Source: an optimization exercise on an open RTL-to-GDS flow (aim: small area). Production flows keep margins and buffers that such runs may drop. Function was checked by simulation only, so behaviour that the tests miss may differ from the original. The series may have gaps, and a smaller design here may also do less where the tests do not look.

### run.sh
#!/bin/bash
# synth_recipe.tcl (not shown) runs the flow's synth.tcl, then flattens the netlist and writes it again
# the make line also repeats each setting of config.mk as NAME=value (left out here)
make -C /OpenROAD-flow-scripts/flow DESIGN_CONFIG=/design/flow/config.mk WORK_HOME=/design/flow/orfs CLKGATE_MAP_FILE= SYNTH_SCRIPT=/design/flow/synth_recipe.tcl finish
### config.mk
export PLATFORM = sky130hd
export DESIGN_NAME = Pinball
export DESIGN_NICKNAME = Pinball
export VERILOG_FILES = /design/flow/design.v
export SDC_FILE = /design/flow/constraint.sdc
export NUM_CORES = 4
export LEC_CHECK = 0
export CAP_MARGIN = 20
export CORE_MARGIN = 2
export CORE_UTILIZATION = 40
export SLEW_MARGIN = 20
### constraint.sdc
create_clock -name core_clock -period 25.0 [get_ports {CLK}]
set_input_delay 5.0000 -clock core_clock [delete_from_list [all_inputs] [get_ports {CLK}]]
set_output_delay 5.0000 -clock core_clock [all_outputs]
set_load 0.01 [all_outputs]
### design.v
module vga640x480(
    input wire i_clk,            
    input wire i_pix_stb,        
    input wire i_rst,            
    output wire o_hs,            
    output wire o_vs,            
    output wire o_blanking,      
    output wire o_active,        
    output wire o_screenend,     
    output wire o_animate,       
    output wire [9:0] o_x,       
    output wire [8:0] o_y        
    );
    localparam HS_STA = 16;               
    localparam HS_END = 16 + 96;          
    localparam HA_STA = 16 + 96 + 48;     
    localparam VS_STA = 480 + 10;         
    localparam VS_END = 480 + 10 + 2;     
    localparam VA_END = 480;              
    localparam LINE   = 800;              
    localparam SCREEN = 525;              
    reg [9:0] h_count;   
    reg [9:0] v_count;   
    assign o_hs = ~((h_count >= HS_STA) & (h_count < HS_END));
    assign o_vs = ~((v_count >= VS_STA) & (v_count < VS_END));
    assign o_x = (h_count < HA_STA) ? 0 : (h_count - HA_STA);
    assign o_y = (v_count >= VA_END) ? (VA_END - 1) : (v_count);
    assign o_blanking = ((h_count < HA_STA) | (v_count > VA_END - 1));
    assign o_active = ~((h_count < HA_STA) | (v_count > VA_END - 1)); 
    assign o_screenend = ((v_count == SCREEN - 1) & (h_count == LINE));
    assign o_animate = ((v_count == VA_END - 1) & (h_count == LINE));
    always @ (posedge i_clk)
    begin
        if (i_rst)   
        begin
            h_count <= 0;
            v_count <= 0;
        end
        if (i_pix_stb)   
        begin
            if (h_count == LINE)   
            begin
                h_count <= 0;
                v_count <= v_count + 1;
            end
            else 
                h_count <= h_count + 1;
            if (v_count == SCREEN)   
                v_count <= 0;
        end
    end
endmodule
module rectangle(
    input wire [31:0] s_x,
    input wire [31:0] s_y,
    input wire [31:0] wi,
    input wire [31:0] he,
    input wire [31:0] x,
    input wire [31:0] y,
    output wire rect
    );
    assign rect =
        x >= s_x &
        x < s_x + wi &
        y >= s_y &
        y < s_y + he;
endmodule
module ssd_vga(
	 input wire CLK,
    input wire [31:0] s_x,      
    input wire [31:0] s_y,      
    input wire [3:0] number,    
    input wire [31:0] x,        
    input wire [31:0] y,        
    output wire digit           
    );
    reg [6:0] lines;
    always @ (posedge CLK)
	 begin
        case (number)
        4'd0: lines = 7'b0111111;
        4'd1: lines = 7'b0000110;
        4'd2: lines = 7'b1011011;
        4'd3: lines = 7'b1001111;
        4'd4: lines = 7'b1100110;
        4'd5: lines = 7'b1101101;
        4'd6: lines = 7'b1111101;
        4'd7: lines = 7'b0000111;
        4'd8: lines = 7'b1111111;
        4'd9: lines = 7'b1101111;
        endcase
    end
    wire [6:0] rectangle_vs;
    rectangle rectangle0(
        s_x + 10, s_y,
        30, 10, x, y, rectangle_vs[0]);
    rectangle rectangle6(
        s_x + 10, s_y + 40,
        30, 10, x, y, rectangle_vs[6]);
    rectangle rectangle3(
        s_x + 10, s_y + 80,
        30, 10, x, y, rectangle_vs[3]);
    rectangle rectangle5(
        s_x, s_y + 10,
        10, 30, x, y, rectangle_vs[5]);
    rectangle rectangle1(
        s_x + 40, s_y + 10,
        10, 30, x, y, rectangle_vs[1]);
    rectangle rectangle4(
        s_x, s_y + 50,
        10, 30, x, y, rectangle_vs[4]);
    rectangle rectangle2(
        s_x + 40, s_y + 50,
        10, 30, x, y, rectangle_vs[2]);
	     assign digit = lines[0] & rectangle_vs[0] |
		  lines[1] & rectangle_vs[1] | lines[2] & rectangle_vs[2] | lines[3] & rectangle_vs[3] | 
		  lines[4] & rectangle_vs[4] | lines[5] & rectangle_vs[5] | lines[6] & rectangle_vs[6];	 
endmodule
module random_gen (
    input CLK,
    input reset,
    output rnd1,
    output rnd3,
    output rnd7,
    output rnd8,
    output rnd11
    );
wire feedback = random[7] ^ random[9] ^ random[11] ^ random[3]; 
reg [12:0] random, random_next, random_done;
reg [3:0] count, count_next;  
always @ (posedge CLK)
begin
 if (reset)
 begin
  random <= 13'hF;  
  count <= 0;
 end
 else
 begin
  random <= random_next;
  count <= count_next;
 end
  random_next <= {random[11:0], feedback};  
  count_next <= count + 1;
 if (count == 13)
 begin
  count <= 0;
  random_done <= random;  
 end
end
assign rnd1 = random_done[1];
assign rnd3 = random_done[3];
assign rnd7 = random_done[7];
assign rnd8 = random_done[8];
assign rnd11 = random_done[11];
endmodule
module Pinball(
    input wire CLK,              
    input wire RST_BTN,          
	 input wire plunger_BTN,		   
	 input wire flipper_left,	   
	 input wire flipper_right,	   
    output wire VGA_HS_O,        
    output wire VGA_VS_O,        
    output wire [7:0] VGA_R,     
    output wire [7:0] VGA_G,     
    output wire [7:0] VGA_B,      
    output wire clk_25MHz 
	 );
	 wire digit_count = ~RST_BTN;
	 wire t0, t1, t2, t3, p0, p1, p2, p3;
	 wire hexagon1, hexagon2, plunger;
    wire rst = ~RST_BTN;     
	 assign clk_25MHz = pix_stb;
    wire [9:0] x;   
    wire [8:0] y;   
    wire animate;   
    reg [15:0] cnt;
    reg pix_stb;
    always @(posedge CLK)
        if (rst)
            {pix_stb, cnt} <= 17'd0;
        else
            {pix_stb, cnt} <= cnt + 16'h8000;   
    vga640x480 display (
        .i_clk(CLK),
        .i_pix_stb(pix_stb),
        .i_rst(rst),
        .o_hs(VGA_HS_O), 
        .o_vs(VGA_VS_O), 
        .o_x(x), 
        .o_y(y),
        .o_animate(animate)
    );
	 integer counter_time;
	 integer s0;	 
	 integer s1;	 
	 integer m0;	 
	 integer m1; 	 
	 always @ (posedge CLK)
	 begin	
		if (rst)
		begin
			 counter_time <=0;
			 s0 <= 0;
			 s1 <= 0;
			 m0 <= 0;
			 m1 <= 0; 
		end
		else if ((counter_time == 99_999)&(s0 == 9)&(s1 == 5)&(m0 == 9))
		begin
			counter_time <= 0;
			s0 <= 0;
			s1 <= 0;
			m0 <= 0;
			m1 <= m1+1;
		end
		else if ((counter_time == 99_999)&(s0 == 9)&(s1 == 5))
		begin
			counter_time <= 0;
			s0 <= 0;
			s1 <= 0;
			m0 <= m0+1;
		end
		else if ((counter_time == 99_999)&(s0 == 9))
		begin
			counter_time <= 0;
			s0 <= 0;
			s1 <= s1+1;
		end
		else if (counter_time == 99_999)
		begin
			counter_time <= 0;
			s0 <= s0+1;
		end
		else
			counter_time <= counter_time +1;
	 end	 
		 ssd_vga time3 (
				CLK, 350, 100, m1, x, y, t3);
		 ssd_vga time2 (
				CLK, 410, 100, m0, x, y, t2);
		 ssd_vga time1 (
				CLK, 500, 100, s1, x, y, t1);
		 ssd_vga time0 (
				CLK, 560, 100, s0, x, y, t0);
		 ssd_vga pt3 (
			CLK, 365, 300, point3, x, y, p3);
		 ssd_vga pt2 (
			CLK, 425, 300, point2, x, y, p2);
		 ssd_vga pt1 (
			CLK, 485, 300, point1, x, y, p1);
		 ssd_vga pt0 (
			CLK, 545, 300, point0*5, x, y, p0);
	 integer timecounter;
	 wire flag_collision;		 
	 wire flag_velocityset;		 
	 wire flag_move;			 
	 wire flag_point;			 
	 assign flag_collision = timecounter == 100_000;
	 assign flag_velocityset = timecounter == 150_000;
	 assign flag_move = timecounter == 200_000;
	 assign flag_point = timecounter == 300_000;
	 always @ (posedge CLK)
	 begin
		if (rst | animate)
			timecounter <= 0;		 
		else
			timecounter <= timecounter +1;
		end
	 localparam integer max_x = 640;   
	 localparam integer max_y = 480;  
	 localparam integer top_edge_in = 10;
	 localparam integer left_edge_in = 10;
	 localparam integer left_edge_bottom = 370;
	 localparam integer right_edge_in = 270;
	 localparam integer right_edge_out = 280;
	 localparam integer right_edge_bottom = 370;
	 localparam integer left_parallel_top = 369;
	 localparam integer left_parallel_bottom = 431;
	 localparam integer right_parallel_top = 369;
	 localparam integer right_parallel_bottom = 431;
	 wire border;
	 wire top_edge;
	 wire left_edge;
	 wire right_edge;
	 wire left_parallel;
	 wire right_parallel;
	 assign top_edge = ((x > 0)&(x <= right_edge_out) & (y > 0)&(y < top_edge_in));
	 assign left_edge = ((x > 0)&(x < left_edge_in) & (y > 0)&(y < left_edge_bottom));
	 assign right_edge = ((x > right_edge_in)&(x <= right_edge_out) & (y > 0)&(y < right_edge_bottom));
	 assign left_parallel= ((y-x >= 361)&(y-x <= 370) & (y > left_parallel_top)&(y < left_parallel_bottom));
	 assign right_parallel= ((x+y >= 641)&(x+y <= 650) & (y > right_parallel_top)&(y < right_parallel_bottom));
    assign border =
	 ((top_edge|left_edge|right_edge|left_parallel|right_parallel)&(x>0)&(x<640)&(y>0)&(y<480));	 
	 wire flipper_left_vga;
	 integer counter_8_left;
	 reg trigger_left;
	 integer flipper_left_state;
	 always @(posedge CLK)
	 begin	
		if (rst)
		begin
			counter_8_left <= 0;
			flipper_left_state <= 0;
			trigger_left <= 1'b0;
		end
		else begin
		if ((flipper_left==1'b0) || trigger_left == 1)
		begin
			trigger_left <=1;
			if (counter_8_left == 781_250)
			begin
				flipper_left_state <= flipper_left_state + 1;
				counter_8_left <=0;								
			end		
			else
				counter_8_left <= counter_8_left+1;		
		end
		if (flipper_left_state == 16)
		begin
			flipper_left_state <= 2'd0;
			trigger_left <= 1'b0;
		end
		end
	 end
	 assign flipper_left_vga = ((((x-65)*(x-65))+((y-431)*(y-431)) < 3601)&
		 (((y-x >= 361)&(y-x <= 371) & (y >= 431) &((flipper_left_state == 0)|(flipper_left_state == 16))) |				 
		 ((3*y-2*x >= 1153)&(y-x <= 371) & (y >= 431) & ((flipper_left_state == 1)|(flipper_left_state == 15))) |		 
		 ((5*y-2*x >= 2015)&(3*y-2*x <= 1173) & (y >= 431) &((flipper_left_state == 2)|(flipper_left_state == 14))) |	 
		 ((5*y-x >= 2085)&(5*y-2*x <= 2035) & (y >= 431) &((flipper_left_state == 3)|(flipper_left_state == 13))) |		 
		 ((y >= 431) & (5*y-x <= 2095) &((flipper_left_state == 4)|(flipper_left_state == 12))) |								 
		 ((5*y+x >= 2215) & (y <= 431) &((flipper_left_state == 5)|(flipper_left_state == 11))) |								 
		 ((5*y+2*x >= 2275)&(5*y+x <= 2225) & (y <= 431) &((flipper_left_state == 6)|(flipper_left_state == 10))) |		 
		 ((3*y+2*x >= 1413)&(5*y+2*x <= 2295) & (y <= 431) &((flipper_left_state == 7)|(flipper_left_state == 9))) |	 
		 ((y+x >= 491)&(3*y+2*x <= 1433) & (y <= 431) &(flipper_left_state == 8))));												 
	 wire flipper_right_vga;
	 integer counter_8_right;
	 reg trigger_right;
	 integer flipper_right_state;
	 always @(posedge CLK)
	 begin	
		if (rst)
		begin
			counter_8_right <= 0;
			flipper_right_state <= 0;
			trigger_right <= 1'b0;
		end
		else begin
		if ((flipper_right==1'b0) || trigger_right == 1)
		begin
			trigger_right <=1;
			if (counter_8_right == 781_250)
			begin
				flipper_right_state <= flipper_right_state + 1;
				counter_8_right <=0;								
			end		
			else
				counter_8_right <= counter_8_right+1;		
		end
		if (flipper_right_state == 16)
		begin
			flipper_right_state <= 2'd0;
			trigger_right <= 1'b0;
		end
		end
	 end
	 assign flipper_right_vga = ((((x-215)*(x-215))+((y-431)*(y-431)) < 3601)&
		 (((y+x >= 641)&(y+x <= 650) & (y >= 431) &((flipper_right_state == 0)|(flipper_right_state == 16))) |				 
		 ((3*y+2*x >= 1713)&(y+x <= 650) & (y >= 431) & ((flipper_right_state == 1)|(flipper_right_state == 15))) |		 
		 ((5*y+2*x >= 2575)&(3*y+2*x <= 1731) & (y >= 431) &((flipper_right_state == 2)|(flipper_right_state == 14))) |	 
		 ((5*y+x >= 2365)&(5*y+2*x <= 2593) & (y >= 431) &((flipper_right_state == 3)|(flipper_right_state == 13))) |		 
		 ((y >= 431) & (5*y+x <= 2374) &((flipper_right_state == 4)|(flipper_right_state == 12))) |								 
		 ((5*y-x >= 1936) & (y <= 431) &((flipper_right_state == 5)|(flipper_right_state == 11))) |								 
		 ((5*y-2*x >= 1717)&(5*y-x <= 1945) & (y <= 431) &((flipper_right_state == 6)|(flipper_right_state == 10))) |		 
		 ((3*y-2*x >= 855)&(5*y-2*x <= 1735) & (y <= 431) &((flipper_right_state == 7)|(flipper_right_state == 9))) |	 
		 ((y-x >= 212)&(3*y-2*x <= 873) & (y <= 431) &(flipper_right_state == 8))));												 
	 localparam ball_r=7;
	 integer ball_x;
	 integer ball_y;
	 integer ball_x_f;
	 integer ball_y_f; 
	 wire [19:0] distance_ball;
	 assign distance_ball = (x-ball_x)*(x-ball_x)+(y-ball_y)*(y-ball_y);
	 wire ball;
	 assign ball = distance_ball < (ball_r*ball_r);
	 localparam circular_r=12;   
	 localparam circular1_x=96;
	 localparam circular1_y=180;
	 wire [19:0] distance_c1;
	 assign distance_c1 = (x-circular1_x)*(x-circular1_x)+(y-circular1_y)*(y-circular1_y);
	 wire circular1;
	 assign circular1 = distance_c1 < (circular_r*circular_r);
	 localparam circular2_x=184;
	 localparam circular2_y=180;
	 wire [19:0] distance_c2;
	 assign distance_c2 = (x-circular2_x)*(x-circular2_x)+(y-circular2_y)*(y-circular2_y);
	 wire circular2;
	 assign circular2 = distance_c2 < (circular_r*circular_r);
	 localparam  penalty_r=10;   
	 localparam penalty1_x=70;
	 localparam penalty1_y=120;
	 wire [19:0] distance_p1;
	 assign distance_p1 = (x-penalty1_x)*(x-penalty1_x)+(y-penalty1_y)*(y-penalty1_y);
	 wire penalty1;
	 assign penalty1 = distance_p1 < (penalty_r*penalty_r);
	 localparam penalty2_x=210;
	 localparam penalty2_y=120;
	 wire [19:0] distance_p2;
	 assign distance_p2 = (x-penalty2_x)*(x-penalty2_x)+(y-penalty2_y)*(y-penalty2_y);
	 wire penalty2;
	 assign penalty2 = distance_p2 < (penalty_r*penalty_r);
	 localparam integer hex_r = 20;
	 localparam integer hex1_x = 85;
	 localparam integer hex1_y = 280;
	 assign hexagon1 = ((((x==66)|(x==105))&(y<282)&(y>279))|(((x==67)|(x==104))&(y<284)&(y>277))|
	 (((x==68)|(x==103))&(y<286)&(y>275))|(((x==69)|(x==102))&(y<288)&(y>273))|(((x==70)|(x==101))&(y<290)&(y>271))|
	 (((x==71)|(x==100))&(y<292)&(y>269))|(((x==72)|(x==99))&(y<294)&(y>267))|(((x==73)|(x==98))&(y<296)&(y>265))|
	 (((x==74)|(x==97))&(y<298)&(y>263))|(((x==75)|(x==96))&(y<300)&(y>261))|((x<96)&(x>75)&(y<302)&(y>259)));
	 localparam integer hex2_x = 215;
	 localparam integer hex2_y = 280;
	 assign hexagon2 = ((((x==234)|(x==195))&(y<282)&(y>279))|(((x==233)|(x==196))&(y<284)&(y>277))|
	 (((x==232)|(x==197))&(y<286)&(y>275))|(((x==231)|(x==198))&(y<288)&(y>273))|(((x==230)|(x==199))&(y<290)&(y>271))|
	 (((x==229)|(x==200))&(y<292)&(y>269))|(((x==228)|(x==201))&(y<294)&(y>267))|(((x==227)|(x==202))&(y<296)&(y>265))|
	 (((x==226)|(x==203))&(y<298)&(y>263))|(((x==225)|(x==204))&(y<300)&(y>261))|((x<225)&(x>204)&(y<302)&(y>259)));
	 assign plunger = 
	 ((x >= 30)&(x < 33) & (y > 357)&(y < 393)) | 	 
	 ((x > 0)&(x < 33) & (y >357)&(y <= 360)); 		 
	 integer collision_state;				 
	 integer velocity_x_temp;
	 integer velocity_y_temp;
	 integer timer_left_parallel;			 
	 integer timer_right_parallel;			 
	 integer timer_left_flipper;
	 integer timer_right_flipper;
	 integer timer_c1;
	 integer timer_c2;
	 integer timer_p1;
	 integer timer_p2;
	 integer timer_h1;
	 integer timer_h2;
	 localparam integer disable_collision_frames = 8;  
	 reg point_c;							 
	 reg point_p;
	 reg point_h;
	 integer velocity_x;
	 integer velocity_y;
	 integer counter_collision_frame;
	 reg velocity_x_direction;
	 reg velocity_y_direction;
	 reg plunger_state;
	 wire random_direction [2:0];
	 wire random_direction0, random_direction1, random_direction2, random_directionx, random_directiony;
	 	random_gen hexa1 (
	CLK,
	rst,
	random_direction0,
	random_direction1,
	random_direction2,
	random_directionx,
	random_directiony);
	assign random_direction[0] = random_direction0;
	assign random_direction[1] = random_direction1;
	assign random_direction[2] = random_direction2;
	 integer point;
	 integer point0;
	 integer point1;
	 integer point2;
	 integer point3;
	 always @ (posedge CLK)
	 begin
	if(rst)
	begin
		 ball_x<=20;
		 ball_y<=370;
		 ball_x_f<=320;
		 ball_y_f<=5920;
		 collision_state <= 13;
		 timer_left_parallel <= 0;
		 timer_right_parallel <= 0;
		 timer_left_flipper <= 0;
		 timer_right_flipper <= 0;
		 timer_c1 <= 0;
		 timer_c2 <= 0;
		 timer_p1 <= 0;
		 timer_p2 <= 0;
		 timer_h1 <= 0;
		 timer_h2 <= 0;
		 velocity_x<=0;
		 velocity_y<=0;
		 velocity_x_direction <= 1;
		 velocity_y_direction <= 0;
		 counter_collision_frame <= 0;
		 plunger_state <= 1;			 
		 point0 <= 0;
		 point1 <= 0;
		 point2 <= 0;
		 point3 <= 0;
		 point <= 0;
		 point_c <= 0;
		 point_p <= 0;
		 point_h <= 0;
	end
	else begin
		if (flag_collision)
		begin
			if (ball_y <= 10+ball_r)  
			begin
				collision_state <= 0;
			end
			else if (ball_x <= 10 + ball_r )  
			begin
				collision_state <= 1;
			end
			else if (ball_x >= 270 - ball_r)  
			begin
				collision_state <= 2;
			end
			else if ((ball_y - ball_x >= 356)&(ball_y<=430)&(ball_x>=10)&(ball_y>369)&(ball_x<80)&(timer_left_parallel==0))  
			begin
				collision_state <= 3;
				timer_left_parallel <= disable_collision_frames;
			end
			else if ((ball_x + ball_y >= 636)&(ball_y<=430)&(ball_y > 369)&(ball_x<=270)&(ball_x > 60)&(timer_right_parallel==0))  
			begin
				collision_state <= 4;
				timer_right_parallel <= disable_collision_frames;
			end
			else if (ball & flipper_left_vga)  
			begin
				collision_state <= 5;
				timer_right_parallel <= disable_collision_frames;
			end
			else if (ball & flipper_right_vga )  
			begin
				collision_state <= 6;
				timer_right_parallel <= disable_collision_frames;
			end
			else if ((((ball_x-circular1_x)*(ball_x-circular1_x)+(ball_y-circular1_y)*(ball_y-circular1_y))<=(ball_r+circular_r)*(ball_r+circular_r))&(timer_c1==0))  
			begin
				collision_state <= 7;
				timer_c1 <= disable_collision_frames;
				point_c <= 1;
			end
			else if ((((ball_x-circular2_x)*(ball_x-circular2_x)+(ball_y-circular2_y)*(ball_y-circular2_y))<=(ball_r+circular_r)*(ball_r+circular_r))&(timer_c2==0))  
			begin
				collision_state <= 8;
				timer_c2 <= disable_collision_frames;
				point_c <= 1;
			end
			else if ((((ball_x-penalty1_x)*(ball_x-penalty1_x)+(ball_y-penalty1_y)*(ball_y-penalty1_y))<=(ball_r+penalty_r)*(ball_r+penalty_r))&(timer_p1==0))  
			begin
				collision_state <= 9;
				timer_p1 <= disable_collision_frames;
				point_p <= 1;
			end
			else if (((((ball_x-penalty2_x)*(ball_x-penalty2_x)+(ball_y-penalty2_y)*(ball_y-penalty2_y))<=(ball_r+penalty_r)*(ball_r+penalty_r)))&(timer_p2==0))  
			begin
				collision_state <= 10;
				timer_p2 <= disable_collision_frames;
				point_p <= 1;
			end
			else if (((((ball_x-hex1_x)*(ball_x-hex1_x)+(ball_y-hex1_y)*(ball_y-hex1_y))<=(ball_r+hex_r)*(ball_r+hex_r))&(timer_h1==0))|
						((((ball_x-hex2_x)*(ball_x-hex2_x)+(ball_y-hex2_y)*(ball_y-hex2_y))<=(ball_r+hex_r)*(ball_r+hex_r))&(timer_h2==0))) 
			begin
				collision_state <= 11;
				timer_h1 <= disable_collision_frames;
				timer_h2 <= disable_collision_frames;
				point_h <= 1;
			end
			else if (ball_y > 415)  
			begin
				collision_state <= 12;
				timer_h2 <= disable_collision_frames;
			end
			else
				collision_state <= 13;
			if (timer_left_parallel > 0)
				timer_left_parallel <= timer_left_parallel -1;
			if (timer_right_parallel > 0)
				timer_right_parallel <= timer_right_parallel -1;
			if (timer_left_flipper > 0)
				timer_left_flipper <= timer_left_flipper -1;
			if (timer_right_flipper > 0)
				timer_right_flipper <= timer_right_flipper -1;
			if (timer_c1 > 0)
				timer_c1 <= timer_c1 -1;
			if (timer_c2 > 0)
				timer_c2 <= timer_c2 -1;
			if (timer_p1 > 0)
				timer_p1 <= timer_p1 -1;
			if (timer_p2 > 0)
				timer_p2 <= timer_p2 -1;
			if (timer_h1 > 0)
				timer_h1 <= timer_h1 -1;
			if (timer_h2 > 0)
				timer_h2 <= timer_h2 -1;
		end
		if ((plunger_BTN==0)&plunger_state)	 
		begin
		 velocity_x<=100;
		 velocity_y<=150;
		 plunger_state <= 0;
		end
		velocity_x_temp = velocity_x;
		velocity_y_temp = velocity_y;
		if (flag_velocityset&(plunger_state == 0))
		begin
			case (collision_state)					 
				0:	velocity_y_direction <= 1;
				1:	velocity_x_direction <= 1;
				2:	velocity_x_direction <= 0;
				3: begin
					velocity_x <= 200;
					velocity_y <= 100;
					velocity_x_direction <= 1;
					velocity_x_direction <= 1;
				end
				4: begin
					velocity_x <= 200;
					velocity_y <= 100;
					velocity_x_direction <= 1;
					velocity_x_direction <= 1;						
				end
				7:begin
					velocity_x_direction <= ~velocity_x_direction;
					velocity_y_direction <= ~velocity_y_direction;
				end
				8:begin
					velocity_x_direction <= ~velocity_x_direction;
					velocity_y_direction <= ~velocity_y_direction;
				end
				9:begin
					velocity_x_direction <= ~velocity_x_direction;
					velocity_y_direction <= ~velocity_y_direction;
				end
				10:begin
					velocity_x_direction <= ~velocity_x_direction;
					velocity_y_direction <= ~velocity_y_direction;
				end
				11:begin
					velocity_x_direction <= random_directionx;
					velocity_y_direction <= random_directiony;
					case ({random_direction[0],random_direction[1],random_direction[2]})
						0:begin
							velocity_x <=120;
							velocity_y <=120;
						end
						1:begin
							velocity_x <=135;
							velocity_y <=90;
						end
						2:begin
							velocity_x <=150;
							velocity_y <=30;
						end
						3:begin
							velocity_x <=150;
							velocity_y <=15;
						end
						4:begin
							velocity_x <=150;
							velocity_y <=0;
						end
						5:begin
							velocity_x <=15;
							velocity_y <=150;
						end
						6:begin
							velocity_x <=30;
							velocity_y <=150;
						end
						7:begin
							velocity_x <=90;
							velocity_y <=135;
						end
					endcase
				end
				12: velocity_y_direction <= 0;
			endcase
		end
		if (flag_move&(plunger_state == 0))
		begin
			if (velocity_x_direction)					 
				ball_x_f <= ball_x_f + velocity_x;
			else
				ball_x_f <= ball_x_f - velocity_x;
			if (velocity_y_direction)					 
			begin
				ball_y_f <= ball_y_f + velocity_y;
				if (velocity_y < 250)
					velocity_y <= velocity_y +1;		 
			end
			else
			begin
				ball_y_f <= ball_y_f - velocity_y;
				if (velocity_y > 100)
					velocity_y <= velocity_y -1;		 
			end
			ball_x <= ball_x_f[12:4];
			ball_y <= ball_y_f[12:4];							
		end		
		if (flag_point)
		begin
			if (point_c)
			begin
				point <= point +2;
				point_c <= 0;
			end
			if (point_p)
			begin
					point <= point - 3;
					point_p <= 0;
			end
			if (point_h)
			begin
				point <= point + 4;
				point_h <= 0;
			end
			if (point > 0)
			begin
				point <= point -1;
				if ((point0 == 1 )&(point1 == 9)&(point2	== 9))
				begin
					point0 <= 0;
					point1 <= 0;
					point2 <= 0;
					point3 <= point3 + 1;
				end
				else if ((point0 == 1 )&(point1 == 9))
				begin
					point0 <= 0;
					point1 <= 0;
					point2 <= point2 + 1;
				end
				else if ((point0 == 1 ))
				begin
					point0 <= 0;
					point1 <= point1 + 1;
				end
				else
					point0 <= point0 + 1;
			end
			if (point < 0)
			begin
				point <= point + 1;
				if ((point0 == 0 )&(point1 == 0)&(point2	== 0))
				begin
					point0 <= 1;
					point1 <= 9;
					point2 <= 9;
					point3 <= point3 - 1;
				end
				else if ((point0 == 0 )&(point1 == 0))
				begin
					point0 <= 1;
					point1 <= 9;
					point2 <= point2 - 1;
				end
				else if (point0 == 0 )
				begin
					point0 <= 1;
					point1 <= point1 - 1;
				end
				else
					point0 <= point0 - 1;
			end
		end
	end
	 end
    assign VGA_R = {8{((border)|circular1|circular2|flipper_left_vga|flipper_right_vga|ball|(t3&(timer_c1>0))|(t2&(timer_c2>0))|(t1&(timer_h1>0))|(t0&(timer_h2>0))|p3|p2|(p1&(timer_p1>0))|(p0&(timer_p2>0)))}};	 
    assign VGA_G = {8{((border)|penalty1|penalty2|ball|plunger|t3|t2|t1|t0|p3|p2|p1|p0)}};													 
    assign VGA_B = {8{((border)|hexagon1|hexagon2|plunger|t3|t2|t1|t0|p3|p2|p1|p0)}};  																				 
endmodule
==> impl_metrics.env, run 1 <==
export IMPL_synth_top_cells_by_count="3249 x sky130_fd_sc_hd__inv_1, 1995 x sky130_fd_sc_hd__fa_1, 1690 x sky130_fd_sc_hd__nor2_1"
export IMPL_fillers=35871
export IMPL_multi_input_logic_portion_of_the_cell_area_pct=71.8
export IMPL_final_wtd_congestion=0.970
export IMPL_crit_fanout=24
export IMPL_boundaryPins=32
export IMPL_synth_compound_area_share_pct=12.1
export IMPL_antenna_found_initial=8
export IMPL_fmax_mhz=47.4
export IMPL_post_cts_setup_buffers=0
export IMPL_holdPathStages=0
export IMPL_seq_area_share_pct=12.5
export IMPL_antenna_cells_inserted=3
export IMPL_critical_path_slowest_cell="sky130_fd_sc_hd__fa_1"
export IMPL_ys_seq_elements=911
export IMPL_multiInputCombCellCount=12409
export IMPL_worstSetupStartpoint="display.v_count[6]$_DFF_P_"
export IMPL_cp_depth=47
export IMPL_post_synth_and_or_nand_nor_area_fraction_pct=17.2
export IMPL_slew_viol_final=0
export IMPL_reg2reg_from="display.v_count[6]$_DFF_P_"
export IMPL_n_sequential_cell=911
export IMPL_finish_cell_count_without_fillers=21807
export IMPL_cp_slowest_stage_delay_ns=0.71
export IMPL_post_synth_num_cell_types=101
export IMPL_antenna_left=0
export IMPL_cts_inserted_buffers=106
export IMPL_clock_transition_time_at_the_flip_flop_clock_pins_of_the_worst_setup_and_hold_paths_ns=0.06
export IMPL_grt_pass1_wl_um=629000
export IMPL_core_rowCount=219
export IMPL_buffers=224
export IMPL_synth_area_top_cells="sky130_fd_sc_hd__fa_1 28%, sky130_fd_sc_hd__dfxtp_1 12%, sky130_fd_sc_hd__ha_1 12%"
export IMPL_synth_adder_area_share_pct=39.8
export IMPL_status="complete, no violations"
export IMPL_worst_setup_path_start_kind="flip-flop"
export IMPL_nets=20299
export IMPL_hold_path_class="reg -> reg"
export IMPL_worst_slew_margin_relative_to_its_limit_pct=18.6
export IMPL_timing_critical_path_arrival_ns=16.11
export IMPL_cts_root_to_sink_buffers=3
export IMPL_aggregate_negative_setup_slack_ns=0
export IMPL_post_cts_resize_count=0
export IMPL_postSynthAreaPerCell_um2=8.28
export IMPL_synth_top_flop_cell="sky130_fd_sc_hd__dfxtp_1"
export IMPL_synth_enable_flop_cells=71
export IMPL_initial_core_util_pct=40.1
export IMPL_hp_start="hexa1.random[0]$_SDFF_PN1_"
export IMPL_asyncSetResetFlopFracSynth_pct=0
export IMPL_global_route_overflow_total=0
export IMPL_well_tap_count=4751
export IMPL_synthXorXnorAreaFrac_pct=6.77
==> run 1: routing by layer <==
metal	up-vias	GRT usage, %	wire (µm)
met5	-	0	57
met2	2943	34.5	173000
li1	55334	-	-
met1	56274	30.3	180000
met4	8	6.09	12200
met3	576	2.35	22200
==> run 1: cell usage in the layout, fill, tap and decap left out, types with 199 or more instances in the layout <==
cell and instances:
sky130_fd_sc_hd__or3_1 199, sky130_fd_sc_hd__nand3_1 371, sky130_fd_sc_hd__fa_1 1995, sky130_fd_sc_hd__nor2_1 1689
sky130_fd_sc_hd__nor3_1 363, sky130_fd_sc_hd__dfxtp_1 837, sky130_fd_sc_hd__xor2_1 431, sky130_fd_sc_hd__inv_1 3248
sky130_fd_sc_hd__o21ai_0 594, sky130_fd_sc_hd__a21oi_1 841, sky130_fd_sc_hd__nand2_1 1354, sky130_fd_sc_hd__xnor2_1 663
sky130_fd_sc_hd__ha_1 1336
==> run_1/clk_routes.png <==
The bar under the picture is 200 µm long.
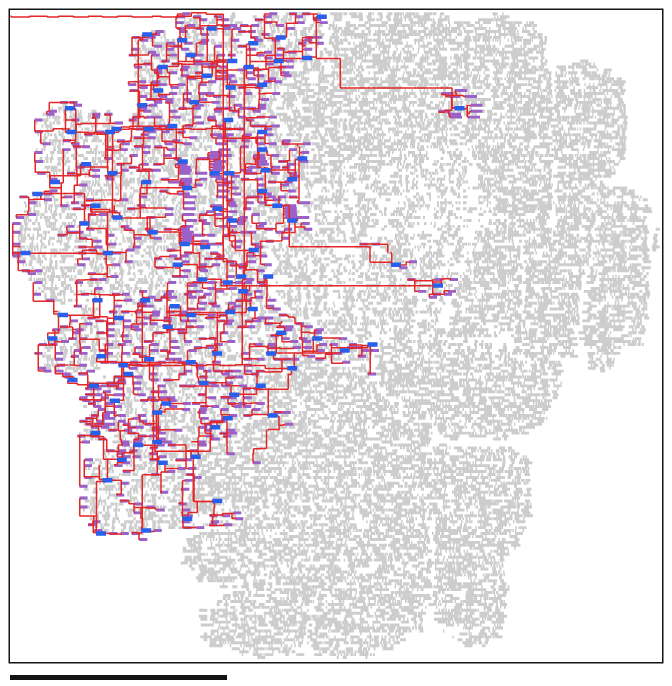
[red] clock wires | length: 14100 µm
[blue] clock drivers | count: 106
[purple] flip-flops | count: 911
routed clock nets: 107
clock latency on the worst-skew pair: 0.75 ns
Final Skew: 0.0754 ns

==> run_1/congestion.png <==
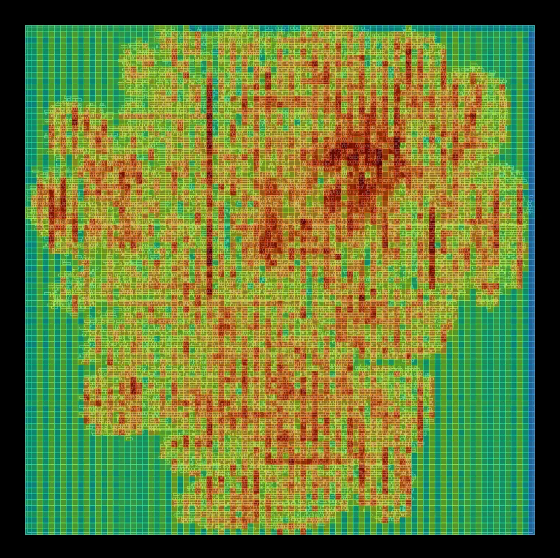
global routing's busiest layer: met2
global-route usage over all layers: 21.4%
met1 GRT Util: 30.3%
average wire length per cell after detail routing: 17.8 µm

==> run_1/detail.png <==
Window x 440 to 460, y 440 to 460 µm. Cells in grey, sequential cells in the stronger grey; small squares are vias.
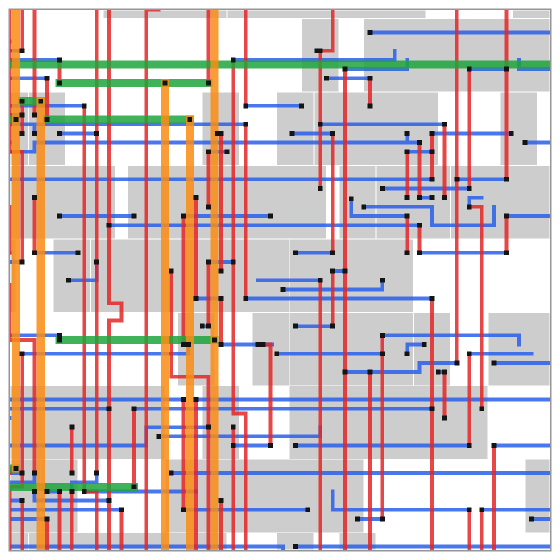
| colour | layer |
|---|---|
| red | metal 2 |
| orange | metal 4 |
| blue | metal 1 |
| green | metal 3 |
most frequent: inv_1 (9), fa_1 (7), ha_1 (3)
cells with their middle in the window: 24
sequential cells in the window: 0

--- run 2 (changed files replaced; the others as in run 1) ---
==> design.v <==
module vga640x480(
    input  wire       i_clk,
    input  wire       i_pix_stb,
    input  wire       i_rst,
    output wire       o_hs,
    output wire       o_vs,
    output wire       o_animate,
    output wire       o_hend,
    output wire [9:0] o_x,
    output wire [8:0] o_y,
    output wire [9:0] o_hx,
    output wire [9:0] o_v
    );
    reg [9:0] hx;
    reg [9:0] v;
    wire hblank = hx[9] & hx[8];           
    wire hend   = (hx == 10'd640);         
    wire vend   = (v == 10'd525);
    assign o_hs = ~((hx >= 10'd880) & (hx < 10'd976));      
    assign o_vs = ~((v == 10'd490) | (v == 10'd491));
    assign o_x  = hblank ? 10'd0 : hx;
    assign o_y  = (v >= 10'd480) ? 9'd479 : v[8:0];
    assign o_animate = (v == 10'd479) & hend;
    assign o_hend = hend;
    assign o_hx = hx;
    assign o_v  = v;
    always @(posedge i_clk)
        if (i_rst) begin
            hx <= 10'd864;
            v  <= 10'd0;
        end else if (i_pix_stb) begin
            hx <= hend ? 10'd864 : hx + 10'd1;
            if (vend)
                v <= 10'd0;
            else if (hend)
                v <= v + 10'd1;
        end
endmodule
module ssd_seg(
    input  wire [3:0] number,
    input  wire [2:0] seg,
    output reg        on
    );
    reg [6:0] lines;
    always @(*) begin
        case (number)
        4'd0: lines = 7'b0111111;
        4'd1: lines = 7'b0000110;
        4'd2: lines = 7'b1011011;
        4'd3: lines = 7'b1001111;
        4'd4: lines = 7'b1100110;
        4'd5: lines = 7'b1101101;
        4'd6: lines = 7'b1111101;
        4'd7: lines = 7'b0000111;
        4'd8: lines = 7'b1111111;
        4'd9: lines = 7'b1101111;
        default: lines = 7'bxxxxxxx;
        endcase
        on = lines[seg];
    end
endmodule
module ssd_vga(
    input  wire [9:0] x,
    input  wire [8:0] y,
    input  wire [3:0] t3, t2, t1, t0,    
    input  wire [3:0] p3, p2, p1, p0,    
    input  wire [7:0] red_en,            
    output wire       digit,             
    output wire       digit_red
    );
    wire trow = (y >= 9'd100) & (y < 9'd190);
    wire prow = (y >= 9'd300) & (y < 9'd390);
    wire [8:0] ly = trow ? (y - 9'd100) : (y - 9'd300);
    reg        incol;
    reg  [2:0] di;
    reg  [9:0] sx;
    always @(*) begin
        incol = 1'b1; di = 3'd0; sx = 10'd0;
        if (trow) begin
            if      (x >= 10'd350 && x < 10'd400) begin di = 3'd7; sx = 10'd350; end
            else if (x >= 10'd410 && x < 10'd460) begin di = 3'd6; sx = 10'd410; end
            else if (x >= 10'd500 && x < 10'd550) begin di = 3'd5; sx = 10'd500; end
            else if (x >= 10'd560 && x < 10'd610) begin di = 3'd4; sx = 10'd560; end
            else incol = 1'b0;
        end else begin
            if      (x >= 10'd365 && x < 10'd415) begin di = 3'd3; sx = 10'd365; end
            else if (x >= 10'd425 && x < 10'd475) begin di = 3'd2; sx = 10'd425; end
            else if (x >= 10'd485 && x < 10'd535) begin di = 3'd1; sx = 10'd485; end
            else if (x >= 10'd545 && x < 10'd595) begin di = 3'd0; sx = 10'd545; end
            else incol = 1'b0;
        end
    end
    wire [5:0] lx = x[5:0] - sx[5:0];
    wire cl = lx < 6'd10;
    wire cr = lx >= 6'd40;
    wire cm = ~cl & ~cr;
    wire ra = ly < 9'd10;
    wire rb = (ly >= 9'd10) & (ly < 9'd40);
    wire rc = (ly >= 9'd40) & (ly < 9'd50);
    wire rd = (ly >= 9'd50) & (ly < 9'd80);
    wire re = (ly >= 9'd80);
    reg       segv;
    reg [2:0] seg;
    always @(*) begin
        segv = 1'b1; seg = 3'd0;
        if      (cm & ra) seg = 3'd0;
        else if (cm & rc) seg = 3'd6;
        else if (cm & re) seg = 3'd3;
        else if (cl & rb) seg = 3'd5;
        else if (cr & rb) seg = 3'd1;
        else if (cl & rd) seg = 3'd4;
        else if (cr & rd) seg = 3'd2;
        else segv = 1'b0;
    end
    reg [3:0] num;
    always @(*)
        case (di)
        3'd7: num = t3; 3'd6: num = t2; 3'd5: num = t1; 3'd4: num = t0;
        3'd3: num = p3; 3'd2: num = p2; 3'd1: num = p1; default: num = p0;
        endcase
    wire on;
    ssd_seg dec(.number(num), .seg(seg), .on(on));
    assign digit = (trow | prow) & incol & segv & on;
    assign digit_red = digit & red_en[di];
endmodule
module random_gen (
    input  wire       CLK,
    input  wire       reset,
    input  wire       step,        
    output wire [4:0] rnd
    );
    reg odd;
    always @(posedge CLK)
        if (reset)
            odd <= 1'b0;
        else if (step)
            odd <= ~odd;
    assign rnd = odd ? 5'b00011 : 5'b01001;
endmodule
module Pinball(
    input wire CLK,              
    input wire RST_BTN,          
	 input wire plunger_BTN,		   
	 input wire flipper_left,	   
	 input wire flipper_right,	   
    output wire VGA_HS_O,        
    output wire VGA_VS_O,        
    output wire [7:0] VGA_R,     
    output wire [7:0] VGA_G,     
    output wire [7:0] VGA_B,      
    output wire clk_25MHz
	 );
    wire rst = ~RST_BTN;
    reg c15, pix;
    always @(posedge CLK)
        if (rst) begin
            c15 <= 1'b0;
            pix <= 1'b0;
        end else begin
            c15 <= ~c15;
            pix <= c15;
        end
    assign clk_25MHz = pix;
    wire k0 = ~c15 & ~pix;       
    wire [9:0] x;
    wire [8:0] y;
    wire [9:0] hx, v;
    wire animate, hend;
    vga640x480 display (
        .i_clk(CLK), .i_pix_stb(pix), .i_rst(rst),
        .o_hs(VGA_HS_O), .o_vs(VGA_VS_O), .o_animate(animate), .o_hend(hend),
        .o_x(x), .o_y(y), .o_hx(hx), .o_v(v));
    reg first;
    always @(posedge CLK)
        if (rst)
            first <= 1'b1;
        else if (animate)
            first <= 1'b0;
    wire fcol = first ? (v == 10'd62  && hx == 10'd177 &&  pix) : (v == 10'd17  && hx == 10'd178 && !pix);
    wire fvel = first ? (v == 10'd93  && hx == 10'd346 &&  pix) : (v == 10'd48  && hx == 10'd347 && !pix);
    wire fmov = first ? (v == 10'd124 && hx == 10'd515 &&  pix) : (v == 10'd79  && hx == 10'd516 && !pix);
    wire fpt  = first ? (v == 10'd187 && hx == 10'd53  && !pix) : (v == 10'd142 && hx == 10'd53  &&  pix);
    reg [16:0] ct;
    reg [3:0] s0, m0, m1;
    reg [2:0] s1;
    always @(posedge CLK)
        if (rst)
            ct <= 17'd0;
        else if (ct == 17'd99999)
            ct <= 17'd0;
        else
            ct <= ct + 17'd1;
    wire tick = (ct == 17'd0) & ~k0;
    always @(posedge CLK)
        if (rst) begin
            s0 <= 4'd0; s1 <= 3'd0; m0 <= 4'd0; m1 <= 4'd0;
        end else if (tick) begin
            if (s0 == 4'd9) begin
                s0 <= 4'd0;
                if (s1 == 3'd5) begin
                    s1 <= 3'd0;
                    if (m0 == 4'd9) begin
                        m0 <= 4'd0;
                        m1 <= m1 + 4'd1;
                    end else
                        m0 <= m0 + 4'd1;
                end else
                    s1 <= s1 + 3'd1;
            end else
                s0 <= s0 + 4'd1;
        end
    reg [19:0] cntL, cntR;
    reg [4:0] stL, stR;
    reg trL, trR;
    always @(posedge CLK)
        if (rst) begin
            cntL <= 20'd0; stL <= 5'd0; trL <= 1'b0;
        end else begin
            if (!flipper_left || trL) begin
                trL <= 1'b1;
                if (cntL == 20'd781250) begin
                    stL <= stL + 5'd1;
                    cntL <= 20'd0;
                end else
                    cntL <= cntL + 20'd1;
            end
            if (stL == 5'd16) begin
                stL <= 5'd0;
                trL <= 1'b0;
            end
        end
    always @(posedge CLK)
        if (rst) begin
            cntR <= 20'd0; stR <= 5'd0; trR <= 1'b0;
        end else begin
            if (!flipper_right || trR) begin
                trR <= 1'b1;
                if (cntR == 20'd781250) begin
                    stR <= stR + 5'd1;
                    cntR <= 20'd0;
                end else
                    cntR <= cntR + 20'd1;
            end
            if (stR == 5'd16) begin
                stR <= 5'd0;
                trR <= 1'b0;
            end
        end
    wire flipper_vga;
    flippers flip(.x(x), .y(y), .stL(stL), .stR(stR), .on(flipper_vga));
    wire border, circ, pen, hexa, plunger;
    playfield field(.x(x), .y(y), .border(border), .circ(circ), .pen(pen), .hexa(hexa), .plunger(plunger));
    reg [8:0] bx, by;
    reg [12:0] bxf, byf;
    reg [3:0] cs;             
    reg [3:0] tlp, trp, tc1, tc2, tp1, tp2, th1, th2;
    reg [3:0] vxc;            
    reg [7:0] vy;
    reg xdir, ydir, ps;
    reg signed [3:0] pt;      
    reg p0, hf;
    reg [3:0] p1, p2, p3;
    wire [4:0] rnd;
    random_gen hexa1(.CLK(CLK), .reset(rst), .step(fvel), .rnd(rnd));
    wire ball;
    ball_disc bd(.x(x), .y(y), .bx(bx), .by(by), .on(ball));
    wire [3:0] hit;           
    objects_hit oh(.bx(bx), .by(by), .hit(hit));
    wire c3 = ({1'b0, by} >= {1'b0, bx} + 10'd356) & (by <= 9'd430) & (bx >= 9'd10) & (by > 9'd369) & (bx < 9'd80) & (tlp == 4'd0);
    wire c4 = ({1'b0, bx} + {1'b0, by} >= 10'd636) & (by <= 9'd430) & (by > 9'd369) & (bx <= 9'd270) & (bx > 9'd60) & (trp == 4'd0);
    wire h7  = (hit == 4'd7)  & (tc1 == 4'd0);
    wire h8  = (hit == 4'd8)  & (tc2 == 4'd0);
    wire h9  = (hit == 4'd9)  & (tp1 == 4'd0);
    wire h10 = (hit == 4'd10) & (tp2 == 4'd0);
    wire h11 = ((hit == 4'd11) & (th1 == 4'd0)) | ((hit == 4'd12) & (th2 == 4'd0));
    reg [3:0] cs_n;
    reg set_lp, set_rp, set_c1, set_c2, set_p1, set_p2, set_h1, set_h2;
    always @(*) begin
        cs_n = 4'd13;
        {set_lp, set_rp, set_c1, set_c2, set_p1, set_p2, set_h1, set_h2} = 8'd0;
        if (by <= 9'd17)       cs_n = 4'd0;
        else if (bx <= 9'd17)  cs_n = 4'd1;
        else if (bx >= 9'd263) cs_n = 4'd2;
        else if (c3)  begin cs_n = 4'd3;  set_lp = 1'b1; end
        else if (c4)  begin cs_n = 4'd3;  set_rp = 1'b1; end
        else if (h7)  begin cs_n = 4'd7;  set_c1 = 1'b1; end
        else if (h8)  begin cs_n = 4'd7;  set_c2 = 1'b1; end
        else if (h9)  begin cs_n = 4'd9;  set_p1 = 1'b1; end
        else if (h10) begin cs_n = 4'd9;  set_p2 = 1'b1; end
        else if (h11) begin cs_n = 4'd11; set_h1 = 1'b1; set_h2 = 1'b1; end
        else if (by > 9'd415) begin cs_n = 4'd12; set_h2 = 1'b1; end
    end
    localparam [3:0] VX0 = 4'd0, VX100 = 4'd1, VX200 = 4'd2, VX120 = 4'd3, VX135 = 4'd4,
                     VX150 = 4'd5, VX15 = 4'd6, VX30 = 4'd7, VX90 = 4'd8;
    reg [7:0] vx;
    always @(*)
        case (vxc)
        VX100: vx = 8'd100; VX200: vx = 8'd200; VX120: vx = 8'd120; VX135: vx = 8'd135;
        VX150: vx = 8'd150; VX15:  vx = 8'd15;  VX30:  vx = 8'd30;  VX90:  vx = 8'd90;
        VX0:   vx = 8'd0;
        default: vx = 8'bxxxxxxxx;
        endcase
    reg [3:0] rvxc;
    reg [7:0] rvy;
    always @(*)
        case (rnd[4:2])
        3'd0: begin rvxc = VX120; rvy = 8'd120; end
        3'd1: begin rvxc = VX135; rvy = 8'd90;  end
        3'd2: begin rvxc = VX150; rvy = 8'd30;  end
        3'd3: begin rvxc = VX150; rvy = 8'd15;  end
        3'd4: begin rvxc = VX150; rvy = 8'd0;   end
        3'd5: begin rvxc = VX15;  rvy = 8'd150; end
        3'd6: begin rvxc = VX30;  rvy = 8'd150; end
        default: begin rvxc = VX90; rvy = 8'd135; end
        endcase
    wire pc = (cs == 4'd7);
    wire pp = (cs == 4'd9);
    wire ph = (cs == 4'd11);
    always @(posedge CLK)
        if (rst) begin
            bx <= 9'd20; by <= 9'd370;
            bxf <= 13'd320; byf <= 13'd5920;
            cs <= 4'd13;
            tlp <= 4'd0; trp <= 4'd0; tc1 <= 4'd0; tc2 <= 4'd0;
            tp1 <= 4'd0; tp2 <= 4'd0; th1 <= 4'd0; th2 <= 4'd0;
            vxc <= VX0; vy <= 8'd0;
            xdir <= 1'b1; ydir <= 1'b0; ps <= 1'b1;
            pt <= 4'sd0; p0 <= 1'b0; p1 <= 4'd0; p2 <= 4'd0; p3 <= 4'd0; hf <= 1'b0;
        end else begin
            if (fcol) begin
                cs <= cs_n;
                tlp <= (tlp != 4'd0) ? tlp - 4'd1 : (set_lp ? 4'd8 : 4'd0);
                trp <= (trp != 4'd0) ? trp - 4'd1 : (set_rp ? 4'd8 : 4'd0);
                tc1 <= (tc1 != 4'd0) ? tc1 - 4'd1 : (set_c1 ? 4'd8 : 4'd0);
                tc2 <= (tc2 != 4'd0) ? tc2 - 4'd1 : (set_c2 ? 4'd8 : 4'd0);
                tp1 <= (tp1 != 4'd0) ? tp1 - 4'd1 : (set_p1 ? 4'd8 : 4'd0);
                tp2 <= (tp2 != 4'd0) ? tp2 - 4'd1 : (set_p2 ? 4'd8 : 4'd0);
                th1 <= (th1 != 4'd0) ? th1 - 4'd1 : (set_h1 ? 4'd8 : 4'd0);
                th2 <= (th2 != 4'd0) ? th2 - 4'd1 : (set_h2 ? 4'd8 : 4'd0);
            end
            if (!plunger_BTN && ps) begin
                vxc <= VX100;
                vy <= 8'd150;
                ps <= 1'b0;
            end
            if (fvel && !ps)
                case (cs)
                4'd0: ydir <= 1'b1;
                4'd1: xdir <= 1'b1;
                4'd2: xdir <= 1'b0;
                4'd3: begin vxc <= VX200; vy <= 8'd100; xdir <= 1'b1; end
                4'd7, 4'd9: begin xdir <= ~xdir; ydir <= ~ydir; end
                4'd11: begin xdir <= rnd[1]; ydir <= rnd[0]; vxc <= rvxc; vy <= rvy; end
                4'd12: ydir <= 1'b0;
                default: ;
                endcase
            if (fmov && !ps) begin
                bxf <= xdir ? bxf + {5'd0, vx} : bxf - {5'd0, vx};
                if (ydir) begin
                    byf <= byf + {5'd0, vy};
                    if (vy < 8'd250) vy <= vy + 8'd1;
                end else begin
                    byf <= byf - {5'd0, vy};
                    if (vy > 8'd100) vy <= vy - 8'd1;
                end
                bx <= bxf[12:4];
                by <= byf[12:4];
            end
            if (fpt) begin
                if (pt > 4'sd0) begin
                    pt <= pt - 4'sd1;
                    if (p0) begin
                        p0 <= 1'b0;
                        if (p1 == 4'd9) begin
                            p1 <= 4'd0;
                            if (p2 == 4'd9) begin
                                p2 <= 4'd0;
                                p3 <= p3 + 4'd1;
                                if (p3 == 4'd9) hf <= 1'b1;
                            end else
                                p2 <= p2 + 4'd1;
                        end else
                            p1 <= p1 + 4'd1;
                    end else
                        p0 <= 1'b1;
                end else if (pt < 4'sd0) begin
                    pt <= pt + 4'sd1;
                    if (!p0) begin
                        p0 <= 1'b1;
                        if (p1 == 4'd0) begin
                            p1 <= 4'd9;
                            if (p2 == 4'd0) begin
                                p2 <= 4'd9;
                                p3 <= p3 - 4'd1;
                                if (p3 == 4'd0) hf <= 1'b0;
                            end else
                                p2 <= p2 - 4'd1;
                        end else
                            p1 <= p1 - 4'd1;
                    end else
                        p0 <= 1'b0;
                end else if (ph)
                    pt <= 4'sd4;
                else if (pp)
                    pt <= -4'sd3;
                else if (pc)
                    pt <= 4'sd2;
            end
        end
    wire [3:0] t3 = (m1 >= 4'd9) ? 4'd9 : m1;
    wire [3:0] q3 = (p3 <= 4'd9) ? p3 : (hf ? 4'd9 : 4'd0);
    wire [3:0] q0 = p0 ? 4'd5 : 4'd0;
    wire digit, digit_red;
    ssd_vga digits(
        .x(x), .y(y),
        .t3(t3), .t2(m0), .t1({1'b0, s1}), .t0(s0),
        .p3(q3), .p2(p2), .p1(p1), .p0(q0),
        .red_en({tc1 != 4'd0, tc2 != 4'd0, th1 != 4'd0, th2 != 4'd0, 1'b1, 1'b1, tp1 != 4'd0, tp2 != 4'd0}),
        .digit(digit), .digit_red(digit_red));
    wire r = border | circ | flipper_vga | ball | digit_red;
    wire g = border | pen | ball | plunger | digit;
    wire b = border | hexa | plunger | digit;
    assign VGA_R = {8{r}};
    assign VGA_G = {8{g}};
    assign VGA_B = {8{b}};
endmodule
module absdiff #(parameter W = 11, parameter A = 6, parameter LIM = 60) (
    input  wire signed [W-1:0] d,
    output wire        [A-1:0] a,
    output wire                ok       
    );
    wire signed [W-1:0] n = -d;
    wire [W-1:0] m = d[W-1] ? n : d;
    assign a  = m[A-1:0];
    assign ok = (m <= LIM);
endmodule
module ball_disc(
    input  wire [9:0] x,
    input  wire [8:0] y,
    input  wire [8:0] bx, by,
    output wire on
    );
    wire signed [10:0] dx = {1'b0, x} - {2'b0, bx};
    wire signed [10:0] dy = {2'b0, y} - {2'b0, by};
    wire [2:0] ax, ay;
    wire okx, oky;
    absdiff #(11, 3, 6) adx(dx, ax, okx);
    absdiff #(11, 3, 6) ady(dy, ay, oky);
    assign on = okx & oky & ({4'd0, ax} * ax + {4'd0, ay} * ay < 7'd49);
endmodule
module objects_hit(
    input  wire [8:0] bx, by,
    output wire [3:0] hit
    );
    wire left = bx < 9'd140;
    wire rp = by < 9'd149;
    wire rc = ~rp & (by < 9'd226);
    wire [8:0] cx = rp ? (left ? 9'd70 : 9'd210) : rc ? (left ? 9'd96 : 9'd184) : (left ? 9'd85 : 9'd215);
    wire [8:0] cy = rp ? 9'd120 : rc ? 9'd180 : 9'd280;
    wire [4:0] r  = rp ? 5'd17 : rc ? 5'd19 : 5'd27;
    wire [9:0] r2 = rp ? 10'd289 : rc ? 10'd361 : 10'd729;
    wire signed [9:0] dx = {1'b0, bx} - {1'b0, cx};
    wire signed [9:0] dy = {1'b0, by} - {1'b0, cy};
    wire [4:0] ax, ay;
    wire okx, oky;
    absdiff #(10, 5, 31) adx(dx, ax, okx);
    absdiff #(10, 5, 31) ady(dy, ay, oky);
    wire in = okx & oky & (ax <= r) & (ay <= r) & ({5'd0, ax} * ax + {5'd0, ay} * ay <= {1'b0, r2});
    assign hit = ~in ? 4'd0 : rp ? (left ? 4'd9 : 4'd10) : rc ? (left ? 4'd7 : 4'd8) : (left ? 4'd11 : 4'd12);
endmodule
module playfield(
    input  wire [9:0] x,
    input  wire [8:0] y,
    output wire border, circ, pen, hexa, plunger
    );
    wire [10:0] xs = {1'b0, x};
    wire [10:0] ys = {2'b0, y};
    wire top_edge   = (x > 0) & (x <= 280) & (y > 0) & (y < 10);
    wire left_edge  = (x > 0) & (x < 10) & (y > 0) & (y < 370);
    wire right_edge = (x > 270) & (x <= 280) & (y > 0) & (y < 370);
    wire [10:0] ymx = ys - xs;
    wire [10:0] ypx = ys + xs;
    wire left_par  = ~ymx[10] & (ymx >= 361) & (ymx <= 370) & (y > 369) & (y < 431);
    wire right_par = (ypx >= 641) & (ypx <= 650) & (y > 369) & (y < 431);
    assign border = (top_edge | left_edge | right_edge | left_par | right_par) & (x > 0) & (x < 640) & (y > 0);
    wire left = x < 10'd140;
    wire signed [10:0] cdx = xs - (left ? 11'd96 : 11'd184);
    wire signed [10:0] cdy = ys - 11'd180;
    wire [3:0] cax, cay; wire cokx, coky;
    absdiff #(11, 4, 11) acx(cdx, cax, cokx);
    absdiff #(11, 4, 11) acy(cdy, cay, coky);
    assign circ = cokx & coky & ({4'd0, cax} * cax + {4'd0, cay} * cay < 8'd144);
    wire signed [10:0] pdx = xs - (left ? 11'd70 : 11'd210);
    wire signed [10:0] pdy = ys - 11'd120;
    wire [3:0] pax, pay; wire pokx, poky;
    absdiff #(11, 4, 9) apx(pdx, pax, pokx);
    absdiff #(11, 4, 9) apy(pdy, pay, poky);
    assign pen = pokx & poky & ({4'd0, pax} * pax + {4'd0, pay} * pay < 8'd100);
    wire signed [11:0] hdx = {xs, 1'b0} - (left ? 12'd171 : 12'd429);
    wire signed [11:0] hdy = {ys, 1'b0} - 12'd561;
    wire [5:0] hax, hay; wire hokx, hoky;
    absdiff #(12, 6, 39) ahx(hdx, hax, hokx);
    absdiff #(12, 6, 41) ahy(hdy, hay, hoky);
    assign hexa = hokx & hoky & ({1'b0, hay} + {hax, 1'b0} <= 7'd79);
    assign plunger = ((x >= 30) & (x < 33) & (y > 357) & (y < 393)) |
                     ((x > 0) & (x < 33) & (y > 357) & (y <= 360));
endmodule
module flippers(
    input  wire [9:0] x,
    input  wire [8:0] y,
    input  wire [4:0] stL, stR,
    output wire on
    );
    wire left = x < 10'd140;
    wire [10:0] xs = {1'b0, x};
    wire signed [10:0] m = left ? xs - 11'd65 : 11'd215 - xs;
    wire signed [10:0] w = {2'b0, y} - 11'd431;
    wire [5:0] am, aw; wire okm, okw;
    absdiff #(11, 6, 60) amm(m, am, okm);
    absdiff #(11, 6, 60) aww(w, aw, okw);
    wire disc = okm & okw & ({7'd0, am} * am + {7'd0, aw} * aw < 13'd3601);
    wire signed [10:0] m1 = {{4{m[6]}}, m[6:0]};
    wire signed [10:0] w1 = {{4{w[6]}}, w[6:0]};
    wire signed [10:0] w3 = w1 + (w1 <<< 1);
    wire signed [10:0] w5 = w1 + (w1 <<< 2);
    wire signed [10:0] m2 = m1 <<< 1;
    wire signed [10:0] f1 = w1 - m1, f2 = w3 - m2, f3 = w5 - m2, f4 = w5 - m1;
    wire signed [10:0] f5 = w5 + m1, f6 = w5 + m2, f7 = w3 + m2, f8 = w1 + m1;
    wire wp = ~w[10];                  
    wire wn = w[10] | (w == 0);        
    wire [4:0] st = left ? stL : stR;
    wire [3:0] sh = (st > 5'd8) ? (5'd16 - st) : st[3:0];
    wire e = left ? 1'b0 : 1'b1;       
    reg in;
    always @(*)
        case (sh)
        4'd0: in = wp & (f1 >= -5) & (f1 <= (e ? 4 : 5));
        4'd1: in = wp & (f2 >= -10) & (f1 <= (e ? 4 : 5));
        4'd2: in = wp & (f3 >= -10) & (f2 <= (e ? 8 : 10));
        4'd3: in = wp & (f4 >= -5) & (f3 <= (e ? 8 : 10));
        4'd4: in = wp & (f4 <= (e ? 4 : 5));
        4'd5: in = wn & (f5 >= (e ? -4 : -5));
        4'd6: in = wn & (f6 >= (e ? -8 : -10)) & (f5 <= 5);
        4'd7: in = wn & (f7 >= (e ? -8 : -10)) & (f6 <= 10);
        4'd8: in = wn & (f8 >= (e ? -4 : -5)) & (f7 <= 10);
        default: in = 1'b0;
        endcase
    assign on = disc & in;
endmodule
==> impl_metrics.env, run 2 <==
export IMPL_status="complete, no violations"
export IMPL_fmax_mhz=63.7
export IMPL_clock_transition_time_at_the_flip_flop_clock_pins_of_the_worst_setup_and_hold_paths_ns=0.07
export IMPL_synth_top_cells_by_count="418 x sky130_fd_sc_hd__nor2_1, 385 x sky130_fd_sc_hd__ha_1, 358 x sky130_fd_sc_hd__nand2_1"
export IMPL_met3_length_um=4460
export IMPL_ys_seq_elements=229
export IMPL_antenna_found_initial=0
export IMPL_worst_slew_margin_relative_to_its_limit_pct=29.5
export IMPL_hold_path_class="reg -> reg"
export IMPL_synth_largest_area_cell="sky130_fd_sc_hd__ha_1"
export IMPL_grtUsageMet1_pct=31.2
export IMPL_routed_wl_met2_um=39800
export IMPL_critical_path_class="reg -> out"
export IMPL_core_occupancy_in_the_finished_layout_pct=43.0
export IMPL_mostFrequentLayoutCell="sky130_fd_sc_hd__nor2_1"
export IMPL_worst_setup_path_start_kind="flip-flop"
export IMPL_route_detailed_wl_per_inst_um=17.7
export IMPL_crit_path_buf_inv_count=4
export IMPL_slew_viol_final=0
export IMPL_top_regs="cntL x20, cntR x20, ct x17"
export IMPL_cp_slowest_stage_delay_ns=0.85
export IMPL_globalRouteMet3Util_pct=1.81
export IMPL_asyncSetResetFlopFracSynth_pct=0
export IMPL_via_per_inst=5.68
export IMPL_routed_top_layer="met4"
export IMPL_whs_ns=0.443
export IMPL_synth_area_um2=30600
export IMPL_finalCritPeriodShare_pct=62.8
export IMPL_gr_usage_all_layers_pct=22.1
export IMPL_post_cts_resize_count=0
export IMPL_final_design_area_no_fill_um2=32600
export IMPL_synth_enable_flop_cells=0
export IMPL_final_wtd_congestion=0.967
export IMPL_post_synth_num_cell_types=92
export IMPL_crit_fanout=26
export IMPL_timing_clock_skew_ns=0.0217
export IMPL_reg2reg_from="by[1]$_SDFFE_PN1P_"
export IMPL_use_met2_pct=36.2
export IMPL_dpl_cell_count=5004
export IMPL_holdPathStages=1
export IMPL_antenna_left=0
export IMPL_cts_inserted_buffers=25
export IMPL_aggregate_negative_setup_slack_ns=0
export IMPL_timing_critical_path_arrival_ns=10.69
export IMPL_post_cts_setup_buffers=0
export IMPL_global_route_overflow_total=0
export IMPL_finish_cell_count_without_fillers=5050
export IMPL_critical_path_slowest_cell="sky130_fd_sc_hd__dfxtp_1"
export IMPL_critical_path_top_delay_family="adder cells"
export IMPL_layout_common_cells="418 x sky130_fd_sc_hd__nor2_1, 385 x sky130_fd_sc_hd__ha_1, 358 x sky130_fd_sc_hd__nand2_1"
export IMPL_cp_depth=31
export IMPL_postSynthAreaPerCell_um2=7.42
export IMPL_routedLengthMet1_um=42800
export IMPL_worstSetupStartpoint="display.v[5]$_SDFFE_PN0P_"
export IMPL_synthCells=4123
export IMPL_place_area_um2=31700
export IMPL_busiest_layer="met2"
export IMPL_postCtsHoldBufs=0
export IMPL_initial_core_util_pct=40.3
export IMPL_hp_start="c15$_SDFF_PN0_"
export IMPL_setup_violations=0
export IMPL_synth_area_top_cells="sky130_fd_sc_hd__ha_1 16%, sky130_fd_sc_hd__dfxtp_1 15%, sky130_fd_sc_hd__xnor2_1 6.9%"
export IMPL_drtPass1Iterations=6
export IMPL_synth_top_area_share_pct=15.8
export IMPL_core_rowCount=101
export IMPL_post_synth_top_count_cell="sky130_fd_sc_hd__nor2_1"
export IMPL_synth_top_flop_cell="sky130_fd_sc_hd__dfxtp_1"
export IMPL_nets=4514
export IMPL_cts_root_to_sink_buffers=3
export IMPL_grt_pass1_wl_um=144000
export IMPL_clock_latency_on_the_worst_skew_pair_ns=0.56
## run 2: cell count changes after synthesis, sizes merged, moves of 245 or more
| cell | change |
|---|---|
| xnor2 | -424 |
| nor2 | -1274 |
| nand2 | -1000 |
| clkbuf | -350 |
| dfxtp | -611 |
| ha | -951 |
| nor3 | -245 |
| xor2 | -310 |
| o21ai | -373 |
| a21oi | -561 |
| nand3 | -266 |
| inv | -2966 |
| fa | -1924 |
## run 2: area by class of cell
cell class | count | area, µm²
antenna | 1 | 2.50
clock buffer | 26 | 629
clock inverter | 19 | 292
fill | 7809 | 43200
inverter | 300 | 1130
multi-input combinational | 3421 | 24100
sequential | 229 | 4580
tap | 978 | 1220
timing repair buffer | 76 | 646
## run 2: cells by family after synthesis
logic type / share of synthesized area [%]
simple gates: 24.2
mux: 1.38
compound gates: 22.4
xor+xnor: 10.3
buf+inv: 6.23
flops: 15.0
fa+ha+maj: 20.4
## run 2: worst paths after layout
check,to,slack [ns]
setup / recovery,VGA_R[0],9.31
hold reg to reg,c15$_SDFF_PN0_,0.44
setup reg to reg,tp1[3]$_SDFFE_PN0P_,14.32
hold / removal,c15$_SDFF_PN0_,0.44
==> run_2/detail.png <==
Window x 200 to 220, y 200 to 220 µm. Cells in grey, sequential cells in the stronger grey; small squares are vias.
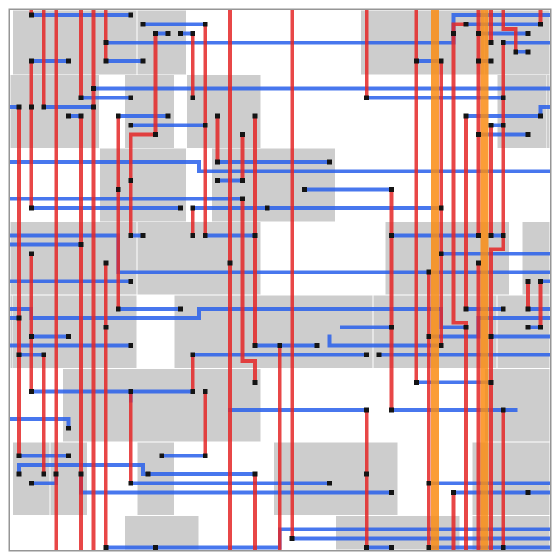
| colour | layer |
|---|---|
| red | metal 2 |
| blue | metal 1 |
| orange | metal 4 |
cells with their middle in the window: 23
most frequent: ha_1 (10), a21oi_1 (3), fa_1 (3)
sequential cells in the window: 0

==> run_2/sizes.png <==
The bar under the picture is 100 µm long.
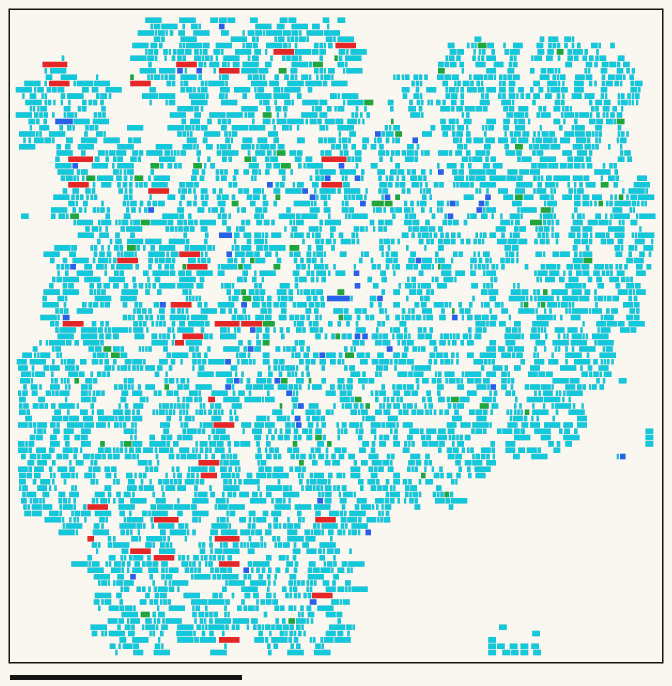
| colour | size | cells | share |
|---|---|---|---|
| blue | _3 and _4 cells | 55 | 1.4% |
| red | _6 and larger | 35 | 0.86% |
| green | _2 cells | 75 | 1.8% |
| cyan | _0 and _1 cells | 3906 | 96% |
number of buffers outside the clock class in the layout: 76
final setup slack of the worst path: 9.31 ns

==> run_2/io_fan.png <==
The bar under the picture is 100 µm long.
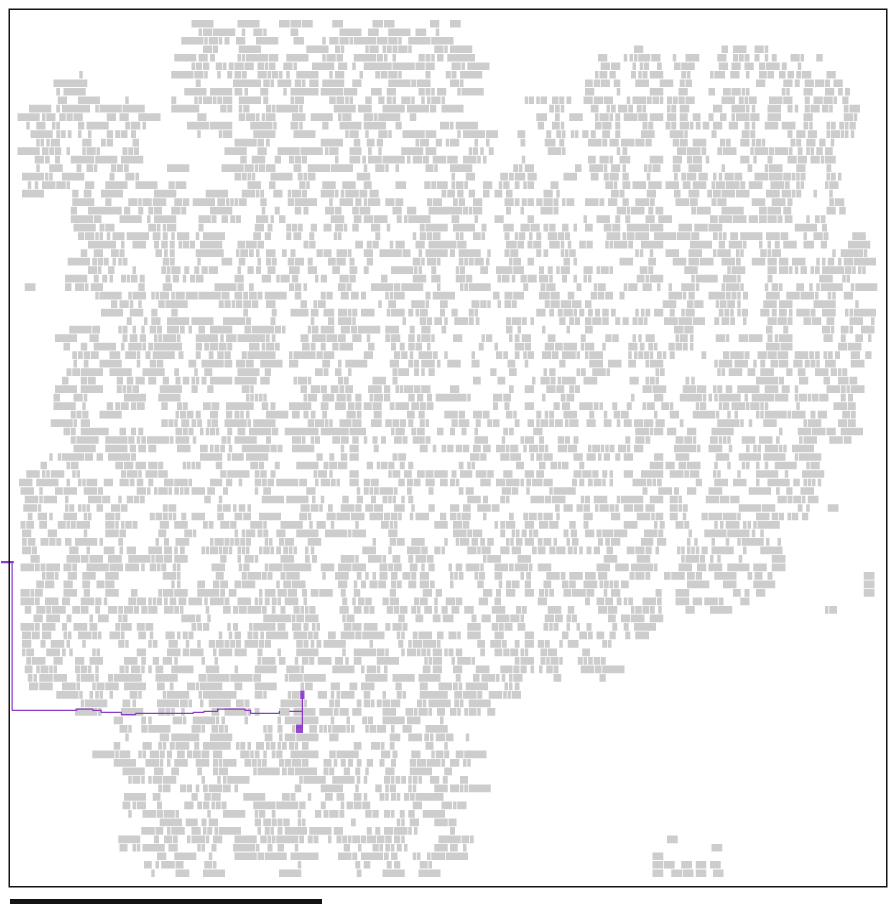
| colour | port | bits | direction | edge | end cells | buffers | wire |
|---|---|---|---|---|---|---|---|
| purple | plunger_BTN | 1 | input | left | 2 | 1 | 157 µm |
total of buffers placed on input and output ports: 31
number of top-level pins: 32

==> run 3: too many edits to list; what changed since run 2 <==
design.v: 549 -> 809 lines; modules unchanged: 4
  Pinball: edited, 287 -> 67 lines
  frame_events: new, 17 lines
  game_clock: new, 37 lines
  flipper_ctl: new, 27 lines
  collision: new, 72 lines
  physics: new, 78 lines
  score: new, 59 lines
  ball_unit: new, 123 lines
  playfield: edited, 37 -> 72 lines
  flippers: edited, 42 -> 118 lines
  removed: absdiff, ball_disc, objects_hit
==> module flipper_ctl as of run 3 <==
module flipper_ctl(
    input  wire       clk, rst, btn_n,
    output wire [4:0] st
    );
    localparam [19:0] CNT_LAST = 20'd76158;      
    reg [19:0] cnt;
    reg [4:0] s;
    reg tr;
    always @(posedge clk)
        if (rst) begin
            cnt <= 20'd0; s <= 5'd0; tr <= 1'b0;
        end else begin
            if (!btn_n || tr) begin
                tr <= 1'b1;
                if (cnt == CNT_LAST) begin
                    s <= s + 5'd1;
                    cnt <= 20'd0;
                end else
                    cnt <= {cnt[18:0], ~(cnt[19] ^ cnt[16])};
            end
            if (s == 5'd16) begin
                s <= 5'd0;
                tr <= 1'b0;
            end
        end
    assign st = s;
endmodule
==> module flippers as of run 3 <==
module flippers(
    input  wire [9:0] x,
    input  wire [8:0] y,
    input  wire [4:0] stL, stR,
    output wire on
    );
    wire left = x < 10'd140;
    wire box = (left ? (x >= 10'd5) & (x <= 10'd125) : (x >= 10'd155) & (x <= 10'd275)) & (y >= 9'd371);
    wire [6:0] m = left ? x[6:0] - 7'd65 : 7'd87 - x[6:0];       
    wire [6:0] w = y[6:0] - 7'd47;                               
    wire [5:0] am = m[6] ? -m[5:0] : m[5:0];
    wire [5:0] aw = w[6] ? -w[5:0] : w[5:0];
    reg [5:0] dlim;
    always @(*)
        case (aw)
        6'd0: dlim = 6'd60;
        6'd1: dlim = 6'd59;
        6'd2: dlim = 6'd59;
        6'd3: dlim = 6'd59;
        6'd4: dlim = 6'd59;
        6'd5: dlim = 6'd59;
        6'd6: dlim = 6'd59;
        6'd7: dlim = 6'd59;
        6'd8: dlim = 6'd59;
        6'd9: dlim = 6'd59;
        6'd10: dlim = 6'd59;
        6'd11: dlim = 6'd58;
        6'd12: dlim = 6'd58;
        6'd13: dlim = 6'd58;
        6'd14: dlim = 6'd58;
        6'd15: dlim = 6'd58;
        6'd16: dlim = 6'd57;
        6'd17: dlim = 6'd57;
        6'd18: dlim = 6'd57;
        6'd19: dlim = 6'd56;
        6'd20: dlim = 6'd56;
        6'd21: dlim = 6'd56;
        6'd22: dlim = 6'd55;
        6'd23: dlim = 6'd55;
        6'd24: dlim = 6'd54;
        6'd25: dlim = 6'd54;
        6'd26: dlim = 6'd54;
        6'd27: dlim = 6'd53;
        6'd28: dlim = 6'd53;
        6'd29: dlim = 6'd52;
        6'd30: dlim = 6'd51;
        6'd31: dlim = 6'd51;
        6'd32: dlim = 6'd50;
        6'd33: dlim = 6'd50;
        6'd34: dlim = 6'd49;
        6'd35: dlim = 6'd48;
        6'd36: dlim = 6'd48;
        6'd37: dlim = 6'd47;
        6'd38: dlim = 6'd46;
        6'd39: dlim = 6'd45;
        6'd40: dlim = 6'd44;
        6'd41: dlim = 6'd43;
        6'd42: dlim = 6'd42;
        6'd43: dlim = 6'd41;
        6'd44: dlim = 6'd40;
        6'd45: dlim = 6'd39;
        6'd46: dlim = 6'd38;
        6'd47: dlim = 6'd37;
        6'd48: dlim = 6'd36;
        6'd49: dlim = 6'd34;
        6'd50: dlim = 6'd33;
        6'd51: dlim = 6'd31;
        6'd52: dlim = 6'd29;
        6'd53: dlim = 6'd28;
        6'd54: dlim = 6'd26;
        6'd55: dlim = 6'd23;
        6'd56: dlim = 6'd21;
        6'd57: dlim = 6'd18;
        6'd58: dlim = 6'd15;
        6'd59: dlim = 6'd10;
        6'd60: dlim = 6'd0;
        default: dlim = 6'bxxxxxx;
        endcase
    wire disc = box & (am <= dlim);
    wire signed [9:0] m1 = {{3{m[6]}}, m[6:0]};
    wire signed [9:0] w1 = {{3{w[6]}}, w[6:0]};
    wire signed [9:0] w3 = w1 + (w1 <<< 1);
    wire signed [9:0] w5 = w1 + (w1 <<< 2);
    wire signed [9:0] m2 = m1 <<< 1;
    wire wp = ~w[6];                   
    wire wn = w[6] | (w == 0);         
    wire [4:0] st = left ? stL : stR;
    wire [3:0] sh = (st > 5'd8) ? (5'd16 - st) : st[3:0];
    wire e = ~left;
    reg [1:0] alo, ahi;         
    reg signed [2:0] blo, bhi;
    reg signed [5:0] clo, chi;
    reg lo_en, hi_en, wpos, wneg;
    always @(*) begin
        lo_en = 1; hi_en = 1; wpos = 0; wneg = 0;
        alo = 0; blo = 0; clo = 0; ahi = 0; bhi = 0; chi = 0;
        case (sh)
        4'd0: begin wpos = 1; alo = 0; blo = -1; clo = 5;  ahi = 0; bhi = -1; chi = e ? 4 : 5; end
        4'd1: begin wpos = 1; alo = 1; blo = -2; clo = 10; ahi = 0; bhi = -1; chi = e ? 4 : 5; end
        4'd2: begin wpos = 1; alo = 2; blo = -2; clo = 10; ahi = 1; bhi = -2; chi = e ? 8 : 10; end
        4'd3: begin wpos = 1; alo = 2; blo = -1; clo = 5;  ahi = 2; bhi = -2; chi = e ? 8 : 10; end
        4'd4: begin wpos = 1; lo_en = 0;                   ahi = 2; bhi = -1; chi = e ? 4 : 5; end
        4'd5: begin wneg = 1; alo = 2; blo = 1; clo = e ? 4 : 5; hi_en = 0; end
        4'd6: begin wneg = 1; alo = 2; blo = 2; clo = e ? 8 : 10; ahi = 2; bhi = 1; chi = 5; end
        4'd7: begin wneg = 1; alo = 1; blo = 2; clo = e ? 8 : 10; ahi = 2; bhi = 2; chi = 10; end
        4'd8: begin wneg = 1; alo = 0; blo = 1; clo = e ? 4 : 5;  ahi = 1; bhi = 2; chi = 10; end
        default: begin lo_en = 0; hi_en = 0; end
        endcase
    end
    wire signed [9:0] awlo = (alo == 0) ? w1 : (alo == 1) ? w3 : w5;
    wire signed [9:0] awhi = (ahi == 0) ? w1 : (ahi == 1) ? w3 : w5;
    wire signed [9:0] bmlo = (blo == 1) ? m1 : (blo == 2) ? m2 : (blo == -1) ? -m1 : -m2;
    wire signed [9:0] bmhi = (bhi == 1) ? m1 : (bhi == 2) ? m2 : (bhi == -1) ? -m1 : -m2;
    wire signed [9:0] slo = awlo + bmlo + clo;
    wire signed [9:0] shi = chi - awhi - bmhi;
    wire in = (~lo_en | ~slo[9]) & (~hi_en | ~shi[9]) & (wpos ? wp : wn);
    assign on = disc & in;
endmodule
==> module frame_events as of run 3 <==
module frame_events(
    input  wire       clk, rst, pix,
    input  wire [9:0] hx, v,
    input  wire       animate,
    output wire       fcol, fvel, fmov, fpt
    );
    reg first;
    always @(posedge clk)
        if (rst)
            first <= 1'b1;
        else if (animate)
            first <= 1'b0;
    assign fcol = first ? (v == 10'd62  && hx == 10'd177 &&  pix) : (v == 10'd17  && hx == 10'd178 && !pix);
    assign fvel = first ? (v == 10'd93  && hx == 10'd346 &&  pix) : (v == 10'd48  && hx == 10'd347 && !pix);
    assign fmov = first ? (v == 10'd124 && hx == 10'd515 &&  pix) : (v == 10'd79  && hx == 10'd516 && !pix);
    assign fpt  = first ? (v == 10'd187 && hx == 10'd53  && !pix) : (v == 10'd142 && hx == 10'd53  &&  pix);
endmodule
==> module collision as of run 3 <==
module collision(
    input  wire       clk, rst, fcol,
    input  wire [9:0] x,
    input  wire [8:0] y,
    input  wire       probe,
    input  wire [8:0] bx, by,
    output reg  [3:0] cs,       
    output wire       tc1nz, tc2nz, tp1nz, tp2nz, th1nz, th2nz
    );
    localparam [2:0] HNONE = 3'd0, HP1 = 3'd1, HP2 = 3'd2, HC1 = 3'd3, HC2 = 3'd4, HH1 = 3'd5, HH2 = 3'd6;
    reg [2:0] hobj;
    wire yP = (y == 9'd120), yC = (y == 9'd180), yH = (y == 9'd280);
    always @(posedge clk)
        if (rst)
            hobj <= HNONE;
        else if (yP & (x == 10'd70))
            hobj <= probe ? HP1 : HNONE;
        else if (probe & ((yP & (x == 10'd210)) | (yC & ((x == 10'd96) | (x == 10'd184))) | (yH & ((x == 10'd85) | (x == 10'd215)))))
            hobj <= yP ? HP2 : yC ? (x[3] ? HC2 : HC1) : (x[1] ? HH2 : HH1);
    reg [3:0] tlp, trp, tc1, tc2, tp1, tp2, th1, th2;
    localparam [3:0] T8 = 4'd6;
    function [3:0] tnext(input [3:0] t, input set);
        tnext = (t != 4'd0) ? {t[2:0], ~(t[3] ^ t[2])} : (set ? T8 : 4'd0);
    endfunction
    wire c3 = ({1'b0, by} >= {1'b0, bx} + 10'd356) & (by <= 9'd430) & (bx >= 9'd10) & (by > 9'd369) & (bx < 9'd80) & (tlp == 4'd0);
    wire c4 = ({1'b0, bx} + {1'b0, by} >= 10'd636) & (by <= 9'd430) & (by > 9'd369) & (bx <= 9'd270) & (bx > 9'd60) & (trp == 4'd0);
    wire h7  = (hobj == HC1) & (tc1 == 4'd0);
    wire h8  = (hobj == HC2) & (tc2 == 4'd0);
    wire h9  = (hobj == HP1) & (tp1 == 4'd0);
    wire h10 = (hobj == HP2) & (tp2 == 4'd0);
    wire h11 = ((hobj == HH1) & (th1 == 4'd0)) | ((hobj == HH2) & (th2 == 4'd0));
    reg [3:0] cs_n;
    reg set_lp, set_rp, set_c1, set_c2, set_p1, set_p2, set_h1, set_h2;
    always @(*) begin
        cs_n = 4'd13;
        {set_lp, set_rp, set_c1, set_c2, set_p1, set_p2, set_h1, set_h2} = 8'd0;
        if (by <= 9'd17)       cs_n = 4'd0;
        else if (bx <= 9'd17)  cs_n = 4'd1;
        else if (bx >= 9'd263) cs_n = 4'd2;
        else if (c3)  begin cs_n = 4'd3;  set_lp = 1'b1; end
        else if (c4)  begin cs_n = 4'd3;  set_rp = 1'b1; end
        else if (h7)  begin cs_n = 4'd7;  set_c1 = 1'b1; end
        else if (h8)  begin cs_n = 4'd7;  set_c2 = 1'b1; end
        else if (h9)  begin cs_n = 4'd9;  set_p1 = 1'b1; end
        else if (h10) begin cs_n = 4'd9;  set_p2 = 1'b1; end
        else if (h11) begin cs_n = 4'd11; set_h1 = 1'b1; set_h2 = 1'b1; end
        else if (by > 9'd415) begin cs_n = 4'd12; set_h2 = 1'b1; end
    end
    always @(posedge clk)
        if (fcol)
            cs <= cs_n;
    always @(posedge clk)
        if (rst) begin
            tlp <= 4'd0; trp <= 4'd0; tc1 <= 4'd0; tc2 <= 4'd0;
            tp1 <= 4'd0; tp2 <= 4'd0; th1 <= 4'd0; th2 <= 4'd0;
        end else if (fcol) begin
            tlp <= tnext(tlp, set_lp);
            trp <= tnext(trp, set_rp);
            tc1 <= tnext(tc1, set_c1);
            tc2 <= tnext(tc2, set_c2);
            tp1 <= tnext(tp1, set_p1);
            tp2 <= tnext(tp2, set_p2);
            th1 <= tnext(th1, set_h1);
            th2 <= tnext(th2, set_h2);
        end
    assign tc1nz = (tc1 != 4'd0);
    assign tc2nz = (tc2 != 4'd0);
    assign tp1nz = (tp1 != 4'd0);
    assign tp2nz = (tp2 != 4'd0);
    assign th1nz = (th1 != 4'd0);
    assign th2nz = (th2 != 4'd0);
endmodule
==> module score as of run 3 <==
module score(
    input  wire       clk, rst, fpt,
    input  wire [3:0] cs,
    output wire [3:0] q3, q2, q1, q0
    );
    reg signed [3:0] pt;      
    reg p0, hf;
    reg [3:0] p1, p2, p3;
    wire pc = (cs == 4'd7);
    wire pp = (cs == 4'd9);
    wire ph = (cs == 4'd11);
    always @(posedge clk)
        if (rst) begin
            pt <= 4'sd0; p0 <= 1'b0; p1 <= 4'd0; p2 <= 4'd0; p3 <= 4'd0; hf <= 1'b0;
        end else if (fpt) begin
            if (pt > 4'sd0) begin
                pt <= pt - 4'sd1;
                if (p0) begin
                    p0 <= 1'b0;
                    if (p1 == 4'd9) begin
                        p1 <= 4'd0;
                        if (p2 == 4'd9) begin
                            p2 <= 4'd0;
                            p3 <= p3 + 4'd1;
                            if (p3 == 4'd9) hf <= 1'b1;
                        end else
                            p2 <= p2 + 4'd1;
                    end else
                        p1 <= p1 + 4'd1;
                end else
                    p0 <= 1'b1;
            end else if (pt < 4'sd0) begin
                pt <= pt + 4'sd1;
                if (!p0) begin
                    p0 <= 1'b1;
                    if (p1 == 4'd0) begin
                        p1 <= 4'd9;
                        if (p2 == 4'd0) begin
                            p2 <= 4'd9;
                            p3 <= p3 - 4'd1;
                            if (p3 == 4'd0) hf <= 1'b0;
                        end else
                            p2 <= p2 - 4'd1;
                    end else
                        p1 <= p1 - 4'd1;
                end else
                    p0 <= 1'b0;
            end else if (ph)
                pt <= 4'sd4;
            else if (pp)
                pt <= -4'sd3;
            else if (pc)
                pt <= 4'sd2;
        end
    assign q3 = (p3 <= 4'd9) ? p3 : (hf ? 4'd9 : 4'd0);
    assign q2 = p2;
    assign q1 = p1;
    assign q0 = p0 ? 4'd5 : 4'd0;
endmodule
==> module game_clock as of run 3 <==
module game_clock(
    input  wire       clk, rst,
    output wire [3:0] s0, s1, m0, m1
    );
    localparam [16:0] CT_LAST = 17'd21611;       
    reg [16:0] ct;
    reg tick;                                    
    reg [3:0] rs0, rm0, rm1;
    reg [2:0] rs1;
    wire ct_last = (ct == CT_LAST);
    always @(posedge clk) begin
        ct <= (rst | ct_last) ? 17'd0 : {ct[15:0], ~(ct[16] ^ ct[13])};
        tick <= ct_last;                         
    end
    always @(posedge clk)
        if (rst) begin
            rs0 <= 4'd0; rs1 <= 3'd0; rm0 <= 4'd0; rm1 <= 4'd0;
        end else if (tick) begin
            if (rs0 == 4'd9) begin
                rs0 <= 4'd0;
                if (rs1 == 3'd5) begin
                    rs1 <= 3'd0;
                    if (rm0 == 4'd9) begin
                        rm0 <= 4'd0;
                        rm1 <= rm1 + 4'd1;
                    end else
                        rm0 <= rm0 + 4'd1;
                end else
                    rs1 <= rs1 + 3'd1;
            end else
                rs0 <= rs0 + 4'd1;
        end
    assign s0 = rs0;
    assign s1 = {1'b0, rs1};
    assign m0 = rm0;
    assign m1 = (rm1 >= 4'd9) ? 4'd9 : rm1;
endmodule
==> impl_metrics.env, run 3 <==
export IMPL_nets=3332
export IMPL_postSynthAreaPerCell_um2=7.35
export IMPL_worst_slew_margin_relative_to_its_limit_pct=27.2
export IMPL_well_tap_count=765
export IMPL_hold_path_class="reg -> reg"
export IMPL_ys_seq_elements=232
export IMPL_critical_path_class="reg -> out"
export IMPL_worstHoldEndpoint="pix$_DFF_P_"
export IMPL_initial_core_util_pct=40.3
export IMPL_slew_viol_final=0
export IMPL_cts_root_to_sink_buffers=3
export IMPL_synth_adder_area_share_pct=14.9
export IMPL_finish_cell_count_without_fillers=3848
export IMPL_status="complete, no violations"
export IMPL_whs_ns=0.354
export IMPL_synth_largest_area_cell="sky130_fd_sc_hd__dfxtp_1"
export IMPL_core_rowCount=88
export IMPL_antenna_left=0
export IMPL_finalCritPeriodShare_pct=57.3
export IMPL_synth_compound_area_share_pct=23.0
export IMPL_drtPass1Iterations=6
export IMPL_cp_slowest_stage_delay_ns=0.65
export IMPL_final_wtd_congestion=0.981
export IMPL_synth_area_top_cells="sky130_fd_sc_hd__dfxtp_1 20%, sky130_fd_sc_hd__ha_1 13%, sky130_fd_sc_hd__nand2_1 6.6%"
export IMPL_synthMuxAreaShare_pct=2.68
export IMPL_area_sequential_um2=4680
export IMPL_dpl_cell_count=3801
export IMPL_holdPathStages=0
export IMPL_layout_inverter_count_without_the_clock_tree=171
export IMPL_hp_start="c15$_DFF_P_"
export IMPL_antenna_cells_inserted=0
export IMPL_grt_pass1_wl_um=115000
export IMPL_multiInputCombCellCount=2565
export IMPL_post_synth_num_cell_types=110
export IMPL_synth_top_flop_cell="sky130_fd_sc_hd__dfxtp_1"
export IMPL_clock_transition_time_at_the_flip_flop_clock_pins_of_the_worst_setup_and_hold_paths_ns=0.07
export IMPL_synthXorXnorAreaFrac_pct=7.92
export IMPL_aggregate_negative_setup_slack_ns=0
export IMPL_layout_cells_largest_class="multi-input combinational cells"
export IMPL_timing_reg2reg_setup_slack_ns=17.25
export IMPL_synth_area_um2=23200
[run 3: cell types whose count changed after synthesis, sizes merged, moves of 59 or more]
cell	previous run	this run
nor2	418	289
xor2	121	61
inv	292	167
xnor2	240	146
o21ai	238	179
ha	385	243
[run 3: worst max path at each step]
stage	startpoint	endpoint	depth (start not counted)
finish	display.hx[9]$_SDFFE_PN1P_	VGA_R[1]	34
global route	display.hx[9]$_SDFFE_PN1P_	VGA_R[0]	33
CTS	display.hx[9]$_SDFFE_PN1P_	VGA_R[1]	33
detailed placement	display.hx[8]$_SDFFE_PN1P_	VGA_R[1]	33
global placement	display.hx[9]$_SDFFE_PN1P_	VGA_R[3]	34
floorplan	display.hx[9]$_SDFFE_PN1P_	VGA_R[0]	38
[run 3: critical path: cells and delay by family (launching register included)]
family / cells / cell delay (ns)
XOR/XNOR: 2 / 0.25
buffers and inverters: 6 / 1.77
AND/OR/NAND/NOR: 7 / 1.39
flip-flops: 1 / 0.45
AO/OA/AOI/OAI: 14 / 3.10
adder cells (fa/ha/maj): 4 / 1.42
multiplexers: 1 / 0.34
[run 3: routing by layer]
layer,track usage (%),wire (µm)
met3,1.77,3490
met5,0,11
met4,6.44,1770
met2,37.9,32000
met1,32.4,33600
==> run_3/detail.png <==
Window x 173 to 193, y 173 to 193 µm. Cells in grey, sequential cells in the stronger grey; small squares are vias.
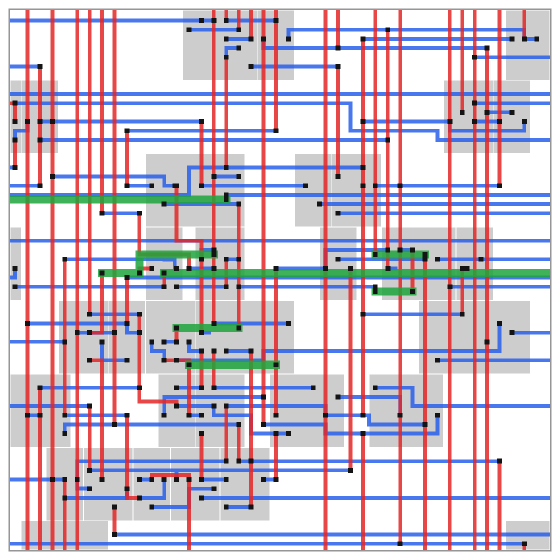
| colour | layer |
|---|---|
| blue | metal 1 |
| green | metal 3 |
| red | metal 2 |
sequential cells in the window: 0
cells with their middle in the window: 28
most frequent: nand2_1 (8), o21ai_0 (6)

==> run_3/sizes.png <==
The bar under the picture is 50 µm long.
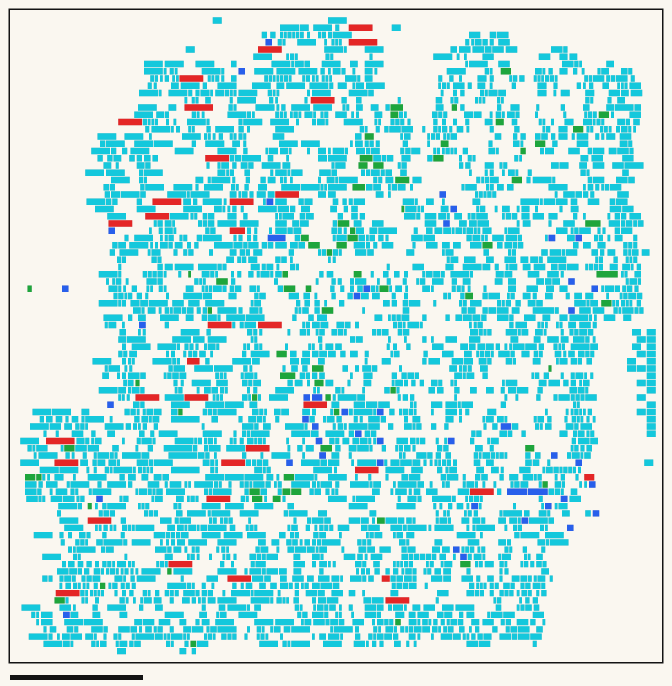
| colour | size | cells | share |
|---|---|---|---|
| green | _2 cells | 72 | 2.3% |
| red | _6 and larger | 34 | 1.1% |
| cyan | _0 and _1 cells | 2930 | 95% |
| blue | _3 and _4 cells | 47 | 1.5% |
final setup slack of the worst path: 10.68 ns
final instance area: 24800 µm²

==> run_3/clk_routes.png <==
The bar under the picture is 50 µm long.
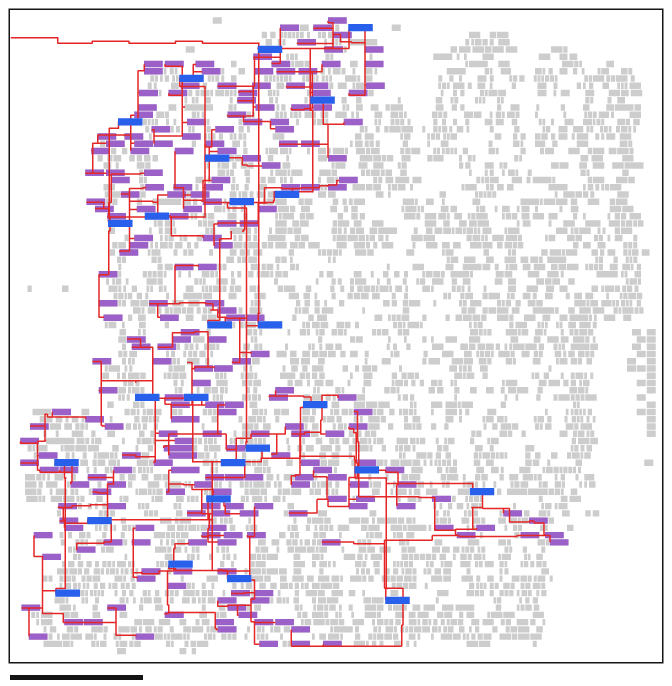
[purple] flip-flops | count: 232
[blue] clock drivers | count: 26
[red] clock wires | length: 3440 µm
routed clock nets: 27
clock latency on the worst-skew pair: 0.57 ns
Final Skew: 0.0383 ns

static timing again, ports no longer ideal:
The flow's constraints put no driver on any port. The routed layouts listed below were extracted and timed again, unchanged, in two steps. Step 1, drivers: a clkbuf_16 drives CLK and a buf_2 each remaining input, both assumed. Step 2 times the ports against the registers' clock, not the clock port: input delays grow and output delays shrink by t, the midpoint of the rising clock arrivals with the driver on. Slacks: no drivers / after step 1 / after step 2; pairs: no drivers / after step 1.
run | t (ns) | setup slack, ns | hold WS [ns] | worst data-port slew with drivers (ns)
run 1 | 0.800 | 3.891 / 3.806 / 4.606 | 0.298 / 0.298 / 0.298 | 0.06
run 2 | 0.602 | 9.308 / 9.256 / 9.858 | 0.443 / 0.443 / 0.443 | 0.11
run 3 | 0.603 | 10.683 / 10.631 / 11.234 | 0.354 / 0.354 / 0.354 | 0.04
After both steps every run listed still meets setup and hold.
